This design comes from an exercise in tuning for small area on the open sky130 flow, not from production work.
Only simulation tests tie the RTL to the original design; equivalence was not proved.
Not every run is shown, and edits may drop behaviour that the tests do not exercise.
The clock port is modelled as an ideal driver; clocking choices that lean on that would not hold on a real chip.
No activity file was given, so power comes from the tool's default toggle rates.

==> design.v <==
module fifo_ctrl #(parameter ADDR_WIDTH=4)
                 (clk, reset, rd, wr, empty, full, w_addr, r_addr);
	input  logic clk, reset, rd, wr;
	output logic empty, full;
	output logic [ADDR_WIDTH-1:0] w_addr, r_addr;
	logic [ADDR_WIDTH-1:0] rd_ptr, rd_ptr_next;
	logic [ADDR_WIDTH-1:0] wr_ptr, wr_ptr_next;
	logic empty_next, full_next;
	assign w_addr = wr_ptr;
	assign r_addr = rd_ptr;
	always_ff @(posedge clk) begin
		if (reset)
			begin
				wr_ptr <= 0;
				rd_ptr <= 0;
				full   <= 0;
				empty  <= 1;
			end
		else
			begin
				wr_ptr <= wr_ptr_next;
				rd_ptr <= rd_ptr_next;
				full   <= full_next;
				empty  <= empty_next;
			end
	end   
	always_comb begin
		rd_ptr_next = rd_ptr;
		wr_ptr_next = wr_ptr;
		empty_next = empty;
		full_next = full;
		case ({rd, wr})
			2'b11:   
				begin
					rd_ptr_next = rd_ptr + 1'b1;
					wr_ptr_next = wr_ptr + 1'b1;
				end
			2'b10:   
				if (~empty)
					begin
						rd_ptr_next = rd_ptr + 1'b1;
						if (rd_ptr_next == wr_ptr)
							empty_next = 1;
						full_next = 0;
					end
			2'b01:   
				if (~full)
					begin
						wr_ptr_next = wr_ptr + 1'b1;
						empty_next = 0;
						if (wr_ptr_next == rd_ptr)
							full_next = 1;
					end
			2'b00: ;  
		endcase
	end   
endmodule   
module reg_file #(parameter DATA_WIDTH=8, ADDR_WIDTH=2)
                (clk, w_data, w_en, full, w_addr, r_addr, r_data);
	input  logic clk, w_en, full;
	input  logic [ADDR_WIDTH-1:0] w_addr, r_addr;
	input  logic [DATA_WIDTH-1:0] w_data;
	output logic [DATA_WIDTH-1:0] r_data;
	logic [DATA_WIDTH-1:0] array_reg [0:2**ADDR_WIDTH-1];
	always_ff @(posedge clk) begin
	   if (w_en)
		   array_reg[w_addr] <= w_data;
		if (full)
			r_data <= array_reg[r_addr];
		else
			r_data <= 0;
	end  
endmodule   
module fifo #(parameter DATA_WIDTH=24, ADDR_WIDTH=3)
            (clk, reset, rd, wr, empty, full, w_data, r_data);
	input  logic clk, reset, rd, wr;
	output logic empty, full;
	input  logic [DATA_WIDTH-1:0] w_data;
	output logic [DATA_WIDTH-1:0] r_data;
	logic [ADDR_WIDTH-1:0] w_addr, r_addr;
	logic w_en;
	assign w_en = wr & (~full | rd);
	fifo_ctrl #(ADDR_WIDTH) c_unit (.*);
	reg_file #(DATA_WIDTH, ADDR_WIDTH) r_unit (.*);
endmodule   
module accumulator(clk, reset, en, r_data, w_data, q);
	input logic clk, reset, en; 			 
	input logic [23:0] r_data, w_data;	 
	output logic [23:0] q;
	always_ff @(posedge clk) begin
		if (reset)
			q <= 0;
		else if (en)
			q <= q + r_data * -1 + w_data;
		else
			q <= q;
	end  
endmodule  
module part3_core (CLOCK_50, reset, SW, LEDR, read_ready, write_ready,
                   readdata_left, readdata_right, read, write,
                   writedata_left, writedata_right, rom_address, rom_q);
	parameter N = 5;
	input logic CLOCK_50;
	input logic reset;                               
	input logic [9:0] SW;
	output logic [9:0] LEDR;
	input logic read_ready, write_ready;
	input logic [23:0] readdata_left, readdata_right;
	output logic read, write;
	output logic [23:0] writedata_left, writedata_right;
	output logic [15:0] rom_address;
	input logic [23:0] rom_q;
	wire [23:0] unfiltered_L, unfiltered_R;		 
	wire [23:0] fifo_in_L, fifo_in_R;				 
	wire [23:0] fifo_out_L, fifo_out_R;				 
	wire [23:0] filtered_L, filtered_R;				 
	assign LEDR[9] = SW[9];
	assign LEDR[8] = SW[8];
	assign LEDR[7:4] = 4'b0;
	assign writedata_left = SW[8] ? filtered_L : unfiltered_L;
	assign unfiltered_L 	 = SW[9] ? sound : readdata_left;
	assign fifo_in_L		 = {{N{unfiltered_L[23]}}, unfiltered_L[23:N]};
	assign writedata_right = SW[8] ? filtered_R : unfiltered_R;
	assign unfiltered_R	  = SW[9] ? sound : readdata_right;
	assign fifo_in_R		  = {{N{unfiltered_R[23]}}, unfiltered_R[23:N]};
	assign read = read_ready & write_ready;
	assign write = read_ready & write_ready;
	logic [15:0] current;	 
	logic [23:0] sound;		 
	assign rom_address = current;
	assign sound = rom_q;
	always_ff @(posedge CLOCK_50) begin
		if (current == 16'd47999 | reset)
			current <= 0;
		else if (write)
			current <= current + 1;
		else
		    current <= current;
	end  
	fifo #(24, N) bufferL(.clk(CLOCK_50), .reset, .rd(LEDR[1] & write), .wr(SW[8] & write), .empty(LEDR[0]), .full(LEDR[1]), .w_data(fifo_in_L), .r_data(fifo_out_L));
	fifo #(24, N) bufferR(.clk(CLOCK_50), .reset, .rd(LEDR[3] & write), .wr(SW[8] & write), .empty(LEDR[2]), .full(LEDR[3]), .w_data(fifo_in_R), .r_data(fifo_out_R));
	accumulator accumulateL(.clk(CLOCK_50), .reset, .w_data(fifo_in_L), .r_data(fifo_out_L), .q(filtered_L), .en(SW[8] & write));
	accumulator accumulateR(.clk(CLOCK_50), .reset, .w_data(fifo_in_R), .r_data(fifo_out_R), .q(filtered_R), .en(SW[8] & write));
endmodule  
==> run.sh <==
#!/bin/bash
# synth_recipe.tcl (not shown) runs the flow's synth.tcl, then flattens the netlist and writes it again
# the make line also repeats each setting of config.mk as NAME=value (left out here)
make -C /OpenROAD-flow-scripts/flow DESIGN_CONFIG=/design/flow/config.mk WORK_HOME=/design/flow/orfs CLKGATE_MAP_FILE= SYNTH_SCRIPT=/design/flow/synth_recipe.tcl finish
==> config.mk <==
export PLATFORM = sky130hd
export DESIGN_NAME = part3_core
export DESIGN_NICKNAME = part3_core
export VERILOG_FILES = /design/flow/design.v
export SDC_FILE = /design/flow/constraint.sdc
export NUM_CORES = 4
export LEC_CHECK = 0
export CAP_MARGIN = 20
export CORE_MARGIN = 2
export CORE_UTILIZATION = 40
export PLACE_DENSITY = 0.6
export SLEW_MARGIN = 20
==> constraint.sdc <==
create_clock -name core_clock -period 10.0 [get_ports {CLOCK_50}]
set_input_delay 2.0000 -clock core_clock [delete_from_list [all_inputs] [get_ports {CLOCK_50}]]
set_output_delay 2.0000 -clock core_clock [all_outputs]
set_load 0.01 [all_outputs]
==> results.tsv, run 1 <==
stage	metric	value	unit
layout	layout cells sized above 1	21.25	%
floorplan	Initial Util	40.38	%
timing	fin crit share	76.47	%
yosys	multiplexer share of the synthesized area	14.94	%
timing	final setup violation count	0	
cts	clk slew on worst S/H paths	60	ps
yosys	Synth Register Bits	1342	
power	Final Power	12.39	mW
layout	dominant class by area	flip-flops and latches	
placed_design	GP Congestion	0.8071	
cts	# Post-CTS Setup Buffers	0	
run_status	status	finished clean	
timing	setup TNS	0	ps
yosys	Cell Area, Synth	62430	um^2
setup_path	worst path required time	10660	ps
grt	vias in the first global route	33280	
cts	Root Driver	clkbuf_16	
floorplan	core area	154600	um^2
cts	H-tree depth	4	
route	Initial DRT Pass Iterations	7	
route	vias per cell	5.333	
setup_path	critical path type	in2reg	
route	DRT iter0 DRCs	3019	
yosys	distinct cell type count after synthesis	63	
layout	Seq/total area	54.43	%
worst_hold_path	Hold Startpoint	accumulateL.q[19]$_SDFFE_PP0P_	
yosys	top cells by area, synth	edfxtp_1 58%, mux4_2 14%, fa_1 7.5%	
layout	Clock-cell share	6.475	%
layout	Final Non-Filler Cells	5999	
cts	CTS resizes	0	
yosys	Top FF cell, synth	edfxtp_1	
route	DRC Markers	0	
yosys	Post-Synth XOR/XNOR Area	1.768	%
placed_design	placed cell count	5733	
yosys	post-synth top area share	58.49	%
cts	TritonCTS clock tree	yes	
yosys	most common cell in the netlist	edfxtp_1	
worst_hold_path	Hold Path Class	reg2reg	
setup_path	CP startpoint	SW[9]	
route	routed via count	31990	
run	max_cap viols	0	
floorplan	row count	144	
layout	Multi-input comb cells	1712	
placed_design	Detailed Place HPWL	97960	um
floorplan	Tapcells	2044	
yosys	Post-synth EDFFs	1216	
floorplan	Die Footprint	159200	um^2
cts	hold_buf cts	0	
yosys	Synth top cells by count	1216 x edfxtp_1, 393 x inv_1, 375 x mux4_2	
layout	multi-input combinational area share	30.40	%
layout	non-clock inverter count	394	
yosys	post-synthesis simple-gate area fraction	3.050	%
layout	clock buf count	179	
setup_path	crit start category	primary input	
timing	Final Max Slew Viols	0	
route	WL final	154900	um
yosys	post-synth top area cell	edfxtp_1	
setup_path	arrival time worst endpoint	8310	ps
timing	Fmax	0.1308	GHz
yosys	register area share after synthesis	62.53	%
layout	multi-input combinational cell area	21820	um^2
layout	layout overhead on the synthesized area	14.95	%
cts	clock latency on the worst-skew pair	770	ps
yosys	complex-gate fraction of the synthesized area	2.509	%
grt	total track usage	19.77	%
grt	initial antenna violation count	9	
layout	count of plain and timing-repair buffers	241	
timing	Max-slew headroom	30.02	%
floorplan	Die Ht	399.1	um
power	VDD IR-drop max	182.0	uV
layout	Nets	4362	
timing	Final Hold Viols	0	
grt	GRT overflow	0	
route	antenna-violating nets left	0	
cts	CTS Sinks	1342	
yosys	Syn Area/Cell	17.35	um^2
layout	seq_cells	1342	
setup_path	critical path endpoint category	flop	
floorplan	die width	399.1	um
yosys	largest family of logic cells by synthesized area	multiplexers	
grt	first-pass GRT wire length	226800	um
layout	Layout non-clock buf frac	3.062	%
layout	Register Area	39060	um^2
power	LEAKAGE	24.58	nW
power	Cell Pwr Density	172.7	nW/um^2
grt	largest net degree at the start of global routing	102	
floorplan	io pins	162	
yosys	Adder-Cell Fraction of Synth Area	11.74	%
setup_path	CP Max Fanout	50	
layout	ant diodes	2	
timing	Final min period	7647	ps
timing	RSZ-0062 raised after global routing	no	
timing	worst-margin pin slew	1050	ps
route	average wire per standard cell	25.82	um
setup_path	Reg2Reg Launch Point	bufferL.r_unit.r_data[0]$_SDFF_PN0_	
yosys	Mapped Cells	3598	
yosys	ys async rst share	0	%
placed_design	Port Buffers	149	
cts	Max Root-Sink Buffers	3	
yosys	Syn. warnings	4	
layout	Layout fillers	13200	
==> run 1: where the power goes <==
group / leakage [nW] / switching (mW) / internal (mW)
registers: 11.8 / 0.0235 / 6.17
logic: 10.5 / 0.592 / 0.348
clock network: 2.28 / 2.26 / 2.99
total: 24.6 / 2.88 / 9.51
==> run 1: metal layers <==
layer	track usage (%)	wire length, um	vias to the layer above
met1	27.82	67530	16870
met3	2.696	8874	158
met2	32.99	76180	940
met5	0	0	-
met4	4.135	2304	0
li1	-	-	14030
==> run 1: cell families (layout without fill, tap and decap cells) <==
family          Yosys count  count (layout)
other cells               1               6
simple gates            419             419
mux                     459             459
buf+inv                 547             899
xor+xnor                126             126
fa+ha+maj               447             447
compound gates          257             257
flops                  1342            1342
==> run 1: path summary, 6_finish.rpt <==
path	end	slack [ps]	depth (start not counted)
min reg2reg	accumulateL.q[19]$_SDFFE_PP0P_	460	2
max	accumulateL.q[22]$_SDFFE_PP0P_	2350	17
min	accumulateL.q[19]$_SDFFE_PP0P_	460	2
max reg2reg	accumulateL.q[22]$_SDFFE_PP0P_	2610	18
==> run 1: critical path, cell delays in order <==
cell and delay, ps:
buf_4 730, nand2_1 270, o21ai_2 320, inv_1 280
fa_1 550, fa_1 570, fa_1 460, fa_1 510
fa_1 490, inv_1 40, ha_1 350, a21o_1 180
a2111oi_0 890, nor4_1 100, a31o_2 250, a21oi_1 120
nand3_1 100
==> run 1: through the flow <==
step           utilization, %  cell area [um^2]  hold slack [ps]  worst slack [ps]
6_report                46.42             71760            458.1              2353
5_1_grt                 46.42             71760            478.5              2000
4_1_cts                 46.42             71760            461.6              2472
3_5_place_dp            43.41             67110            450.8              1610
3_3_place_gp            43.41             67110            436.5              1685
2_1_floorplan               -             62440            425.4              1355
==> run 1: cell usage in the layout, fill, tap and decap left out, types with 75 or more instances in the layout <==
cell type | Yosys | final
a21oi_1 | 81 | 81
buf_4 | 15 | 92
clkbuf_16 | 0 | 146
clkdlybuf4s50_1 | 0 | 146
dfxtp_1 | 126 | 118
edfxtp_1 | 1216 | 1216
fa_1 | 233 | 233
ha_1 | 208 | 208
inv_1 | 393 | 392
mux4_2 | 375 | 375
nand2_1 | 142 | 141
nor2_1 | 140 | 75
run_1/layers.png
Two of the layers only.
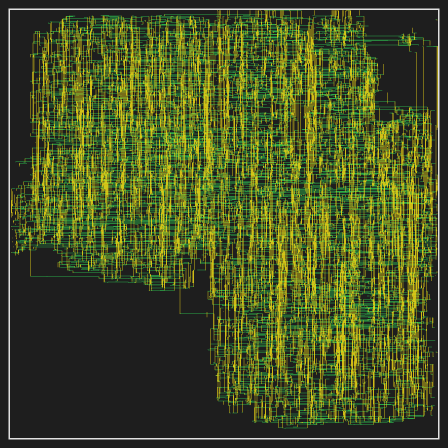
legend:
  M1:
    colour: green
    wire_length: 67.5 mm
  M2:
    colour: yellow
    wire_length: 76.2 mm

run_1/clock_wires.png
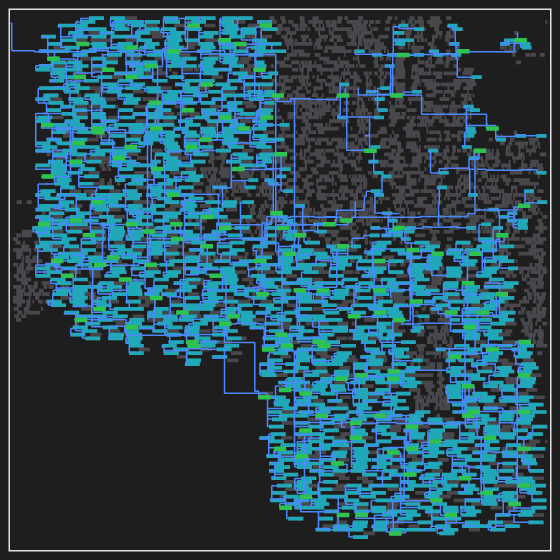
legend:
  clock wires:
    colour: blue
    length: 16400 um
  clock-net drivers:
    colour: green
    count: 144
  flip-flops:
    colour: cyan
    count: 1342
routed clock nets: 145

run_1/clock_nets.png
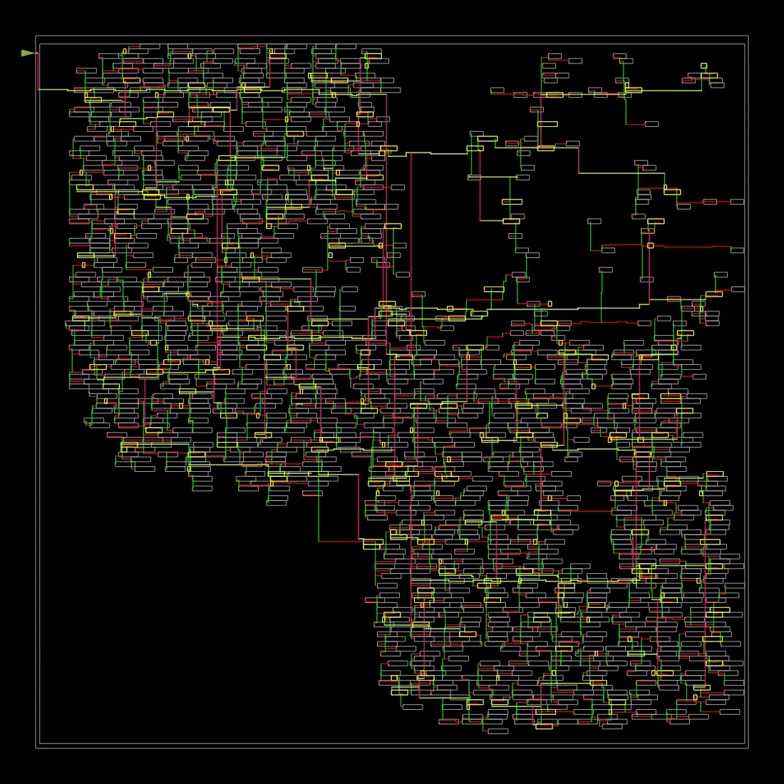
CTS buffer count: 144
Worst Skew: 25.88 ps

run_1/sizing.png
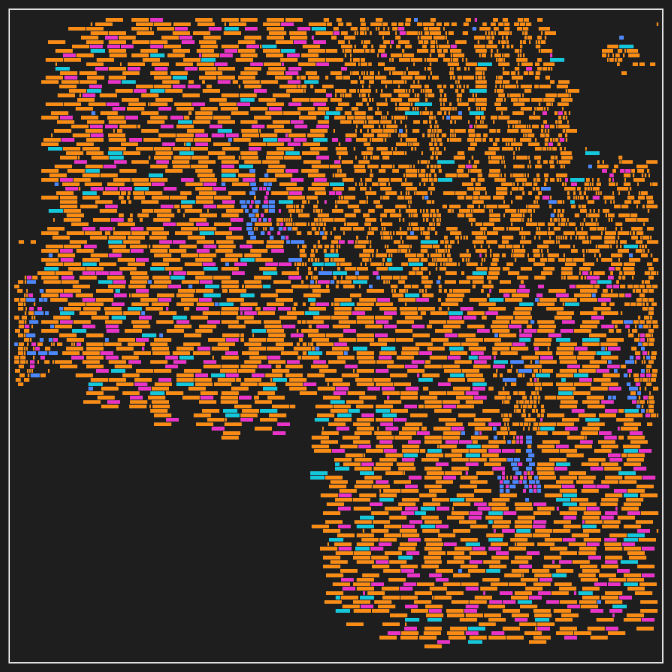
legend:
  x6 and larger:
    colour: cyan
    cells: 177
  x3 and x4:
    colour: blue
    cells: 151
  x1 and smaller:
    colour: orange
    cells: 3113
  x2:
    colour: magenta
    cells: 512

run_1/closeup.png
Window x 190 to 210, y 110 to 130 um. Cells in grey, sequential cells in the stronger grey; small squares are vias.
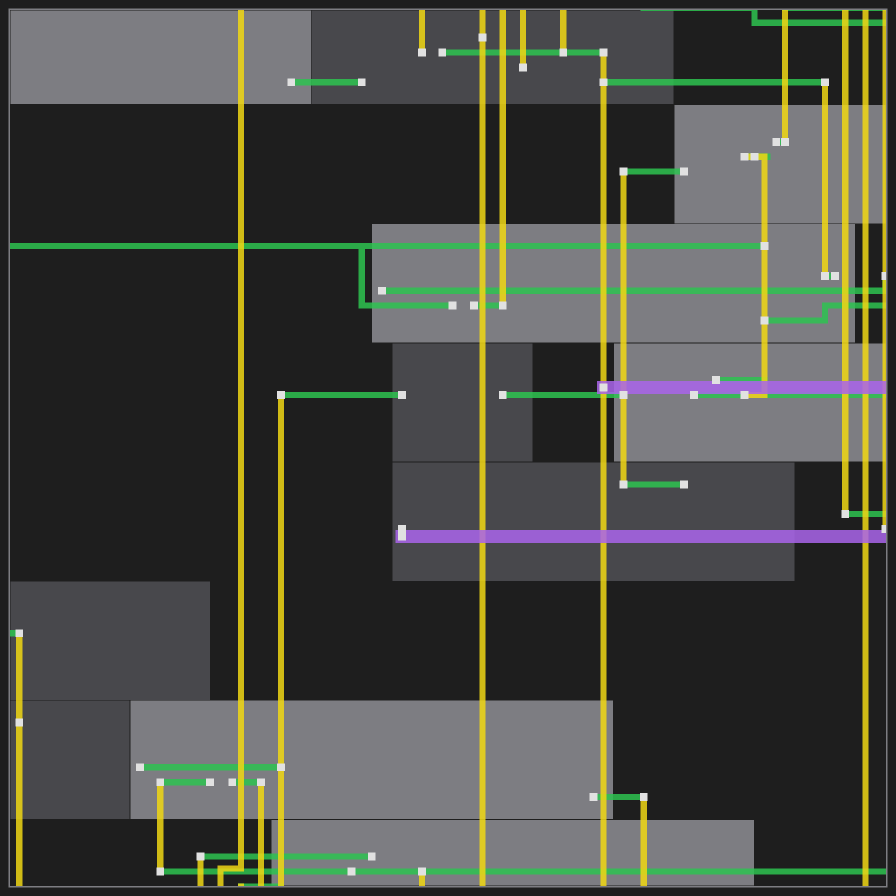

==> inputs of run 2 (changes only) <==
==> design.v (replaced) <==
module fifo_ctrl #(parameter ADDR_WIDTH=5)
                 (clk, reset, w, en, empty, full);
	input  logic clk, reset, w, en;
	output logic empty, full;
	logic [ADDR_WIDTH:0] count;
	assign full  = count[ADDR_WIDTH];
	assign empty = (count == 0);
	always_ff @(posedge clk) begin
		if (reset)
			count <= 0;
		else if (full) begin
			if (w & ~en)
				count <= count - 1'b1;    
		end
		else if (en)
			count <= count + 1'b1;        
	end
endmodule   
module fifo #(parameter DATA_WIDTH=19, ADDR_WIDTH=5)
            (clk, en, w_data, r_data);
	input  logic clk, en;
	input  logic [DATA_WIDTH-1:0] w_data;
	output logic [DATA_WIDTH-1:0] r_data;
	logic [DATA_WIDTH-1:0] sr [0:2**ADDR_WIDTH-1];
	always_ff @(posedge clk) begin
		if (en) begin
			sr[0] <= w_data;
			for (int i = 1; i < 2**ADDR_WIDTH; i++)
				sr[i] <= sr[i-1];
		end
	end
	assign r_data = sr[2**ADDR_WIDTH-1];
endmodule   
module accumulator #(parameter W=19)
                   (clk, reset, en, full, head, w_data, q);
	input  logic clk, reset, en, full;
	input  logic [W-1:0] head, w_data;
	output logic [23:0] q;
	logic [W-1:0] r;
	always_ff @(posedge clk)
		r <= full ? head : '0;
	always_ff @(posedge clk) begin
		if (reset)
			q <= 0;
		else if (en)
			q <= q - {{(24-W){r[W-1]}}, r} + {{(24-W){w_data[W-1]}}, w_data};
	end
endmodule  
module part3_core (CLOCK_50, reset, SW, LEDR, read_ready, write_ready,
                   readdata_left, readdata_right, read, write,
                   writedata_left, writedata_right, rom_address, rom_q);
	parameter N = 5;
	input logic CLOCK_50;
	input logic reset;                               
	input logic [9:0] SW;
	output logic [9:0] LEDR;
	input logic read_ready, write_ready;
	input logic [23:0] readdata_left, readdata_right;
	output logic read, write;
	output logic [23:0] writedata_left, writedata_right;
	output logic [15:0] rom_address;
	input logic [23:0] rom_q;
	logic w, en;                        
	logic empty, full;                  
	logic [23:0] unfiltered_L, unfiltered_R;
	logic [23:0] filtered_L, filtered_R;
	logic [23-N:0] head_L, head_R;    
	assign w  = read_ready & write_ready;
	assign en = SW[8] & w;
	assign read  = w;
	assign write = w;
	assign LEDR[9] = SW[9];
	assign LEDR[8] = SW[8];
	assign LEDR[7:4] = 4'b0;
	assign LEDR[0] = empty;
	assign LEDR[1] = full;
	assign LEDR[2] = empty;
	assign LEDR[3] = full;
	assign unfiltered_L = SW[9] ? rom_q : readdata_left;
	assign unfiltered_R = SW[9] ? rom_q : readdata_right;
	assign writedata_left  = SW[8] ? filtered_L : unfiltered_L;
	assign writedata_right = SW[8] ? filtered_R : unfiltered_R;
	logic [15:0] current;
	assign rom_address = current;
	always_ff @(posedge CLOCK_50) begin
		if (current == 16'd47999 | reset)
			current <= 0;
		else if (w)
			current <= current + 1'b1;
	end
	fifo_ctrl #(N) ctrl (.clk(CLOCK_50), .reset, .w, .en, .empty, .full);
	fifo #(24-N, N) bufferL (.clk(CLOCK_50), .en, .w_data(unfiltered_L[23:N]), .r_data(head_L));
	fifo #(24-N, N) bufferR (.clk(CLOCK_50), .en, .w_data(unfiltered_R[23:N]), .r_data(head_R));
	accumulator #(24-N) accumulateL (.clk(CLOCK_50), .reset, .en, .full, .head(head_L), .w_data(unfiltered_L[23:N]), .q(filtered_L));
	accumulator #(24-N) accumulateR (.clk(CLOCK_50), .reset, .en, .full, .head(head_R), .w_data(unfiltered_R[23:N]), .q(filtered_R));
endmodule  
run_2/closeup.png
Window x 160 to 180, y 92 to 112 um. Cells in grey, sequential cells in the stronger grey; small squares are vias.
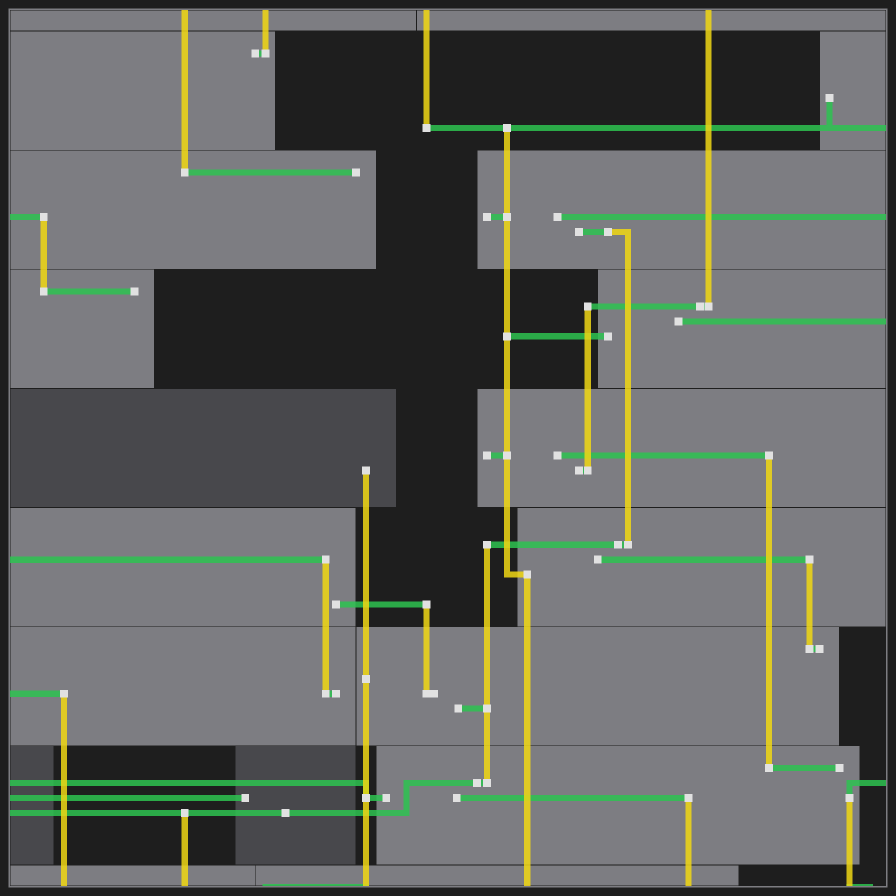
legend:
  M2:
    colour: yellow
  M1:
    colour: green
cells with their middle in the window: 13
most frequent: edfxtp_1 (10)
sequential cells in the window: 10
netlist names of flops here include: bufferR.sr (10)

run_2/layers.png
Two of the layers only.
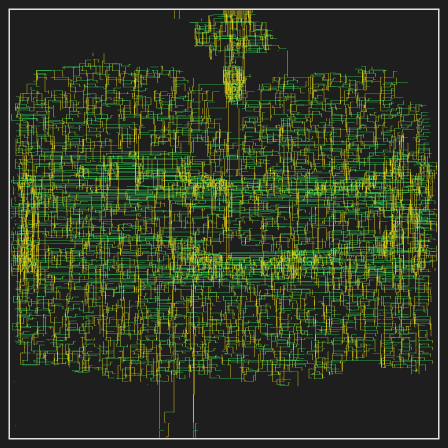
legend:
  M1:
    colour: green
    wire_length: 36.8 mm
  M2:
    colour: yellow
    wire_length: 28.0 mm

run_2/sizing.png
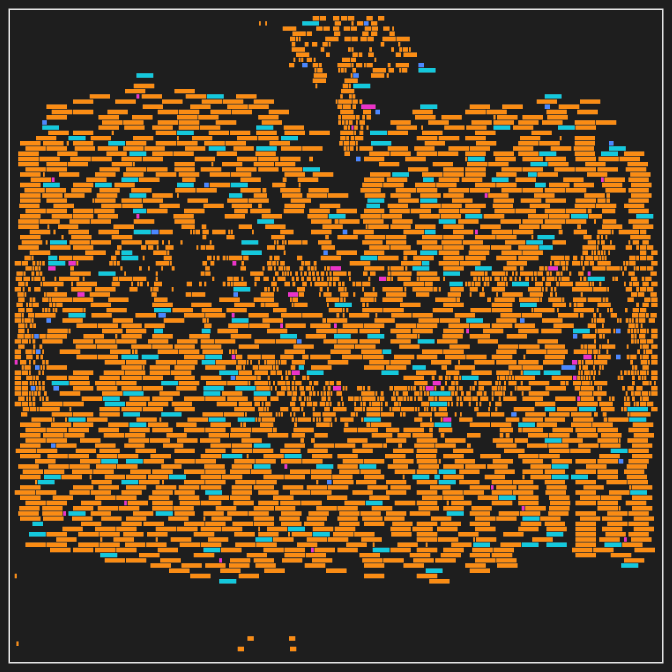
legend:
  x1 and smaller:
    colour: orange
    cells: 2482
  x2:
    colour: magenta
    cells: 40
  x6 and larger:
    colour: cyan
    cells: 166
  x3 and x4:
    colour: blue
    cells: 32

==> results.tsv, run 2 <==
stage	metric	value	unit
cts	CTS buffer count	130	
yosys	top cells by area, synth	edfxtp_1 81%, dfxtp_1 4.8%, fa_1 2.0%	
floorplan	io pins	162	
timing	Final Hold Viols	0	
yosys	Mapped Cells	2364	
setup_path	crit start category	primary input	
cts	Max Root-Sink Buffers	3	
grt	busiest layer in global routing	met1	
power	Cell Pwr Density	224.9	nW/um^2
timing	final setup margin	3384	ps
timing	final setup violation count	0	
timing	RSZ-0062 raised after global routing	no	
route	routed via count	19850	
cts	TritonCTS clock tree	yes	
setup_path	CP delay by family, top	buffers and inverters	
timing	worst-margin pin slew	1110	ps
route	DRC Markers	0	
timing	fin crit share	66.16	%
timing	Final Max Slew Viols	0	
route	antenna-violating nets left	0	
layout	layout overhead on the synthesized area	16.87	%
yosys	most common cell in the netlist	edfxtp_1	
cts	# Post-CTS Setup Buffers	0	
setup_path	WP buf/inv	4	
grt	M1 GR Usage	20.16	%
yosys	post-synth top area cell	edfxtp_1	
timing	setup TNS	0	ps
setup_path	CP max-delay cell	clkdlybuf4s50_1	
yosys	post-synth top area share	80.77	%
timing	Fmax	0.1512	GHz
yosys	distinct cell type count after synthesis	71	
route	Initial DRT Pass Iterations	5	
yosys	Syn. warnings	5	
yosys	Top FF cell, synth	edfxtp_1	
timing	Final min period	6616	ps
setup_path	CP Max Fanout	61	
grt	initial antenna violation count	1	
route	vias per cell	4.705	
placed_design	Placement Setup Slack	3484	ps
route	average wire per standard cell	16.93	um
setup_path	arrival time worst endpoint	4620	ps
timing	Max-slew headroom	26.01	%
placed_design	GP Congestion	0.8462	
floorplan	core area	112300	um^2
layout	Nets	2801	
grt	largest net degree at the start of global routing	213	
cts	hold_buf cts	0	
cts	CTS Sinks	1324	
run	max_cap viols	0	
cts	clock latency on the worst-skew pair	710	ps
placed_design	Detailed Place HPWL	41300	um
layout	most frequent cells in the layout	1216 x edfxtp_1, 225 x inv_1, 146 x clkdlybuf4s50_1	
setup_path	most used cell, CP	buf_4	
timing	Worst Skew	17.84	ps
yosys	Cell Area, Synth	45210	um^2
setup_path	cells along the critical path	buf_2, buf_4, nand2_1, o21ai_0, buf_4, nor2_1, a21oi_1, clkdlybuf4s50_1	
cts	CTS resizes	0	
power	LEAKAGE	17.89	nW
grt	total track usage	12.41	%
worst_hold_path	Hold Path Class	reg2reg	
yosys	Synth top cells by count	1216 x edfxtp_1, 225 x inv_1, 116 x a21oi_1	
layout	Register Area	38680	um^2
yosys	Syn Area/Cell	19.12	um^2
setup_path	Slowest Stage Delay on Critical Path	670	ps
grt	GRT overflow	0	
yosys	Synth Register Bits	1324	
yosys	ys async rst share	0	%
route	WL final	71450	um
layout	layout cells sized above 1	8.750	%
cts	clk slew on worst S/H paths	60	ps
placed_design	Port Buffers	149	
layout	multi-input combinational cell area	5441	um^2
floorplan	Die Footprint	115700	um^2
yosys	Post-synth EDFFs	1216	
floorplan	Die Ht	340.2	um
grt	vias in the first global route	19430	
setup_path	critical path endpoint category	output pin	
yosys	register area share after synthesis	85.55	%
floorplan	row count	123	
power	VDD IR-drop max	148.9	uV
setup_path	worst path required time	8000	ps
cts	Root Driver	clkbuf_16	
floorplan	Initial Util	40.24	%
floorplan	die width	340.2	um
grt	met2 Usage GRT	15.84	%
route	DRT iter0 DRCs	2007	
grt	first-pass GRT wire length	112400	um
setup_path	critical path type	in2out	
layout	ant diodes	0	
grt	M3 GR Usage	3.145	%
cts	H-tree depth	4	
layout	commonest non-fill, non-tap cell in the layout	edfxtp_1	
layout	Layout fillers	9390	
run_status	status	finished clean	
==> run 2: cell count changes after synthesis, sizes merged, moves of 44 or more <==
cell	before	now
mux4	375	0
nand2	142	98
fa	233	46
buf	81	22
ha	208	54
inv	393	226
==> run 2: path summary, 6_finish.rpt <==
path,startpoint,end,slack [ps],depth (start not counted)
min,bufferR.sr[4][9]$_DFFE_PP_,bufferR.sr[5][9]$_DFFE_PP_,410,0
min reg2reg,bufferR.sr[4][9]$_DFFE_PP_,bufferR.sr[5][9]$_DFFE_PP_,410,0
max reg2reg,accumulateL.q[1]$_SDFFE_PP0P_,accumulateL.q[16]$_SDFFE_PP0P_,6500,11
max,SW[9],writedata_left[11],3380,8
==> run 2: logic make-up (layout without fill, tap and decap cells) <==
logic type                 count (synthesis)  in the layout  share of synthesized area, %
AOI/OAI and AO/OA                        284            284                         3.880
buffers and inverters                    281            634                         2.466
xor gates and xnor gates                  58             58                         1.124
DFF                                     1324           1324                         85.55
adders and majority gates                100            100                         3.531
and+or+nand+nor                          300            300                         3.075
other                                      1              4                      0.008295
muxes                                     16             16                        0.3653
==> run 2: routing by layer <==
layer / wire length, um / vias up / part of all wire (%)
li1: - / 9198 / -
met1: 36780 / 9957 / 51
met2: 27980 / 560 / 39
met3: 4946 / 139 / 6.9
met4: 1743 / 0 / 2.4
met5: 0 / - / 0
==> run 2: layout make-up <==
type                    count  area share (%)
inverters                 227           1.627
clock buffers             166           6.588
clock inverters            71           1.475
well taps                1500           3.552
multi-input cells         762           10.30
repair buffers            170           3.254
flip-flops and latches   1324           73.20
==> run 2: through the flow <==
stage / std cells / power [mW] / hold WS, ps / util [%] / instance area [um^2]
3_5_place_dp: 3982 / 7.209 / 404.5 / 43.21 / 48550
2_1_floorplan: 2367 / 6.945 / 400.3 / - / 45230
4_1_cts: 4219 / 12.03 / 397.5 / 47.01 / 52810
5_1_grt: 4220 / 12.37 / 414.3 / 47.03 / 52840
3_3_place_gp: 3982 / 7.188 / 401.5 / 43.20 / 48540
6_report: 4220 / 11.88 / 406.7 / 47.03 / 52840
==> run 2: where the power goes <==
| part | internal, mW | switching, mW |
|---|---|---|
| logic | 0.334 | 0.561 |
| clock network | 2.72 | 2.06 |
| registers | 6.17 | 0.0435 |
run_2/clock_wires.png
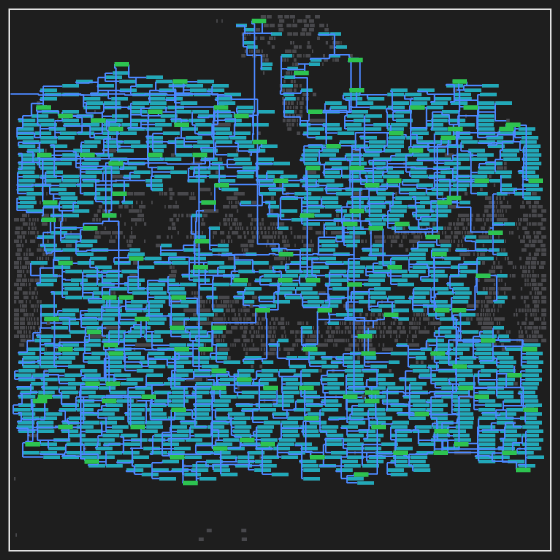

==> inputs of run 3 (changes only) <==
--- a/design.v
+++ b/design.v
@@ -31,19 +31,44 @@
 	end
 	assign r_data = sr[2**ADDR_WIDTH-1];
 endmodule   
-module accumulator #(parameter W=19)
+module accumulator #(parameter W=19, SPLIT=14)
                    (clk, reset, en, full, head, w_data, q);
 	input  logic clk, reset, en, full;
 	input  logic [W-1:0] head, w_data;
 	output logic [23:0] q;
-	logic [W-1:0] r;
+	logic [W-1:0] rn;    
+	logic [23:0] a, b, s, c, y, sum;
+	logic [24:0] cy, cy0, cy1;
+	logic [23:0] sum0, sum1;
 	always_ff @(posedge clk)
-		r <= full ? head : '0;
+		rn <= ~(full ? head : '0);
+	assign a = {{(24-W){rn[W-1]}}, rn};
+	assign b = {{(24-W){w_data[W-1]}}, w_data};
+	assign s = q ^ a ^ b;
+	assign c = (q & a) | (q & b) | (a & b);
+	assign y = {c[22:0], 1'b1};
+	always_comb begin
+		cy = '0; cy0 = '0; cy1 = '0;
+		sum = '0; sum0 = '0; sum1 = '0;
+		for (int i = 0; i < SPLIT; i++) begin
+			sum[i]  = s[i] ^ y[i] ^ cy[i];
+			cy[i+1] = (s[i] & y[i]) | (s[i] & cy[i]) | (y[i] & cy[i]);
+		end
+		cy0[SPLIT] = 1'b0;
+		cy1[SPLIT] = 1'b1;
+		for (int i = SPLIT; i < 24; i++) begin
+			sum0[i]  = s[i] ^ y[i] ^ cy0[i];
+			cy0[i+1] = (s[i] & y[i]) | (s[i] & cy0[i]) | (y[i] & cy0[i]);
+			sum1[i]  = s[i] ^ y[i] ^ cy1[i];
+			cy1[i+1] = (s[i] & y[i]) | (s[i] & cy1[i]) | (y[i] & cy1[i]);
+			sum[i]   = cy[SPLIT] ? sum1[i] : sum0[i];
+		end
+	end
 	always_ff @(posedge clk) begin
 		if (reset)
 			q <= 0;
 		else if (en)
-			q <= q - {{(24-W){r[W-1]}}, r} + {{(24-W){w_data[W-1]}}, w_data};
+			q <= sum;
 	end
 endmodule  
 module part3_core (CLOCK_50, reset, SW, LEDR, read_ready, write_ready,
==> flow/run.sh (new file) <==
#!/bin/bash
# Standard ORFS layout (standard.sh) with smaller port buffers, a
# clock tree of small buffers without dummy loads, and power recovery
# (downsizing) after global route.
set -euo pipefail
bash standard.sh \
  "BUFFER_PORTS_ARGS=-buffer_cell sky130_fd_sc_hd__buf_1" \
  "CTS_ARGS=-sink_clustering_enable -repair_clock_nets -dont_use_dummy_load -buf_list sky130_fd_sc_hd__clkbuf_4 -sink_clustering_size 10 -sink_clustering_max_diameter 30" \
  "RECOVER_POWER=100" \
  finish > flow_make.log 2>&1
==> standard.sh (new file) <==
#!/bin/bash
# synth_recipe.tcl (not shown) runs the flow's synth.tcl, then flattens the netlist and writes it again
# the make line also repeats each setting of config.mk as NAME=value (left out here)
make -C /OpenROAD-flow-scripts/flow DESIGN_CONFIG=/design/flow/config.mk WORK_HOME=/design/flow/orfs CLKGATE_MAP_FILE= SYNTH_SCRIPT=/design/flow/synth_recipe.tcl "${@:-finish}"
--- a/config.mk
+++ b/config.mk
@@ -7,6 +7,6 @@
 export LEC_CHECK = 0
 export CAP_MARGIN = 20
 export CORE_MARGIN = 2
-export CORE_UTILIZATION = 40
-export PLACE_DENSITY = 0.6
+export CORE_UTILIZATION = 60
+export PLACE_DENSITY = 0.72
 export SLEW_MARGIN = 20
removed: run.sh
run_3/clock_wires.png
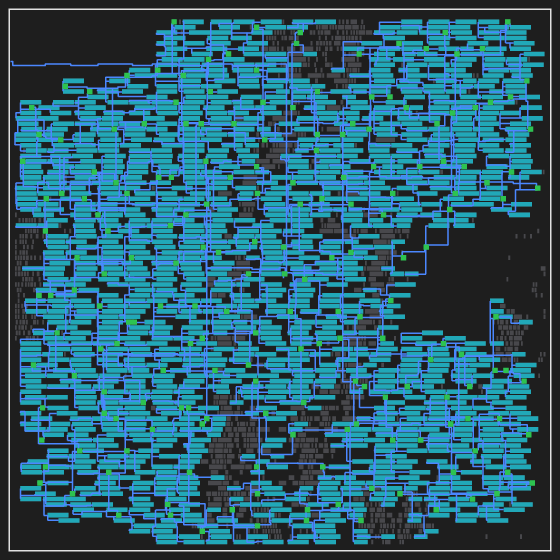
legend:
  clock wires:
    colour: blue
    length: 13600 um
  flip-flops:
    colour: cyan
    count: 1324
  clock-net drivers:
    colour: green
    count: 192
flops lie: spread over the die
routed clock nets: 193

run_3/clock_nets.png
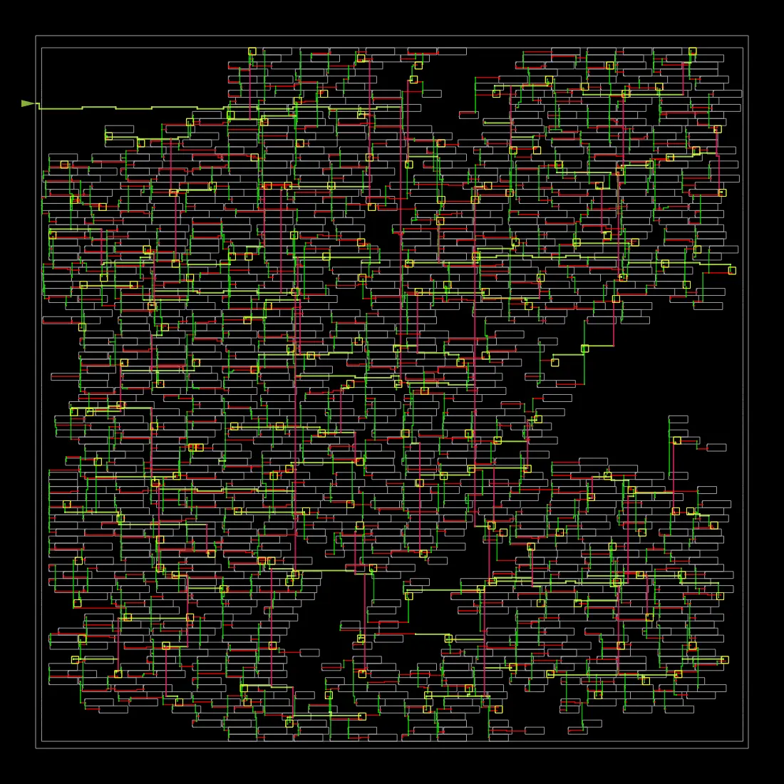
CTS Sinks: 1324
clock latency on the worst-skew pair: 1030 ps
CTS buffer count: 192

run_3/layers.png
Two of the layers only.
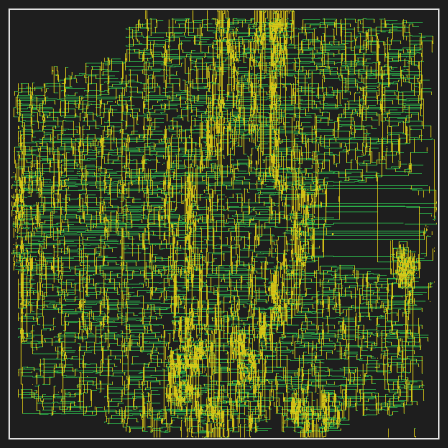
legend:
  M1:
    colour: green
    wire_length: 29.8 mm
  M2:
    colour: yellow
    wire_length: 28.3 mm

==> results.tsv, run 3 <==
stage	metric	value	unit
run_status	status	finished with violations	
run_status	violated checks	max-capacitance violations, max-slew violations	
timing	Worst Skew	118.0	ps
cts	# Post-CTS Setup Buffers	0	
layout	layout overhead on the synthesized area	7.418	%
floorplan	die width	273.9	um
route	vias per cell	5.455	
timing	Final Max Slew Viols	1034	
floorplan	Die Footprint	75040	um^2
layout	post-route cell area	46960	um^2
setup_path	crit start category	primary input	
grt	GRT overflow	0	
layout	most frequent cells in the layout	1216 x edfxtp_1, 195 x clkbuf_4, 145 x buf_1	
yosys	Synth Register Bits	1324	
worst_hold_path	Hold Path Class	reg2reg	
route	Highest Signal Layer	met4	
floorplan	row count	98	
placed_design	placed cell count	3116	
floorplan	core area	71850	um^2
cts	hold_buf cts	0	
cts	Max Root-Sink Buffers	3	
yosys	post-synth top area share	83.52	%
yosys	Cell Area, Synth	43720	um^2
power	LEAKAGE	15.12	nW
route	routed via count	18090	
layout	fin util	65.36	%
layout	commonest non-fill, non-tap cell in the layout	edfxtp_1	
yosys	most common cell in the netlist	edfxtp_1	
route	antenna-violating nets left	0	
cts	H-tree depth	4	
timing	final setup violation count	0	
placed_design	Port Buffers	149	
timing	fin crit share	95.61	%
floorplan	Initial Util	60.85	%
power	Cell Pwr Density	195.8	nW/um^2
cts	clk slew on worst S/H paths	100	ps
route	Initial DRT Pass Iterations	5	
cts	Root Driver	clkbuf_4	
cts	TritonCTS clock tree	yes	
route	DRC Markers	0	
setup_path	worst path required time	10910	ps
layout	Final Non-Filler Cells	3317	
route	DRT met1 WL	29820	um
timing	setup TNS	0	ps
floorplan	Die Ht	273.9	um
timing	Final min period	9561	ps
floorplan	io pins	162	
yosys	post-synth top area cell	edfxtp_1	
power	Final Power	9.195	mW
route	DR WL met3	4485	um
route	met2 wire length	28340	um
yosys	Syn. warnings	5	
timing	Fmax	0.1046	GHz
setup_path	critical path type	in2reg	
setup_path	critical path endpoint category	flop	
timing	Max-slew headroom	-200.7	%
placed_design	GP Congestion	0.7815	
yosys	top cells by area, synth	edfxtp_1 84%, dfxtp_1 4.9%, fa_1 3.3%	
route	DRT iter0 DRCs	1684	
cts	CTS resizes	0	
timing	Final Hold Viols	0	
grt	total track usage	17.75	%
yosys	Top FF cell, synth	edfxtp_1	
grt	largest net degree at the start of global routing	228	
timing	Min Hold Slack	331.7	ps
yosys	Post-synth EDFFs	1216	
placed_design	placed standard-cell area	45660	um^2
placed_design	Placement Setup Slack	-530.2	ps
timing	worst-margin pin slew	4511	ps
yosys	ys async rst share	0	%
yosys	Syn Area/Cell	21.67	um^2
timing	RSZ-0062 raised after global routing	no	
setup_path	CP Max Fanout	6	
grt	vias in the first global route	18180	
yosys	register area share after synthesis	88.46	%
grt	initial antenna violation count	11	
yosys	Synth top cells by count	1216 x edfxtp_1, 141 x nand2_1, 108 x dfxtp_1	
power	VDD IR-drop max	133.4	uV
yosys	distinct cell type count after synthesis	50	
placed_design	Detailed Place HPWL	36770	um
layout	layout cells sized above 1	10.09	%
run	max_cap viols	12	
yosys	Mapped Cells	2018	
layout	Nets	2543	
route	average wire per standard cell	19.52	um
route	WL final	64750	um
timing	final setup margin	439.0	ps
grt	first-pass GRT wire length	99770	um
setup_path	arrival time worst endpoint	10470	ps
## run 3: cell count changes after synthesis, sizes merged, moves of 26 or more
cell	before	now
mux2	4	39
a21oi	117	49
nand2	98	141
ha	54	24
nor2	99	53
and2	40	3
inv	226	59
fa	46	72
## run 3: layout make-up
cell class                 instances  area [um^2]
antenna                            8        20.02
clock buffer                     192         1441
fill                            4778        24890
inverter                          59        229.0
multi-input combinational        589         4611
sequential                      1324        38680
tap                              950         1189
timing repair buffer             195        797.0
## run 3: report_power, final
part | internal (mW) | leakage [nW] | switching [mW]
Clock | 0.877 | 0.883 | 1.58
Combinational | 0.190 | 2.22 | 0.327
Sequential | 6.17 | 12.0 | 0.0516
## run 3: routing by layer
metal | up-vias | global-route usage, %
li1 | 8282 | -
met1 | 9129 | 26.90
met2 | 519 | 24.44
met3 | 163 | 4.746
met4 | 0 | 8.295
met5 | - | 0
## run 3: worst paths after layout
check                                  start                              to  slack (ps)  cells after the start
setup reg to reg   accumulateL.rn[1]$_DFF_P_  accumulateL.q[22]$_SDFFE_PP0P_        1650                     22
hold / removal    bufferL.sr[8][3]$_DFFE_PP_      bufferL.sr[9][3]$_DFFE_PP_         330                      0
setup / recovery                       SW[9]  accumulateL.q[22]$_SDFFE_PP0P_         440                     26
hold reg to reg   bufferL.sr[8][3]$_DFFE_PP_      bufferL.sr[9][3]$_DFFE_PP_         330                      0
## run 3: critical path, stage by stage
cell	delay, ps
clkbuf_2	170
clkbuf_1	180
nand2_1	80
o21ai_1	200
fa_1	460
inv_1	110
fa_1	190
inv_1	50
fa_1	380
fa_1	440
fa_1	490
fa_1	460
fa_1	490
fa_1	480
fa_1	460
fa_1	460
fa_1	480
fa_1	460
fa_1	460
fa_1	490
nor2b_1	200
o221ai_1	200
a21oi_1	380
nor3_1	130
or4_1	480
nand3_1	90
## run 3: cells by family (layout without fill, tap and decap cells)
logic type	Yosys count	in the layout	share of synthesized area, %
compound gates	141	141	1.869
xor+xnor	39	39	0.7813
fa+ha+maj	96	96	3.984
buf+inv	108	446	1.022
flops	1324	1324	88.46
mux	50	50	1.256
other cells	1	12	0.008577
simple gates	259	259	2.616
run_3/sizing.png
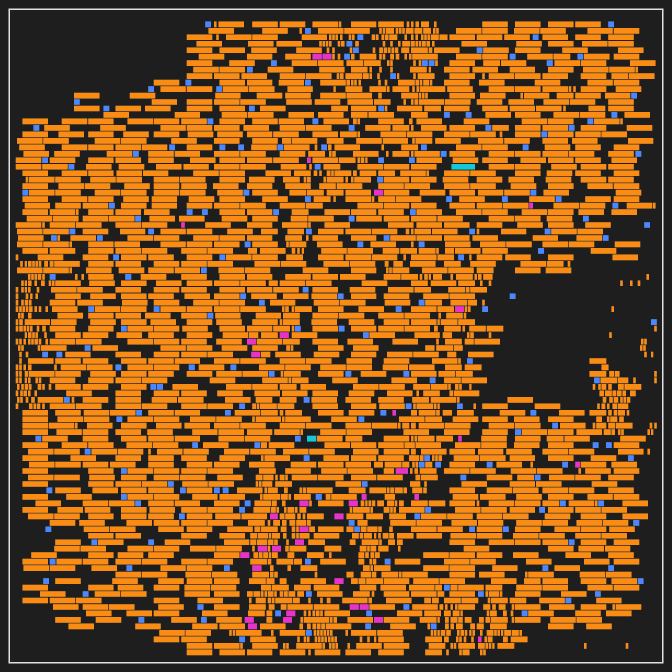

==> inputs of run 4 (changes only) <==
==> flow/run.sh (replaced) <==
#!/bin/bash
# Standard ORFS layout (standard.sh) with smaller port buffers and a
# clock tree of small buffers without dummy loads.
set -euo pipefail
bash standard.sh \
  "BUFFER_PORTS_ARGS=-buffer_cell sky130_fd_sc_hd__buf_1" \
  "CTS_ARGS=-sink_clustering_enable -repair_clock_nets -dont_use_dummy_load -buf_list sky130_fd_sc_hd__clkbuf_4 -sink_clustering_size 10 -sink_clustering_max_diameter 30" \
  finish > flow_make.log 2>&1
run_4/sizing.png
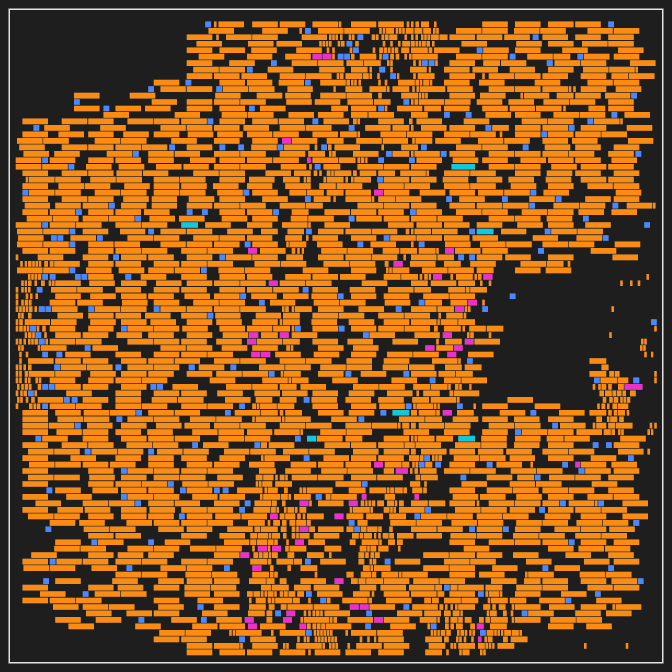
legend:
  x3 and x4:
    colour: blue
    cells: 234
  x1 and smaller:
    colour: orange
    cells: 2068
  x2:
    colour: magenta
    cells: 51
  x6 and larger:
    colour: cyan
    cells: 6

run_4/closeup.png
Window x 127 to 147, y 72 to 92 um. Cells in grey, sequential cells in the stronger grey; small squares are vias.
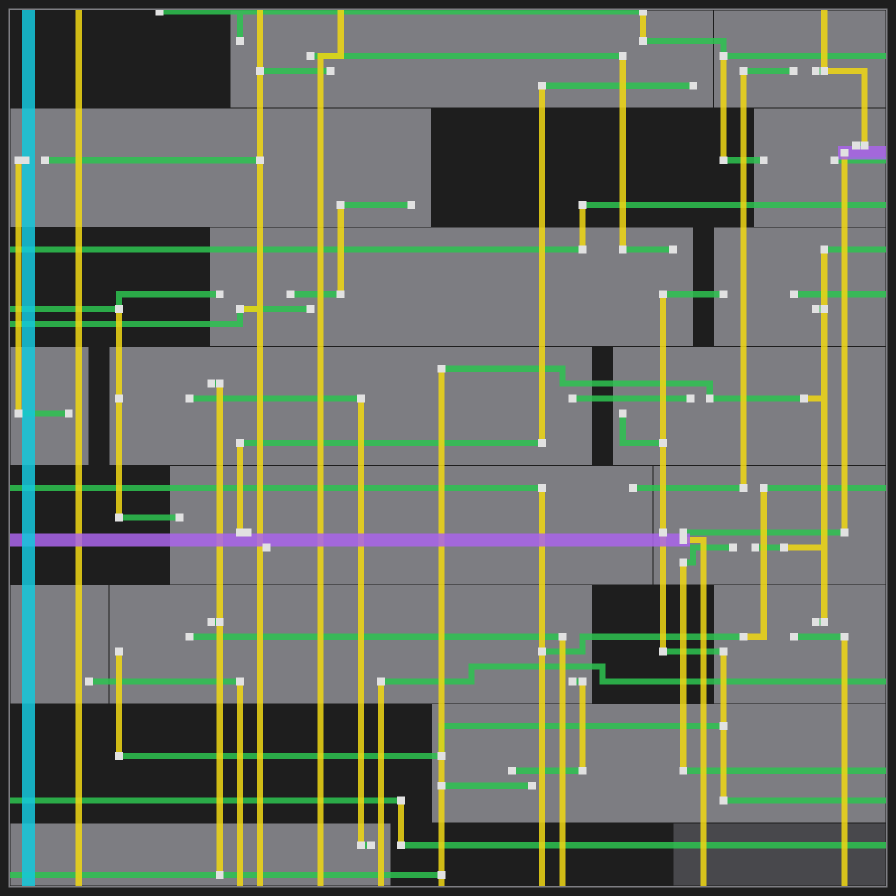
legend:
  M4:
    colour: cyan
  M3:
    colour: purple
  M1:
    colour: green
  M2:
    colour: yellow
sequential cells in the window: 9
cells with their middle in the window: 10
netlist names of flops here include: bufferL.sr (5), bufferR.sr (4)
most frequent: edfxtp_1 (9), fa_1 (1)

run_4/layers.png
Two of the layers only.
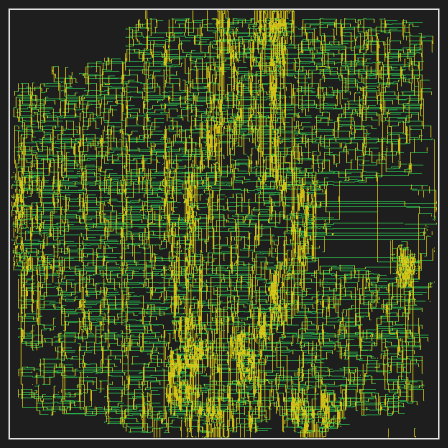
legend:
  M1:
    colour: green
    wire_length: 29.7 mm
  M2:
    colour: yellow
    wire_length: 28.2 mm

==> results.tsv, run 4 <==
stage	metric	value	unit
route	Initial DRT Pass Iterations	5	
cts	Root Driver	clkbuf_4	
grt	first-pass GRT wire length	99770	um
setup_path	WP buf/inv	4	
yosys	post-synth top area cell	edfxtp_1	
timing	Fmax	0.1048	GHz
setup_path	arrival time worst endpoint	10460	ps
timing	worst-margin pin slew	1071	ps
grt	busiest layer in global routing	met1	
yosys	Synth Register Bits	1324	
yosys	Syn. warnings	5	
yosys	Syn Area/Cell	21.67	um^2
setup_path	worst path required time	10920	ps
timing	Final Max Slew Viols	0	
yosys	Mapped Cells	2018	
setup_path	CP delay by family, top	adder cells	
layout	Layout fillers	4724	
yosys	top cells by area, synth	edfxtp_1 84%, dfxtp_1 4.9%, fa_1 3.3%	
setup_path	crit start category	primary input	
cts	hold_buf cts	0	
setup_path	CP Max Fanout	6	
placed_design	GP Congestion	0.7815	
cts	TritonCTS clock tree	yes	
grt	total track usage	17.75	%
setup_path	CP max-delay cell	fa_1	
placed_design	placed cell count	3116	
yosys	distinct cell type count after synthesis	50	
grt	GRT overflow	0	
setup_path	stages on the worst setup path	25	
setup_path	CP startpoint	SW[9]	
timing	final setup violation count	0	
timing	Max-slew headroom	27.83	%
setup_path	critical path endpoint category	flop	
route	vias per cell	5.463	
route	antenna-violating nets left	0	
grt	vias in the first global route	18180	
worst_hold_path	Hold Path Class	reg2reg	
route	DRT iter0 DRCs	1629	
yosys	Cell Area, Synth	43720	um^2
yosys	Synth top cells by count	1216 x edfxtp_1, 141 x nand2_1, 108 x dfxtp_1	
grt	M1 GR Usage	26.90	%
yosys	most common cell in the netlist	edfxtp_1	
yosys	register area share after synthesis	88.46	%
layout	Nets	2543	
timing	Final min period	9542	ps
setup_path	critical path type	in2reg	
grt	met2 Usage GRT	24.44	%
setup_path	Slowest Stage Delay on Critical Path	490	ps
cts	CTS Sinks	1324	
timing	fin crit share	95.42	%
run_status	status	finished clean	
layout	layout overhead on the synthesized area	7.850	%
cts	CTS resizes	0	
setup_path	Reg2Reg Launch Point	accumulateL.rn[1]$_DFF_P_	
grt	initial antenna violation count	11	
power	VDD IR-drop max	131.0	uV
cts	clk slew on worst S/H paths	100	ps
run	max_cap viols	0	
setup_path	r2r worst-path depth	22	
cts	H-tree depth	4	
timing	Final Hold Viols	0	
cts	Max Root-Sink Buffers	3	
timing	Min Hold Slack	335.8	ps
layout	Final Non-Filler Cells	3317	
cts	CTS buffer count	192	
layout	most frequent cells in the layout	1216 x edfxtp_1, 193 x clkbuf_4, 146 x buf_1	
timing	RSZ-0062 raised after global routing	no	
route	routed via count	18120	
placed_design	Port Buffers	149	
floorplan	io pins	162	
route	DRC Markers	0	
yosys	Top FF cell, synth	edfxtp_1	
floorplan	Die Ht	273.9	um
power	LEAKAGE	15.26	nW
floorplan	Initial Util	60.85	%
placed_design	Detailed Place HPWL	36770	um
cts	# Post-CTS Setup Buffers	0	
floorplan	row count	98	
setup_path	most used cell, CP	fa_1	
floorplan	Die Footprint	75040	um^2
yosys	post-synth top area share	83.52	%
grt	largest net degree at the start of global routing	228	
yosys	ys async rst share	0	%
worst_hold_path	worst hold path cell count	0	
cts	clock latency on the worst-skew pair	1030	ps
layout	commonest non-fill, non-tap cell in the layout	edfxtp_1	
floorplan	die width	273.9	um
route	average wire per standard cell	19.54	um
yosys	Post-synth EDFFs	1216	
layout	layout cells sized above 1	12.34	%
worst_hold_path	Hold Startpoint	bufferL.sr[8][3]$_DFFE_PP_	
grt	M3 GR Usage	4.746	%
power	Cell Pwr Density	195.0	nW/um^2
route	WL final	64820	um
floorplan	core area	71850	um^2
timing	Worst Skew	117.0	ps
==> run 4: cell counts after synthesis <==
No cell type changed its count.
==> run 4: final cells by class <==
type | count | area, um^2 | area share, %
antenna | 8 | 20.02 | 0.04246
clock buffer | 192 | 1441 | 3.057
inverter | 59 | 229.0 | 0.4856
multi-input combinational | 589 | 4614 | 9.786
sequential | 1324 | 38680 | 82.03
tap | 950 | 1189 | 2.521
timing repair buffer | 195 | 980.9 | 2.080
==> run 4: kinds of logic after synthesis <==
logic type	Yosys count	synth area share, %
flip-flops	1324	88.46
XOR/XNOR	39	0.7813
multiplexers	50	1.256
buffers and inverters	108	1.022
other	1	0.008577
adder cells (fa/ha/maj)	96	3.984
AND/OR/NAND/NOR	259	2.616
AO/OA/AOI/OAI	141	1.869
==> run 4: worst paths after layout <==
kind	endpoint	slack [ps]
setup / recovery	accumulateL.q[22]$_SDFFE_PP0P_	460
hold / removal	bufferL.sr[9][3]$_DFFE_PP_	340
setup reg to reg	accumulateL.q[22]$_SDFFE_PP0P_	1640
hold reg to reg	bufferL.sr[9][3]$_DFFE_PP_	340
==> run 4: metal layers <==
metal,share of wire (%),routed length [um],vias to the layer above
li1,-,-,8286
met1,46,29730,9107
met2,44,28240,565
met3,7.3,4744,162
met4,3.3,2115,0
met5,0,0,-
==> run 4: stage by stage <==
step                utilization, %  setup WS [ps]  TNS, ps  instance area [um^2]  total power [mW]
floorplan                        -          22.94        0                 43740             6.711
global placement             63.55         -361.5    -1331                 45660             6.832
finish                       65.62          458.3        0                 47150             9.196
global route                 65.62          181.0        0                 47150             9.595
CTS                          65.55          561.7        0                 47100             9.317
detailed placement           63.55         -530.2    -2242                 45660             6.866
==> run 4: power by group <==
part	total, mW	switching [mW]	internal (mW)
registers	6.21	0.0515	6.16
clock network	2.46	1.58	0.878
logic	0.530	0.329	0.201
run_4/clock_nets.png
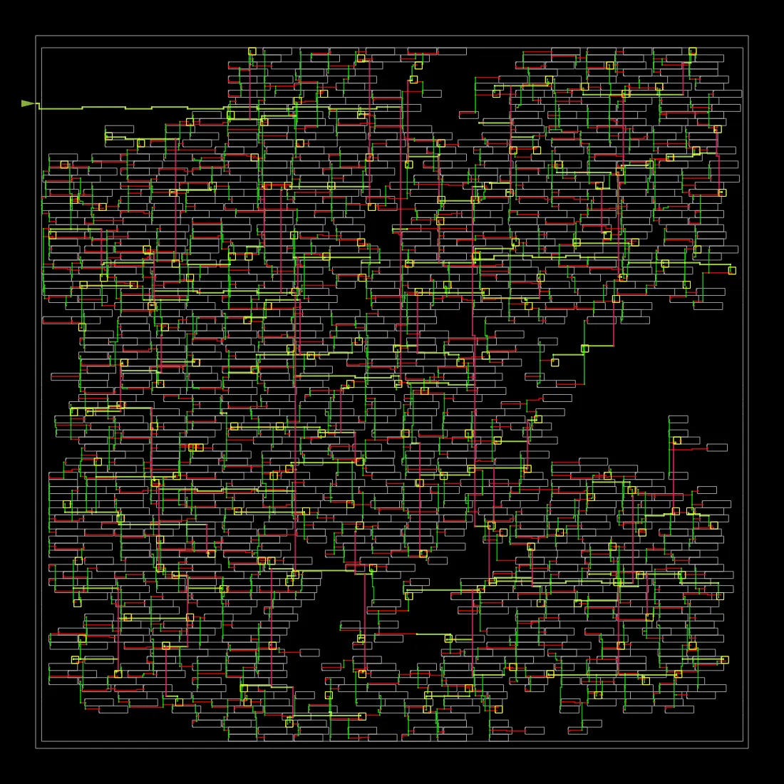

==> inputs of run 5 (changes only) <==
==> flow/run.sh (replaced) <==
#!/bin/bash
# Standard ORFS layout (standard.sh) with smaller port buffers and a
# clock tree of small buffers without dummy loads.
set -euo pipefail
bash standard.sh \
  "BUFFER_PORTS_ARGS=-buffer_cell sky130_fd_sc_hd__buf_1" \
  "CTS_ARGS=-sink_clustering_enable -repair_clock_nets -dont_use_dummy_load -buf_list sky130_fd_sc_hd__clkbuf_4 -sink_clustering_size 11 -sink_clustering_max_diameter 35" \
  finish > flow_make.log 2>&1
--- a/config.mk
+++ b/config.mk
@@ -5,8 +5,8 @@
 export SDC_FILE = /design/flow/constraint.sdc
 export NUM_CORES = 4
 export LEC_CHECK = 0
-export CAP_MARGIN = 20
+export CAP_MARGIN = 0
 export CORE_MARGIN = 2
 export CORE_UTILIZATION = 60
 export PLACE_DENSITY = 0.72
-export SLEW_MARGIN = 20
+export SLEW_MARGIN = 0
run_5/clock_nets.png
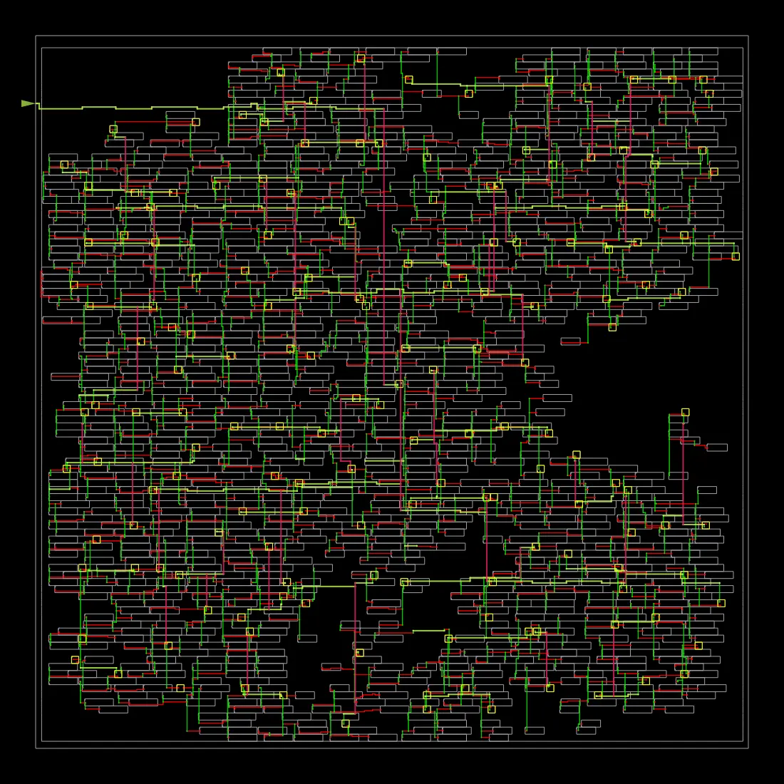
clock buf count: 167
seq_cells: 1324
Clock Power: 2.31 mW

run_5/closeup.png
Window x 127 to 147, y 72 to 92 um. Cells in grey, sequential cells in the stronger grey; small squares are vias.
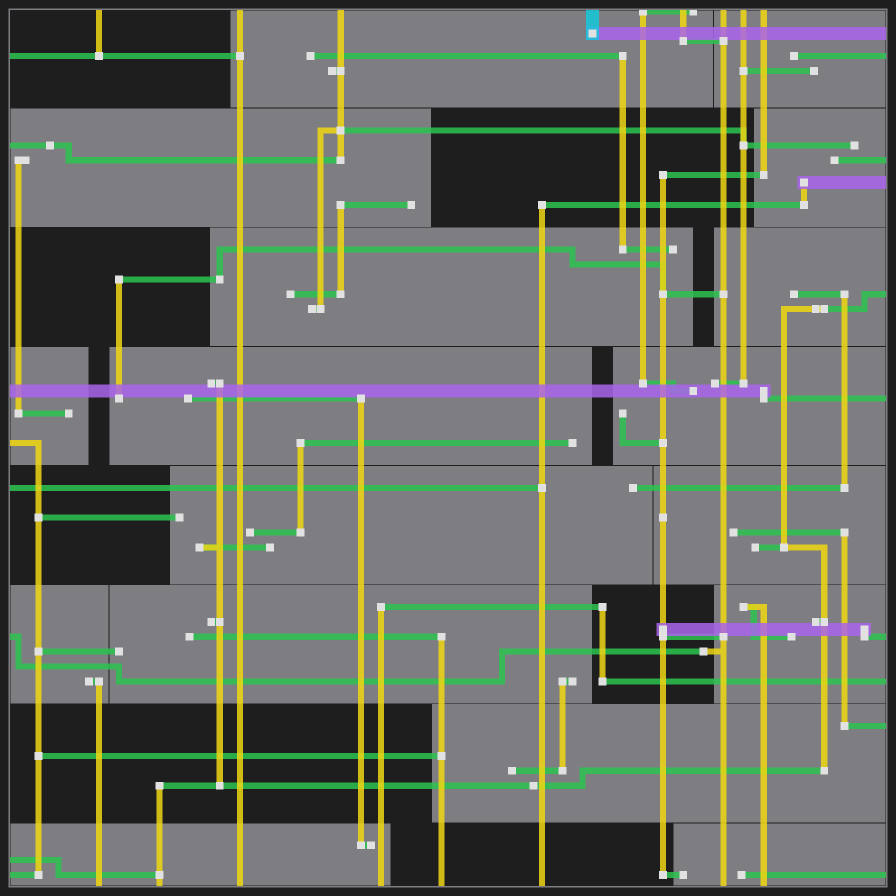
legend:
  M1:
    colour: green
  M3:
    colour: purple
  M2:
    colour: yellow
  M4:
    colour: cyan
cells with their middle in the window: 10
netlist names of flops here include: bufferL.sr (5), bufferR.sr (4)
most frequent: edfxtp_1 (9), dfxtp_1 (1)
sequential cells in the window: 10

==> results.tsv, run 5 <==
stage	metric	value	unit
setup_path	arrival time worst endpoint	10390	ps
floorplan	Die Ht	273.9	um
yosys	distinct cell type count after synthesis	50	
setup_path	crit start category	primary input	
yosys	Post-Synth XOR/XNOR Area	0.7813	%
grt	total track usage	17.62	%
cts	Max Root-Sink Buffers	3	
power	Cell Pwr Density	192.9	nW/um^2
power	Final Power	9.052	mW
placed_design	GP Congestion	0.7815	
placed_design	placed standard-cell area	45660	um^2
cts	H-tree depth	4	
cts	# Post-CTS Setup Buffers	0	
layout	post-route cell area	46930	um^2
timing	Worst Skew	93.78	ps
yosys	Syn Area/Cell	21.67	um^2
timing	Final min period	9463	ps
setup_path	critical path endpoint category	flop	
placed_design	Port Buffers	149	
cts	CTS buffer count	167	
route	average wire per standard cell	19.63	um
cts	TritonCTS clock tree	yes	
cts	Root Driver	clkbuf_4	
setup_path	most used cell, CP	fa_1	
setup_path	r2r setup slk	1750	ps
layout	Register Area	38680	um^2
worst_hold_path	worst hold path cell count	0	
run	max_cap viols	0	
worst_hold_path	hold path endpoint	bufferR.sr[13][8]$_DFFE_PP_	
yosys	Cell Area, Synth	43720	um^2
yosys	post-synth top area cell	edfxtp_1	
setup_path	r2r worst-path depth	22	
timing	worst-margin pin slew	1223	ps
setup_path	Reg2Reg Launch Point	accumulateL.rn[1]$_DFF_P_	
layout	layout cells sized above 1	11.32	%
grt	initial antenna violation count	9	
yosys	multiplexer share of the synthesized area	1.256	%
timing	final setup violation count	0	
route	vias per cell	5.454	
floorplan	Die Footprint	75040	um^2
setup_path	CP Max Fanout	6	
grt	largest net degree at the start of global routing	228	
setup_path	CP delay by family, top	adder cells	
yosys	Synth Register Bits	1324	
layout	most frequent cells in the layout	1216 x edfxtp_1, 168 x clkbuf_4, 146 x buf_1	
floorplan	Initial Util	60.85	%
grt	vias in the first global route	17880	
yosys	ys async rst share	0	%
route	Initial DRT Pass Iterations	5	
power	VDD IR-drop max	117.3	uV
cts	CTS Sinks	1324	
yosys	Post-synth EDFFs	1216	
layout	layout overhead on the synthesized area	7.332	%
route	WL final	64540	um
route	routed via count	17930	
layout	Nets	2517	
setup_path	Crit Reg-Reg Endpoint	accumulateL.q[22]$_SDFFE_PP0P_	
layout	multi-input combinational cell area	4611	um^2
setup_path	Slowest Stage Delay on Critical Path	490	ps
worst_hold_path	Hold Startpoint	bufferR.sr[12][8]$_DFFE_PP_	
timing	RSZ-0062 raised after global routing	no	
floorplan	row count	98	
timing	fin crit share	94.63	%
cts	CTS resizes	0	
yosys	Synth top cells by count	1216 x edfxtp_1, 141 x nand2_1, 108 x dfxtp_1	
timing	Max-slew headroom	18.44	%
yosys	most common cell in the netlist	edfxtp_1	
floorplan	io pins	162	
yosys	Syn. warnings	5	
layout	Layout fillers	4733	
cts	hold_buf cts	0	
yosys	Mapped Cells	2018	
setup_path	WP buf/inv	4	
yosys	Top FF cell, synth	edfxtp_1	
yosys	post-synthesis simple-gate area fraction	2.616	%
setup_path	stages on the worst setup path	25	
timing	Final Max Slew Viols	0	
floorplan	core area	71850	um^2
yosys	complex-gate fraction of the synthesized area	1.869	%
timing	Min Hold Slack	349.5	ps
placed_design	Detailed Place HPWL	36720	um
run_status	status	finished clean	
route	DRC Markers	0	
power	LEAKAGE	15.13	nW
cts	clock latency on the worst-skew pair	990	ps
yosys	post-synth top area share	83.52	%
timing	Final Hold Viols	0	
grt	GRT overflow	0	
yosys	largest family of logic cells by synthesized area	adder cells	
setup_path	critical path type	in2reg	
worst_hold_path	Hold Path Class	reg2reg	
floorplan	die width	273.9	um
timing	Fmax	0.1057	GHz
grt	first-pass GRT wire length	99460	um
route	DRT iter0 DRCs	1771	
yosys	register area share after synthesis	88.46	%
setup_path	CP max-delay cell	fa_1	
setup_path	worst path required time	10930	ps
yosys	top cells by area, synth	edfxtp_1 84%, dfxtp_1 4.9%, fa_1 3.3%	
cts	clk slew on worst S/H paths	110	ps
layout	commonest non-fill, non-tap cell in the layout	edfxtp_1	
route	antenna-violating nets left	0	
yosys	Adder-Cell Fraction of Synth Area	3.984	%
run_5/layers.png
Two of the layers only.
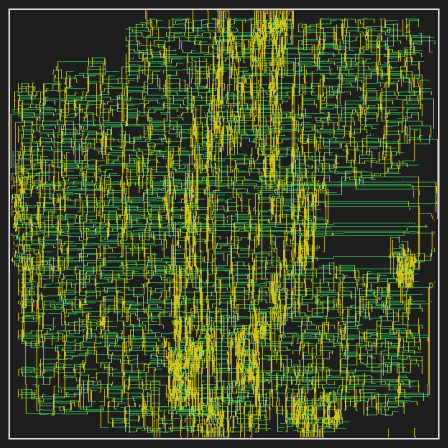
legend:
  M2:
    colour: yellow
    wire_length: 28.6 mm
  M1:
    colour: green
    wire_length: 30.7 mm

## run 5: cell counts after synthesis
No cell type changed its count.
## run 5: report_power, final
group	switching (mW)	internal [mW]
combinational	0.330	0.200
sequential	0.0515	6.16
clock	1.54	0.768
## run 5: layout make-up
class                   instances  share of cell area, %
well taps                     950                  2.533
repair buffers                194                  2.032
multi-input cells             589                  9.825
flip-flops and latches       1324                  82.42
clock buffers                 167                  2.672
inverters                      59                 0.4879
diodes                          5                0.02666
## run 5: kinds of logic after synthesis
kind of cell / Yosys count
simple gates: 259
buf+inv: 108
fa+ha+maj: 96
mux: 50
xor+xnor: 39
other cells: 1
compound gates: 141
flops: 1324
## run 5: metrics by stage
stage | worst slack [ps] | utilization [%] | setup TNS [ps] | cells
floorplan | 22.94 | - | 0 | 2021
global placement | -361.5 | 63.55 | -1331 | 3116
detailed placement | -485.1 | 63.55 | -2037 | 3116
CTS | 618.3 | 65.29 | 0 | 3283
global route | 236.5 | 65.30 | 0 | 3285
finish | 536.9 | 65.31 | 0 | 3288
## run 5: how the worst max path moves through the flow
stage,end,slack (ps),startpoint
floorplan,accumulateL.q[21]$_SDFFE_PP0P_,20,SW[9]
global placement,accumulateL.q[22]$_SDFFE_PP0P_,-360,SW[9]
detailed placement,accumulateL.q[22]$_SDFFE_PP0P_,-490,SW[9]
CTS,accumulateL.q[22]$_SDFFE_PP0P_,620,SW[9]
global route,accumulateL.q[22]$_SDFFE_PP0P_,240,SW[9]
finish,accumulateL.q[22]$_SDFFE_PP0P_,540,SW[9]
## run 5: layer usage
metal	vias up	GRT usage, %	wire [um]
met2	495	24.49	28600
li1	8204	-	-
met5	-	0	0
met3	113	3.993	3893
met4	0	6.836	1373
met1	9122	27.63	30670
run_5/clock_wires.png
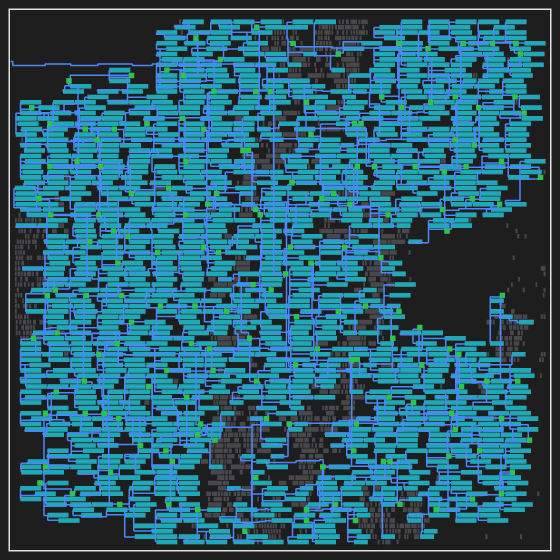

==> inputs of run 6 (changes only) <==
--- a/design.v
+++ b/design.v
@@ -2,18 +2,23 @@
                  (clk, reset, w, en, empty, full);
 	input  logic clk, reset, w, en;
 	output logic empty, full;
-	logic [ADDR_WIDTH:0] count;
-	assign full  = count[ADDR_WIDTH];
-	assign empty = (count == 0);
+	logic [ADDR_WIDTH-1:0] c;
+	assign empty = (c == 0);
 	always_ff @(posedge clk) begin
-		if (reset)
-			count <= 0;
+		if (reset) begin
+			c    <= 0;
+			full <= 0;
+		end
 		else if (full) begin
 			if (w & ~en)
-				count <= count - 1'b1;    
+				full <= 0;                
 		end
-		else if (en)
-			count <= count + 1'b1;        
+		else if (en) begin
+			if (&c)
+				full <= 1;
+			else
+				c <= c + 1'b1;
+		end
 	end
 endmodule   
 module fifo #(parameter DATA_WIDTH=19, ADDR_WIDTH=5)
==> flow/run.sh (replaced) <==
#!/bin/bash
# Standard ORFS layout (standard.sh) with smaller port buffers and a
# clock tree of small buffers without dummy loads; after CTS the leaf buffers
# whose flip-flops see a high clock slew are upsized (flow/post_cts.tcl).
set -euo pipefail
export CLK_SLEW_FIX=0.115
bash standard.sh \
  "BUFFER_PORTS_ARGS=-buffer_cell sky130_fd_sc_hd__buf_1" \
  "CTS_ARGS=-sink_clustering_enable -repair_clock_nets -dont_use_dummy_load -buf_list sky130_fd_sc_hd__clkbuf_4 -sink_clustering_size 14 -sink_clustering_max_diameter 50" \
  "POST_CTS_TCL=$PWD/flow/post_cts.tcl" \
  finish > flow_make.log 2>&1
==> flow/post_cts.tcl (new file) <==
# Upsize the clock buffers that drive flip-flop clock pins with a high
# estimated slew, then legalize the placement again.
estimate_parasitics -placement
set thr [expr {[info exists ::env(CLK_SLEW_FIX)] ? $::env(CLK_SLEW_FIX) : 0.100}]
set drivers {}
foreach pin [get_pins -hierarchical */CLK] {
  if {[get_property $pin slew_max] > $thr} {
    set net [get_nets -of_objects $pin]
    foreach d [get_pins -of_objects $net -filter "direction==output"] {
      lappend drivers [get_full_name [get_cells -of_objects $d]]
    }
  }
}
set drivers [lsort -unique $drivers]
puts "clock slew fix: upsizing [llength $drivers] clock buffers"
foreach i $drivers {
  set master [get_property [get_cells $i] ref_name]
  if {$master eq "sky130_fd_sc_hd__clkbuf_4"} {
    replace_cell [get_cells $i] sky130_fd_sc_hd__clkbuf_8
  }
}
detailed_placement
check_placement -verbose
estimate_parasitics -placement
run_6/clock_wires.png
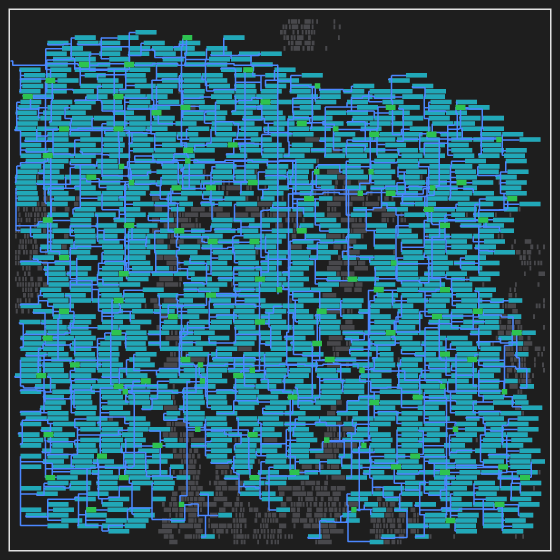
legend:
  flip-flops:
    colour: cyan
    count: 1324
  clock wires:
    colour: blue
    length: 12500 um
  clock-net drivers:
    colour: green
    count: 109
flops lie: spread over the die
routed clock nets: 110

run_6/clock_nets.png
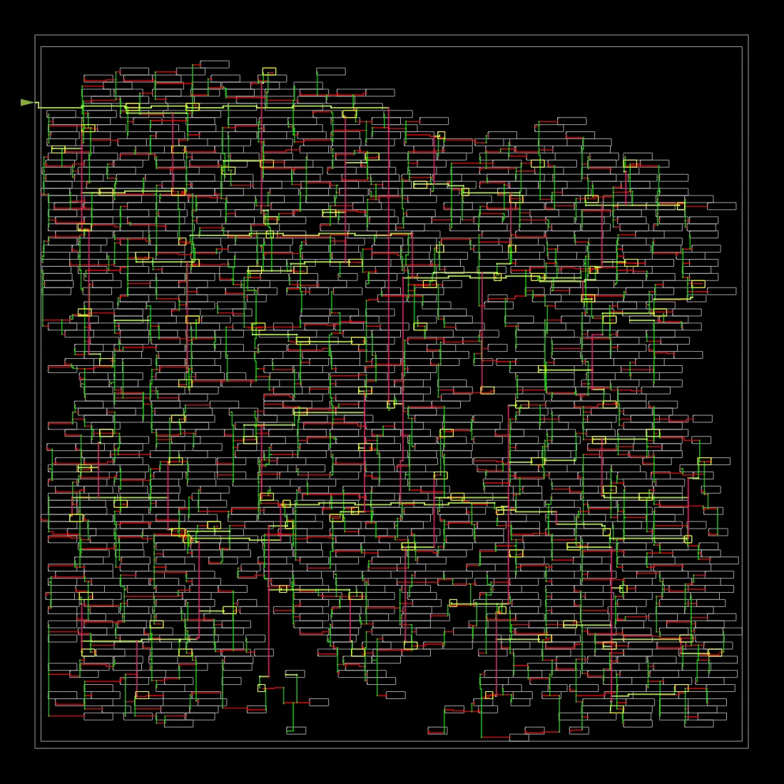
Clock Power: 2.35 mW
Worst Skew: 94.82 ps
clock latency on the worst-skew pair: 930 ps
clock buf count: 109

run_6/sizing.png
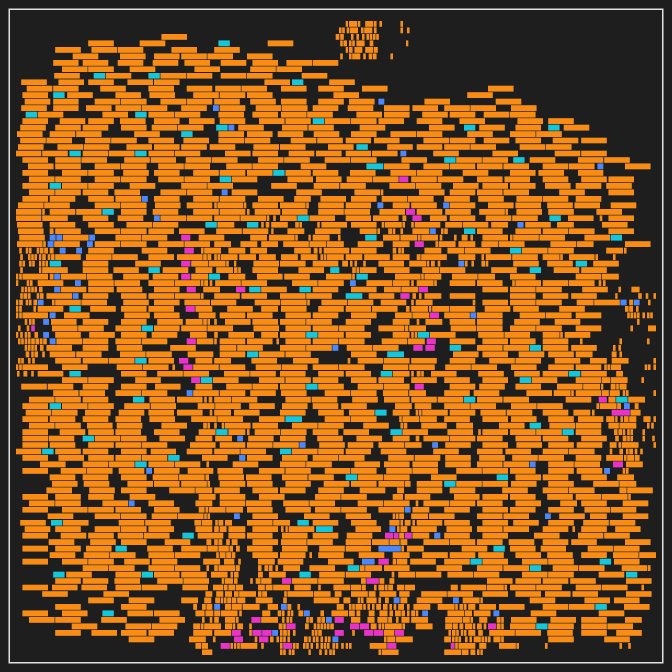
legend:
  x1 and smaller:
    colour: orange
    cells: 2045
  x6 and larger:
    colour: cyan
    cells: 90
  x2:
    colour: magenta
    cells: 51
  x3 and x4:
    colour: blue
    cells: 61

==> results.tsv, run 6 <==
stage	metric	value	unit
run_status	status	finished clean	
layout	Layout fillers	4583	
run	max_cap viols	0	
timing	Final Max Slew Viols	0	
setup_path	r2r worst-path depth	21	
route	average wire per standard cell	19.85	um
yosys	post-synth top area share	83.62	%
power	Pint	7.193	mW
floorplan	io pins	162	
power	LEAKAGE	15.03	nW
layout	commonest non-fill, non-tap cell in the layout	edfxtp_1	
setup_path	Crit Reg-Reg Endpoint	accumulateR.q[18]$_SDFFE_PP0P_	
setup_path	r2r setup slk	2500	ps
yosys	Post-synth EDFFs	1216	
placed_design	placed cell count	3088	
route	Initial DRT Pass Iterations	5	
power	sequential share of power	68.5	%
route	antenna-violating nets left	0	
timing	final setup violation count	0	
route	WL final	63520	um
worst_hold_path	Hold Path Class	reg2reg	
cts	TritonCTS clock tree	yes	
cts	CTS Sinks	1324	
power	combinational share of power	5.5	%
timing	RSZ-0062 raised after global routing	no	
power	Sw Share	20.56	%
grt	total track usage	17.36	%
yosys	Synth Register Bits	1324	
grt	largest net degree at the start of global routing	194	
timing	fin crit share	90.76	%
placed_design	GP Congestion	0.8364	
yosys	Cell Area, Synth	43670	um^2
yosys	Syn Area/Cell	21.91	um^2
layout	layout cells sized above 1	8.990	%
placed_design	Detailed Place HPWL	37080	um
worst_hold_path	Hold Startpoint	bufferL.sr[31][10]$_DFFE_PP_	
floorplan	Die Footprint	74950	um^2
placed_design	Placement Setup Slack	-65.85	ps
yosys	Top FF cell, synth	edfxtp_1	
route	DRC Markers	0	
yosys	ys async rst share	0	%
yosys	post-synth top area cell	edfxtp_1	
power	VDD IR-drop max	130.7	uV
grt	first-pass GRT wire length	97970	um
yosys	most common cell in the netlist	edfxtp_1	
yosys	Mapped Cells	1993	
yosys	top cells by area, synth	edfxtp_1 84%, dfxtp_1 5.0%, fa_1 3.3%	
worst_hold_path	hold path endpoint	accumulateL.rn[10]$_DFF_P_	
layout	fin util	65.43	%
setup_path	critical path endpoint category	flop	
setup_path	Reg2Reg Launch Point	accumulateR.rn[0]$_DFF_P_	
layout	Final Non-Filler Cells	3200	
worst_hold_path	worst hold path cell count	1	
route	vias per cell	5.479	
yosys	Syn. warnings	5	
floorplan	die width	273.8	um
layout	Nets	2431	
floorplan	core area	71730	um^2
power	Clk pwr share	26.0	%
floorplan	Initial Util	60.87	%
timing	Final Hold Viols	0	
timing	Max-slew headroom	11.65	%
route	DRT iter0 DRCs	1849	
layout	layout overhead on the synthesized area	7.479	%
setup_path	arrival time worst endpoint	9900	ps
power	Cell Pwr Density	192.9	nW/um^2
placed_design	Port Buffers	149	
run 6: power by group through the flow:
stage          Combinational [mW]  Clock, mW  Sequential [mW]
2_1_floorplan               0.341          0             6.34
3_3_place_gp                0.472          0             6.33
3_5_place_dp                0.499          0             6.33
5_1_grt                     0.558       2.64             6.22
6_report                    0.500       2.35             6.20
run 6: metal layers:
layer	share of wire, %	track usage [%]
met5	0.020	0
met3	6.8	4.061
met1	47	27.74
met4	2.3	5.047
met2	44	24.28
run 6: critical path, stage by stage:
cell and delay (ps):
buf_2 200, o21ai_0 510, inv_1 140, fa_1 610, fa_1 190, inv_1 50, fa_1 380, fa_1 380
fa_1 390, fa_1 400, fa_1 410, fa_1 400, fa_1 400, fa_1 400, fa_1 410, fa_1 410
fa_1 390, fa_1 420, or2_1 310, a311oi_4 320, a211oi_1 160, or3_1 360, a32o_1 250
run 6: final cells by class:
class	instances	area, um^2	area share (%)
Antenna cell	3	7.507	0.01600
Clock buffer	109	1344	2.863
Inverter	58	225.2	0.4799
Multi-Input combinational cell	569	4574	9.747
Sequential cell	1324	38680	82.41
Tap cell	950	1189	2.533
Timing Repair Buffer	187	913.4	1.946
run 6: worst max-delay path by stage:
stage / end / slack [ps] / depth (start not counted) / startpoint
floorplan: accumulateR.q[19]$_SDFFE_PP0P_ / 540 / 25 / SW[9]
global placement: accumulateL.q[20]$_SDFFE_PP0P_ / 60 / 23 / SW[9]
detailed placement: accumulateL.q[20]$_SDFFE_PP0P_ / -70 / 23 / SW[9]
global route: accumulateL.q[21]$_SDFFE_PP0P_ / 630 / 24 / SW[9]
finish: accumulateL.q[20]$_SDFFE_PP0P_ / 920 / 23 / SW[9]
run 6: metrics by stage:
stage                     TNS [ps]  area, um^2
after floorplan                  0       43680
after global placement           0       45580
after detailed placement    -69.95       45580
after global routing             0       46930
final                            0       46930
run 6: cells by family (layout without fill, tap and decap cells):
logic type,Yosys count,after routing,share of synthesized area [%]
compound gates,141,141,2.037
buf+inv,103,354,0.9857
other cells,1,7,0.008588
flops,1324,1324,88.58
fa+ha+maj,96,96,3.989
mux,54,54,1.364
xor+xnor,31,31,0.6533
simple gates,243,243,2.387
run_6/layers.png
Two of the layers only.
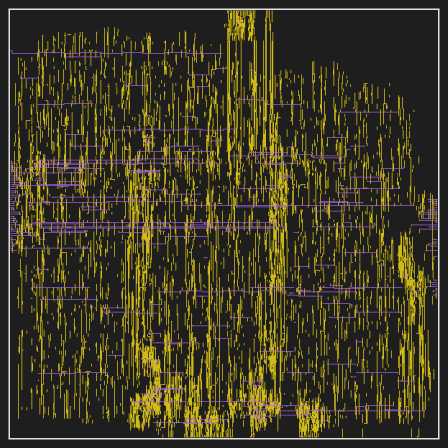

==> inputs of run 7 (changes only) <==
--- a/flow/run.sh
+++ b/flow/run.sh
@@ -6,6 +6,6 @@
 export CLK_SLEW_FIX=0.115
 bash standard.sh \
   "BUFFER_PORTS_ARGS=-buffer_cell sky130_fd_sc_hd__buf_1" \
-  "CTS_ARGS=-sink_clustering_enable -repair_clock_nets -dont_use_dummy_load -buf_list sky130_fd_sc_hd__clkbuf_4 -sink_clustering_size 14 -sink_clustering_max_diameter 50" \
+  "CTS_ARGS=-sink_clustering_enable -repair_clock_nets -dont_use_dummy_load -buf_list sky130_fd_sc_hd__clkbuf_4 -sink_clustering_size 11 -sink_clustering_max_diameter 50" \
   "POST_CTS_TCL=$PWD/flow/post_cts.tcl" \
   finish > flow_make.log 2>&1
run_7/layers.png
Two of the layers only.
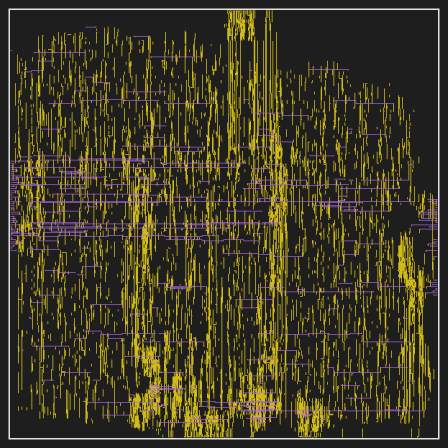
legend:
  M3:
    colour: purple
    wire_length: 4530 um
  M2:
    colour: yellow
    wire_length: 28.0 mm

run_7/sizing.png
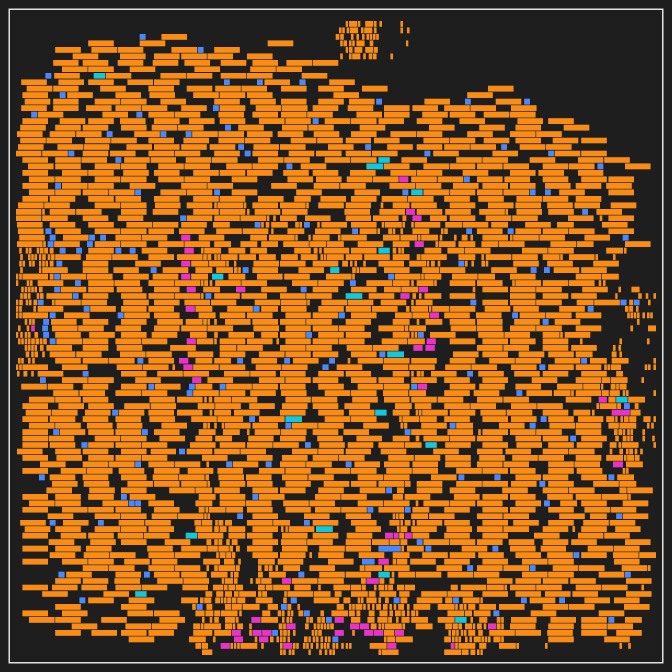
legend:
  x1 and smaller:
    colour: orange
    cells: 2045
  x2:
    colour: magenta
    cells: 51
  x3 and x4:
    colour: blue
    cells: 164
  x6 and larger:
    colour: cyan
    cells: 18

run_7/clock_wires.png
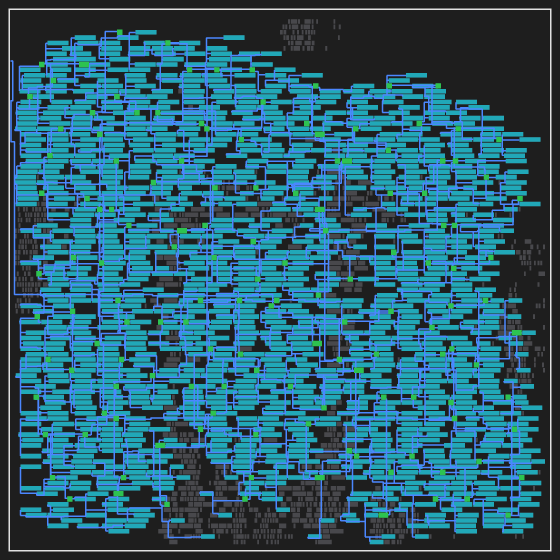
legend:
  clock wires:
    colour: blue
    length: 13200 um
  flip-flops:
    colour: cyan
    count: 1324
  clock-net drivers:
    colour: green
    count: 140
flops lie: spread over the die

==> results.tsv, run 7 <==
stage	metric	value	unit
grt	first-pass GRT wire length	99040	um
yosys	post-synthesis simple-gate area fraction	2.387	%
layout	fin util	65.14	%
power	Final Power	8.923	mW
setup_path	CP delay by family, top	adder cells	
yosys	Post-synth EDFFs	1216	
route	antenna-violating nets left	0	
floorplan	core area	71730	um^2
route	Initial DRT Pass Iterations	6	
timing	final setup violation count	0	
timing	worst-margin pin slew	1205	ps
cts	CTS Sinks	1324	
placed_design	GP Congestion	0.8364	
route	DRC Markers	0	
timing	Final Max Slew Viols	0	
setup_path	Reg2Reg Launch Point	accumulateR.rn[0]$_DFF_P_	
floorplan	Initial Util	60.87	%
grt	largest net degree at the start of global routing	194	
setup_path	crit start category	primary input	
setup_path	WP buf/inv	3	
timing	Final Hold Viols	0	
grt	initial antenna violation count	4	
placed_design	Detailed Place HPWL	37080	um
yosys	post-synth top area cell	edfxtp_1	
worst_hold_path	worst hold path cell count	0	
layout	layout cells sized above 1	10.23	%
yosys	post-synth top area share	83.62	%
setup_path	r2r worst-path depth	21	
route	DRT iter0 DRCs	1737	
grt	vias in the first global route	17560	
power	VDD IR-drop max	119.7	uV
yosys	distinct cell type count after synthesis	62	
layout	multi-input combinational cell area	4574	um^2
power	Cell Pwr Density	191.0	nW/um^2
yosys	Top FF cell, synth	edfxtp_1	
setup_path	r2r setup slk	2370	ps
setup_path	worst path required time	10850	ps
yosys	Synth Register Bits	1324	
layout	layout overhead on the synthesized area	7.003	%
power	sequential share of power	69.5	%
timing	RSZ-0062 raised after global routing	no	
yosys	Post-Synth XOR/XNOR Area	0.6533	%
cts	clk slew on worst S/H paths	110	ps
worst_hold_path	Hold Startpoint	bufferL.sr[14][17]$_DFFE_PP_	
setup_path	critical path type	in2reg	
power	Switching Power	1.883	mW
power	Pint	7.040	mW
yosys	Synth top cells by count	1216 x edfxtp_1, 145 x nand2_1, 108 x dfxtp_1	
run_status	status	finished clean	
yosys	Adder-Cell Fraction of Synth Area	3.989	%
setup_path	most used cell, CP	fa_1	
setup_path	critical path endpoint category	flop	
timing	Fmax	0.1102	GHz
floorplan	io pins	162	
route	routed via count	17830	
timing	Min Hold Slack	349.4	ps
floorplan	Die Ht	273.8	um
cts	TritonCTS clock tree	yes	
placed_design	Port Buffers	149	
yosys	largest family of logic cells by synthesized area	adder cells	
cts	clock latency on the worst-skew pair	990	ps
power	Sw Share	21.10	%
timing	setup TNS	0	ps
route	WL final	64290	um
power	LEAKAGE	14.99	nW
grt	total track usage	17.75	%
floorplan	row count	98	
setup_path	CP max-delay cell	fa_1	
yosys	most common cell in the netlist	edfxtp_1	
setup_path	arrival time worst endpoint	9920	ps
timing	Worst Skew	80.01	ps
run	max_cap viols	0	
layout	most frequent cells in the layout	1216 x edfxtp_1, 146 x buf_1, 145 x nand2_1	
yosys	register area share after synthesis	88.58	%
## run 7: cell counts after synthesis
No cell type changed its count.
## run 7: cell type report
| cell class | instances | area share (%) |
|---|---|---|
| diodes | 7 | 0.03749 |
| clock buffers | 140 | 2.410 |
| inverters | 58 | 0.4820 |
| multi-input cells | 569 | 9.790 |
| flip-flops and latches | 1324 | 82.78 |
| well taps | 950 | 2.544 |
| repair buffers | 187 | 1.955 |
## run 7: routing by layer
| metal | track usage (%) | part of all wire (%) | vias to the layer above |
|---|---|---|---|
| met5 | 0 | 0.020 | - |
| met4 | 7.219 | 2.4 | 2 |
| met3 | 4.456 | 7.1 | 132 |
| met2 | 24.20 | 44 | 506 |
| met1 | 27.81 | 47 | 9091 |
| li1 | - | - | 8101 |
## run 7: logic make-up after synthesis
logic type | count (synthesis)
AO/OA/AOI/OAI | 141
XOR/XNOR | 31
adder cells (fa/ha/maj) | 96
buffers and inverters | 103
flip-flops | 1324
multiplexers | 54
other | 1
AND/OR/NAND/NOR | 243
## run 7: per-stage QoR
step	worst slack, ps	instances	cell area (um^2)
2_1_floorplan	535.9	1996	43680
3_3_place_gp	64.06	3088	45580
3_5_place_dp	-65.85	3088	45580
5_1_grt	630.3	3233	46720
6_report	923.4	3235	46720
## run 7: worst max path at each step
| stage | startpoint | endpoint | slack [ps] | cells past startpoint |
|---|---|---|---|---|
| after global placement | SW[9] | accumulateL.q[20]$_SDFFE_PP0P_ | 60 | 23 |
| after detailed placement | SW[9] | accumulateL.q[20]$_SDFFE_PP0P_ | -70 | 23 |
| after global routing | SW[9] | accumulateL.q[20]$_SDFFE_PP0P_ | 630 | 23 |
| after floorplan | SW[9] | accumulateR.q[19]$_SDFFE_PP0P_ | 540 | 25 |
| final | SW[9] | accumulateL.q[20]$_SDFFE_PP0P_ | 920 | 23 |
## run 7: power groups by stage
stage               logic [mW]  clock network (mW)  registers [mW]
finish                   0.500                2.22            6.20
global route             0.558                2.51            6.22
detailed placement       0.499                   0            6.33
global placement         0.472                   0            6.33
floorplan                0.341                   0            6.34
run_7/closeup.png
Window x 127 to 147, y 72 to 92 um. Cells in grey, sequential cells in the stronger grey; small squares are vias.
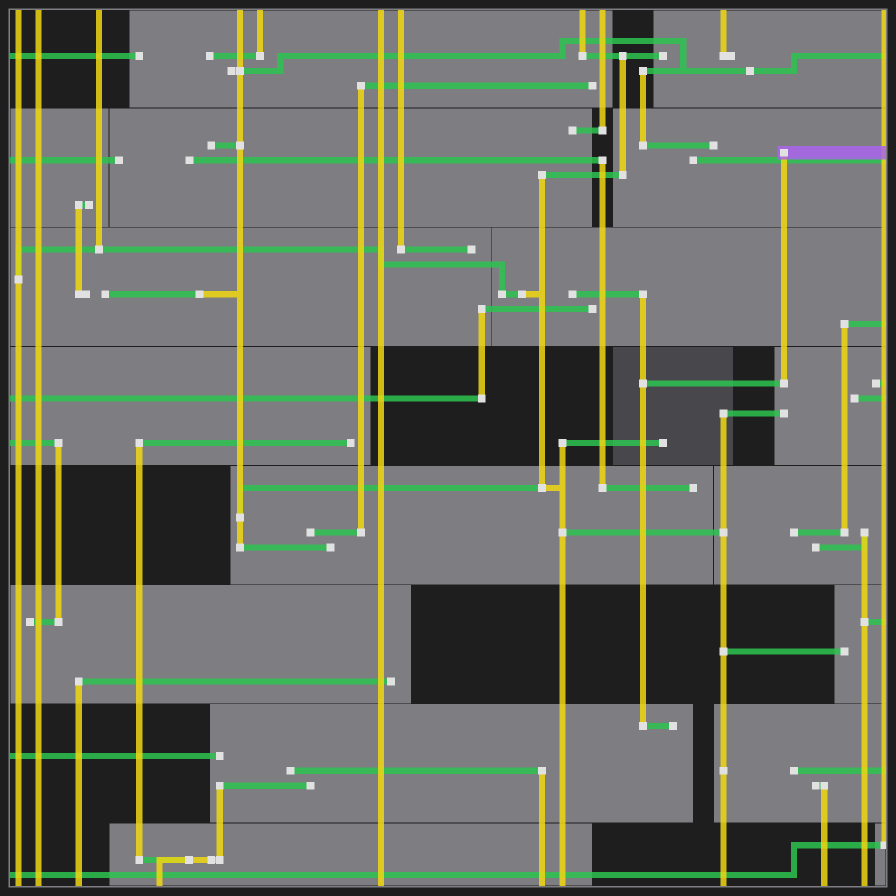

==> inputs of run 8 (changes only) <==
--- a/design.v
+++ b/design.v
@@ -36,7 +36,7 @@
 	end
 	assign r_data = sr[2**ADDR_WIDTH-1];
 endmodule   
-module accumulator #(parameter W=19, SPLIT=14)
+module accumulator #(parameter W=19, SPLIT=16)
                    (clk, reset, en, full, head, w_data, q);
 	input  logic clk, reset, en, full;
 	input  logic [W-1:0] head, w_data;
run_8/closeup.png
Window x 127 to 147, y 72 to 92 um. Cells in grey, sequential cells in the stronger grey; small squares are vias.
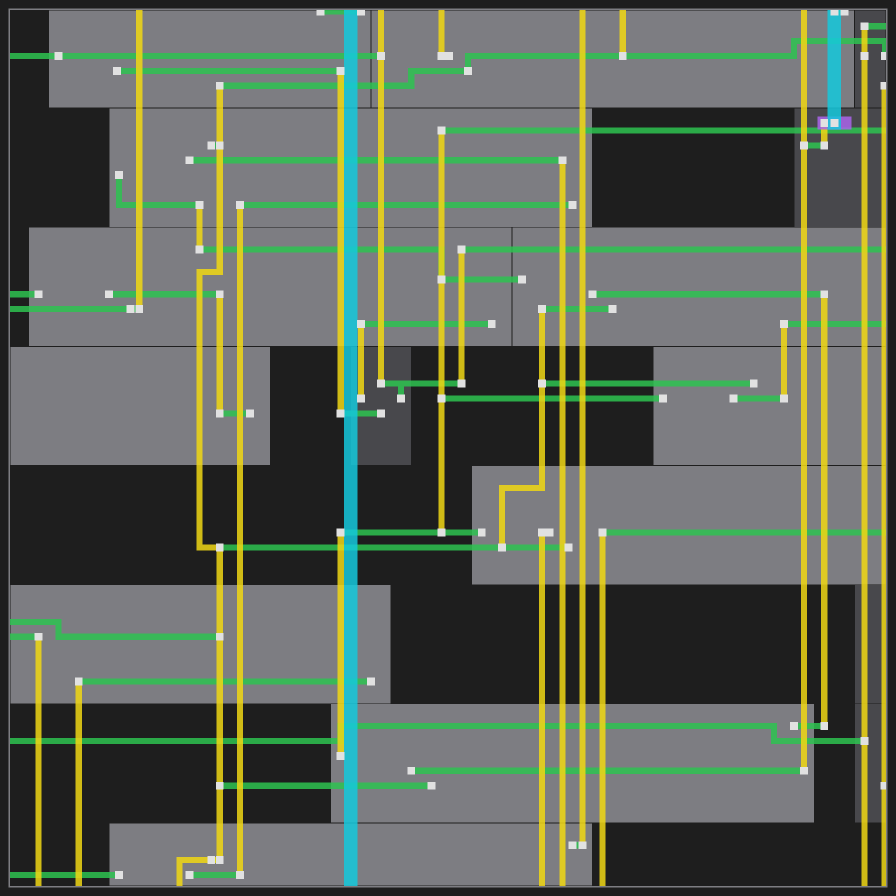
legend:
  M2:
    colour: yellow
  M4:
    colour: cyan
  M1:
    colour: green
  M3:
    colour: purple
sequential cells in the window: 10
most frequent: edfxtp_1 (9), nand2_1 (1), dfxtp_1 (1)
cells with their middle in the window: 11
netlist names of flops here include: bufferL.sr (7), bufferR.sr (2)

run_8/layers.png
Two of the layers only.
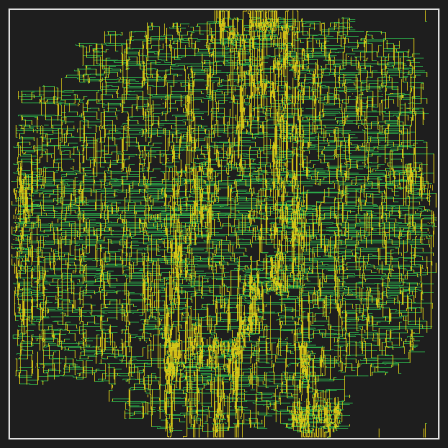
legend:
  M1:
    colour: green
    wire_length: 30.5 mm
  M2:
    colour: yellow
    wire_length: 27.6 mm

run_8/clock_wires.png
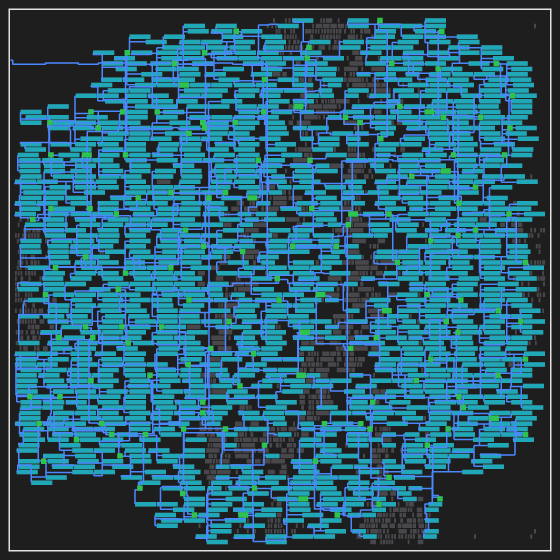
legend:
  flip-flops:
    colour: cyan
    count: 1324
  clock wires:
    colour: blue
    length: 13300 um
  clock-net drivers:
    colour: green
    count: 141
routed clock nets: 142

==> results.tsv, run 8 <==
stage	metric	value	unit
run_status	status	finished clean	
placed_design	GP Congestion	0.7800	
route	average wire per standard cell	20.03	um
route	WL final	64670	um
power	LEAKAGE	14.95	nW
layout	Nets	2452	
route	antenna-violating nets left	0	
layout	layout cells sized above 1	10.89	%
setup_path	stages on the worst setup path	27	
setup_path	Reg2Reg Launch Point	accumulateL.q[0]$_SDFFE_PP0P_	
setup_path	Slowest Stage Delay on Critical Path	500	ps
power	Clk pwr share	25.1	%
yosys	register area share after synthesis	88.91	%
grt	vias in the first global route	17510	
timing	worst-margin pin slew	1253	ps
placed_design	placed cell count	3077	
timing	Worst Skew	75.22	ps
yosys	Post-synth EDFFs	1216	
layout	Layout fillers	4722	
worst_hold_path	Hold Path Class	reg2reg	
timing	Max-slew headroom	15.61	%
setup_path	r2r setup slk	1700	ps
grt	largest net degree at the start of global routing	227	
power	Sw Share	21.15	%
power	Pint	7.053	mW
placed_design	Port Buffers	149	
power	Switching Power	1.891	mW
layout	commonest non-fill, non-tap cell in the layout	edfxtp_1	
timing	Final min period	9632	ps
floorplan	Initial Util	60.75	%
route	DRT iter0 DRCs	1770	
floorplan	row count	98	
floorplan	die width	273.3	um
setup_path	crit start category	primary input	
grt	GRT overflow	0	
route	vias per cell	5.436	
yosys	distinct cell type count after synthesis	53	
grt	total track usage	17.84	%
run	max_cap viols	0	
power	sequential share of power	69.4	%
setup_path	worst path required time	10890	ps
placed_design	Placement Setup Slack	-660.8	ps
setup_path	critical path endpoint category	flop	
timing	RSZ-0062 raised after global routing	no	
power	combinational share of power	5.5	%
timing	final setup margin	367.9	ps
timing	fin crit share	96.32	%
setup_path	critical path type	in2reg	
floorplan	Die Footprint	74670	um^2
route	DRC Markers	0	
yosys	Syn. warnings	5	
power	VDD IR-drop max	133.4	uV
timing	Fmax	0.1038	GHz
layout	Final Non-Filler Cells	3228	
route	Initial DRT Pass Iterations	5	
setup_path	CP startpoint	SW[9]	
setup_path	most used cell, CP	fa_1	
yosys	Synth Register Bits	1324	
floorplan	io pins	162	
yosys	Cell Area, Synth	43500	um^2
route	routed via count	17550	
yosys	Syn Area/Cell	22.03	um^2
setup_path	Crit Reg-Reg Endpoint	accumulateL.q[23]$_SDFFE_PP0P_	
yosys	Top FF cell, synth	edfxtp_1	
cts	clock latency on the worst-skew pair	1000	ps
grt	initial antenna violation count	5	
placed_design	Detailed Place HPWL	37130	um
setup_path	r2r worst-path depth	24	
layout	most frequent cells in the layout	1216 x edfxtp_1, 156 x nand2_1, 146 x buf_1	
grt	first-pass GRT wire length	99540	um
setup_path	arrival time worst endpoint	10530	ps
setup_path	CP Max Fanout	10	
floorplan	Die Ht	273.3	um
setup_path	WP buf/inv	4	
power	Cell Pwr Density	191.8	nW/um^2
cts	CTS Sinks	1324	
yosys	Mapped Cells	1975	
timing	final setup violation count	0	
layout	layout overhead on the synthesized area	7.179	%
yosys	ys async rst share	0	%
setup_path	CP delay by family, top	adder cells	
timing	Final Hold Viols	0	
yosys	top cells by area, synth	edfxtp_1 84%, dfxtp_1 5.0%, fa_1 3.5%	
yosys	most common cell in the netlist	edfxtp_1	
cts	TritonCTS clock tree	yes	
setup_path	Worst Setup EP	accumulateL.q[23]$_SDFFE_PP0P_	
layout	Register Area	38680	um^2
yosys	post-synth top area cell	edfxtp_1	
floorplan	core area	71610	um^2
setup_path	CP max-delay cell	fa_1	
timing	Final Max Slew Viols	0	
layout	multi-input combinational cell area	4390	um^2
yosys	post-synth top area share	83.94	%
yosys	Synth top cells by count	1216 x edfxtp_1, 157 x nand2_1, 108 x dfxtp_1	
cts	clk slew on worst S/H paths	120	ps
[run 8: how the worst min path moves through the flow]
stage | slack [ps] | end | cells after the start | from
final | 350 | bufferL.sr[20][6]$_DFFE_PP_ | 0 | bufferL.sr[19][6]$_DFFE_PP_
after global routing | 350 | bufferL.sr[31][15]$_DFFE_PP_ | 0 | bufferL.sr[30][15]$_DFFE_PP_
after detailed placement | 400 | accumulateL.rn[5]$_DFF_P_ | 1 | bufferL.sr[31][5]$_DFFE_PP_
after global placement | 390 | accumulateR.rn[8]$_DFF_P_ | 1 | bufferR.sr[31][8]$_DFFE_PP_
after floorplan | 390 | accumulateL.rn[18]$_DFF_P_ | 1 | bufferL.sr[31][18]$_DFFE_PP_
[run 8: metrics by stage]
step           power, mW  setup TNS (ps)  utilization (%)  instance area [um^2]  hold slack, ps
2_1_floorplan      6.672               0                -                 43530           387.3
3_3_place_gp       6.794           -4243            63.48                 45450           394.1
3_5_place_dp       6.827           -6076            63.48                 45450           399.7
5_1_grt            9.309               0            65.10                 46620           351.5
6_report           8.944               0            65.11                 46620           354.6
[run 8: logic make-up after synthesis]
group / share of synthesized area, %
AO/OA/AOI/OAI: 1.611
XOR/XNOR: 0.7651
adder cells (fa/ha/maj): 4.073
buffers and inverters: 1.053
flip-flops: 88.91
multiplexers: 1.260
other: 0.008620
AND/OR/NAND/NOR: 2.321
[run 8: routing by layer]
layer / up-vias / share of wire (%) / GRT usage, %
met2: 449 / 43 / 24.02
met4: 0 / 2.8 / 7.075
li1: 7982 / - / -
met1: 8973 / 47 / 28.51
met3: 144 / 7.2 / 4.263
met5: - / 0 / 0
[run 8: power groups by stage]
stage,combinational [mW],sequential [mW],clock [mW]
final,0.492,6.21,2.25
after global routing,0.551,6.22,2.54
after detailed placement,0.495,6.33,0
after global placement,0.468,6.33,0
after floorplan,0.326,6.35,0
[run 8: final cells by class]
class | instances | share of cell area, %
well taps | 950 | 2.549
clock buffers | 141 | 2.458
diodes | 10 | 0.05367
repair buffers | 194 | 2.066
multi-input cells | 549 | 9.417
flip-flops and latches | 1324 | 82.96
inverters | 60 | 0.4991
run_8/clock_nets.png
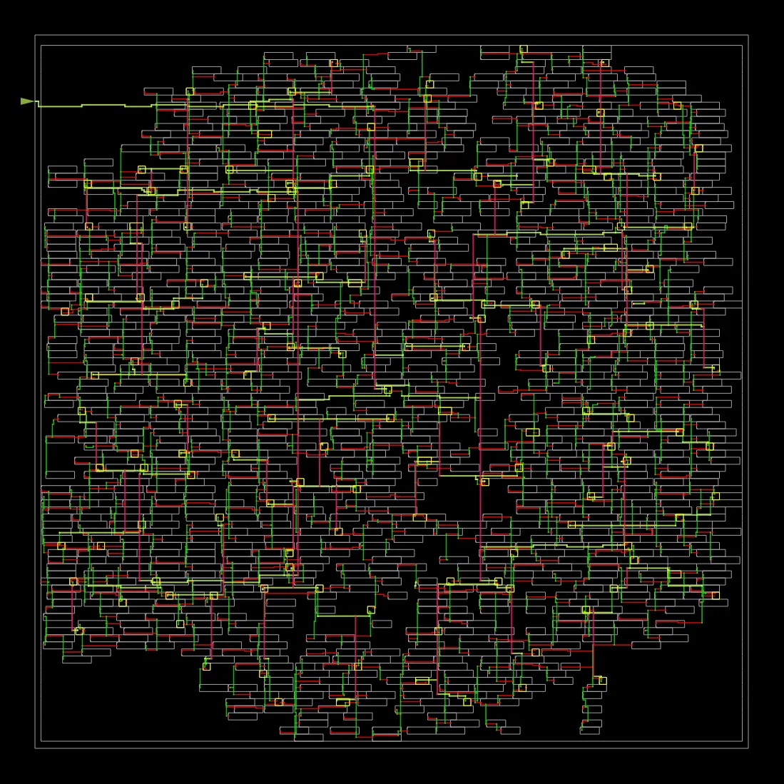

==> inputs of run 9 (changes only) <==
--- a/flow/run.sh
+++ b/flow/run.sh
@@ -3,7 +3,7 @@
 # clock tree of small buffers without dummy loads; after CTS the leaf buffers
 # whose flip-flops see a high clock slew are upsized (flow/post_cts.tcl).
 set -euo pipefail
-export CLK_SLEW_FIX=0.115
+export CLK_SLEW_FIX=0.108
 bash standard.sh \
   "BUFFER_PORTS_ARGS=-buffer_cell sky130_fd_sc_hd__buf_1" \
   "CTS_ARGS=-sink_clustering_enable -repair_clock_nets -dont_use_dummy_load -buf_list sky130_fd_sc_hd__clkbuf_4 -sink_clustering_size 11 -sink_clustering_max_diameter 50" \
run_9/clock_nets.png
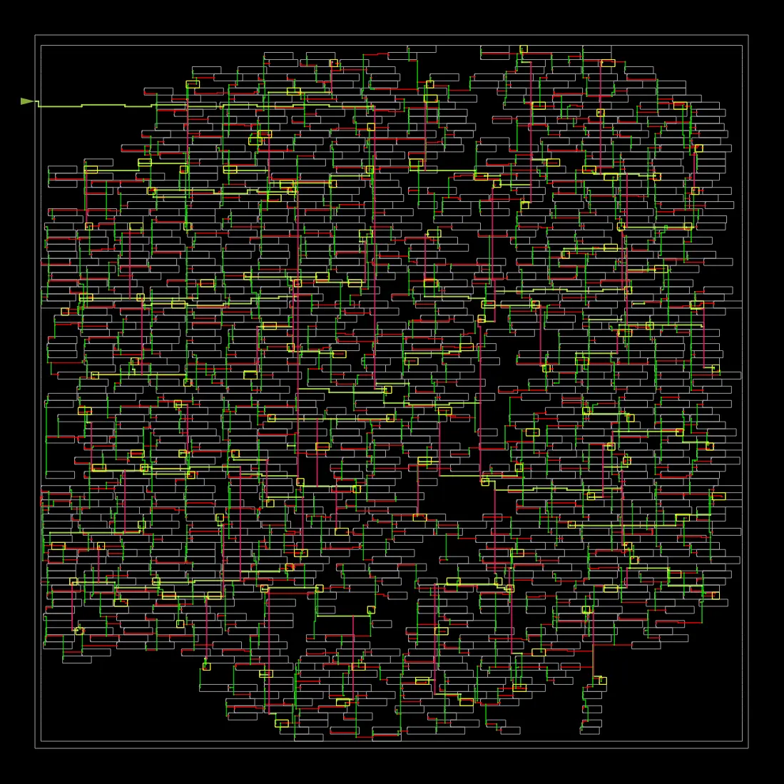
Worst Skew: 92.59 ps
clock buf count: 141
clock latency on the worst-skew pair: 1020 ps
Clock Power: 2.50 mW

run_9/closeup.png
Window x 127 to 147, y 72 to 92 um. Cells in grey, sequential cells in the stronger grey; small squares are vias.
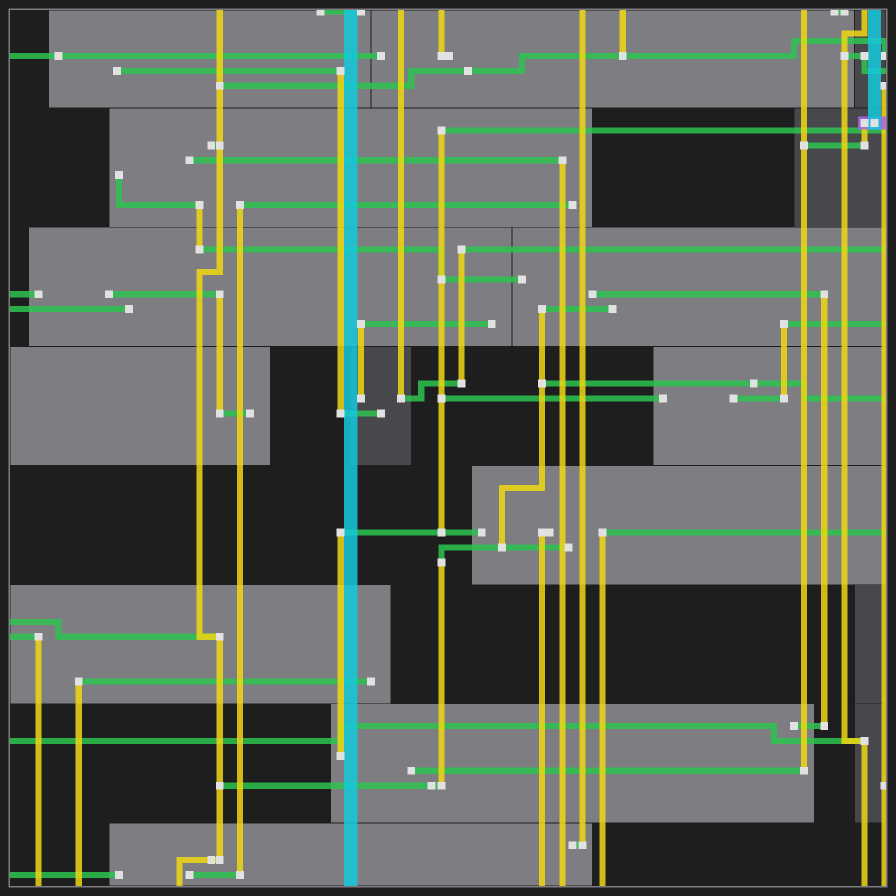
legend:
  M4:
    colour: cyan
  M1:
    colour: green
  M3:
    colour: purple
  M2:
    colour: yellow
sequential cells in the window: 10
netlist names of flops here include: bufferL.sr (7), bufferR.sr (2)
cells with their middle in the window: 11
most frequent: edfxtp_1 (9), nand2_1 (1), dfxtp_1 (1)

==> results.tsv, run 9 <==
stage	metric	value	unit
run_status	status	finished clean	
setup_path	CP max-delay cell	fa_1	
route	DRC Markers	0	
yosys	post-synth top area cell	edfxtp_1	
timing	Final Hold Viols	0	
route	average wire per standard cell	20.11	um
setup_path	most used cell, CP	fa_1	
route	routed via count	17530	
setup_path	critical path endpoint category	flop	
timing	fin crit share	96.59	%
yosys	top cells by area, synth	edfxtp_1 84%, dfxtp_1 5.0%, fa_1 3.5%	
yosys	ys async rst share	0	%
yosys	Mapped Cells	1975	
cts	CTS Sinks	1324	
route	Initial DRT Pass Iterations	5	
floorplan	Initial Util	60.75	%
floorplan	row count	98	
timing	Max-slew headroom	12.77	%
layout	most frequent cells in the layout	1216 x edfxtp_1, 156 x nand2_1, 146 x buf_1	
yosys	Top FF cell, synth	edfxtp_1	
grt	total track usage	17.87	%
yosys	Post-synth EDFFs	1216	
timing	setup TNS	0	ps
yosys	Cell Area, Synth	43500	um^2
yosys	most common cell in the netlist	edfxtp_1	
setup_path	Slowest Stage Delay on Critical Path	490	ps
cts	TritonCTS clock tree	yes	
setup_path	worst path required time	10890	ps
placed_design	Placement Setup Slack	-660.8	ps
floorplan	Die Ht	273.3	um
placed_design	GP Congestion	0.7800	
floorplan	core area	71610	um^2
timing	final setup margin	341.0	ps
route	antenna-violating nets left	0	
timing	final setup violation count	0	
setup_path	CP Max Fanout	10	
worst_hold_path	Hold Path Class	reg2reg	
setup_path	arrival time worst endpoint	10550	ps
setup_path	WP buf/inv	4	
placed_design	Detailed Place HPWL	37130	um
layout	Nets	2452	
layout	layout overhead on the synthesized area	7.941	%
layout	commonest non-fill, non-tap cell in the layout	edfxtp_1	
yosys	Synth Register Bits	1324	
placed_design	Port Buffers	149	
timing	Final Max Slew Viols	0	
yosys	register area share after synthesis	88.91	%
grt	vias in the first global route	17540	
layout	layout cells sized above 1	10.89	%
layout	Layout fillers	4646	
power	VDD IR-drop max	152.5	uV
route	DRT iter0 DRCs	1864	
setup_path	CP delay by family, top	adder cells	
run	max_cap viols	0	
power	Cell Pwr Density	195.9	nW/um^2
floorplan	die width	273.3	um
cts	clk slew on worst S/H paths	100	ps
floorplan	io pins	162	
route	vias per cell	5.430	
setup_path	crit start category	primary input	
yosys	Syn. warnings	5	
grt	largest net degree at the start of global routing	227	
setup_path	critical path type	in2reg	
yosys	distinct cell type count after synthesis	53	
yosys	Syn Area/Cell	22.03	um^2
timing	Final min period	9659	ps
grt	GRT overflow	0	
yosys	Synth top cells by count	1216 x edfxtp_1, 157 x nand2_1, 108 x dfxtp_1	
power	LEAKAGE	15.09	nW
floorplan	Die Footprint	74670	um^2
yosys	post-synth top area share	83.94	%
timing	worst-margin pin slew	1295	ps
route	WL final	64920	um
grt	initial antenna violation count	5	
timing	Fmax	0.1035	GHz
grt	first-pass GRT wire length	99720	um
timing	RSZ-0062 raised after global routing	no	
run_9/layers.png
Two of the layers only.
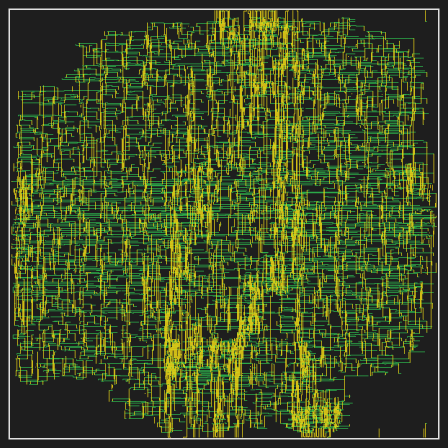
legend:
  M1:
    colour: green
    wire_length: 30.5 mm
  M2:
    colour: yellow
    wire_length: 27.9 mm

run 9: path summary, 6_finish.rpt:
kind / start / to / slack [ps] / depth (start not counted)
max: SW[9] / accumulateL.q[23]$_SDFFE_PP0P_ / 340 / 27
min: bufferL.sr[27][14]$_DFFE_PP_ / bufferL.sr[28][14]$_DFFE_PP_ / 340 / 0
max reg2reg: accumulateL.q[0]$_SDFFE_PP0P_ / accumulateL.q[23]$_SDFFE_PP0P_ / 1720 / 24
min reg2reg: bufferL.sr[27][14]$_DFFE_PP_ / bufferL.sr[28][14]$_DFFE_PP_ / 340 / 0
run 9: power breakdown:
| group | leakage (nW) | switching, mW | internal, mW |
|---|---|---|---|
| Clock | 0.822 | 1.57 | 0.933 |
| Combinational | 2.25 | 0.308 | 0.184 |
| Sequential | 12.0 | 0.0489 | 6.16 |
| Total | 15.1 | 1.92 | 7.28 |
run 9: metrics by stage:
stage / hold WS, ps / cells / power [mW] / utilization [%] / instance area (um^2)
6_report: 342.6 / 3228 / 9.198 / 65.57 / 46960
5_1_grt: 336.2 / 3226 / 9.564 / 65.57 / 46950
2_1_floorplan: 387.3 / 1978 / 6.672 / - / 43530
3_3_place_gp: 394.1 / 3077 / 6.794 / 63.48 / 45450
3_5_place_dp: 399.7 / 3077 / 6.827 / 63.48 / 45450
run 9: metal layers:
layer	up-vias	GRT usage (%)	routed length [um]
li1	7947	-	-
met1	8960	28.51	30490
met2	476	24.09	27870
met5	-	0	0
met3	144	4.272	4798
met4	0	7.133	1764
run 9: area by class of cell:
cell class              count  area (um^2)  share of cell area (%)
flip-flops and latches   1324        38680                   82.37
multi-input cells         549         4390                   9.350
repair buffers            194        963.4                   2.052
inverters                  60        232.7                  0.4956
well taps                 950         1189                   2.531
diodes                     10        25.02                 0.05329
clock buffers             141         1478                   3.147
run 9: cell families (layout without fill, tap and decap cells):
kind of cell               after synthesis  count (layout)  synth area share [%]
DFF                                   1324            1324                 88.91
AOI/OAI and AO/OA                      124             124                 1.611
xor gates and xnor gates                38              38                0.7651
other                                    1              14              0.008620
muxes                                   50              50                 1.260
adders and majority gates               96              96                 4.073
and+or+nand+nor                        237             237                 2.321
buffers and inverters                  105             395                 1.053

what the ideal ports hide:
Ports are ideal in the flow. The routed layouts listed here were re-timed in OpenROAD. Step 1 assumes that a clkbuf_16 drives the clock port and a buf_2 every other input. Step 2, shift: input delay + t, output delay - t, t = (earliest + latest rising clock arrival at the registers) / 2. This alone moves slack from input paths to output paths. Slacks: no drivers / after step 1 / after step 2; pairs: no drivers / after step 1.
run | shift t [ns] | setup slack, ns | latest minus earliest clock arrival (ns) | cell pins on the clock port's net
run 1 | 0.851 | 2.353 / 2.413 / 1.562 | 0.037 / 0.036 | 1
run 2 | 0.768 | 3.384 / 3.360 / 3.360 | 0.026 / 0.025 | 1
run 3 | 1.028 | 0.439 / 0.299 / -0.729 | 0.141 / 0.141 | 1
run 4 | 1.027 | 0.458 / 0.352 / -0.675 | 0.140 / 0.140 | 1
run 5 | 0.998 | 0.537 / 0.453 / -0.545 | 0.131 / 0.131 | 1
run 6 | 0.956 | 0.924 / 0.957 / 0.001 | 0.127 / 0.127 | 1
run 7 | 1.021 | 0.923 / 0.958 / -0.063 | 0.093 / 0.094 | 1
run 8 | 1.027 | 0.368 / 0.278 / -0.749 | 0.084 / 0.083 | 1
run 9 | 1.036 | 0.341 / 0.254 / -0.782 | 0.104 / 0.104 | 1
The setup slack of run 3, which loses most, moves by -0.140 ns with the drivers and by -1.168 ns with both steps.
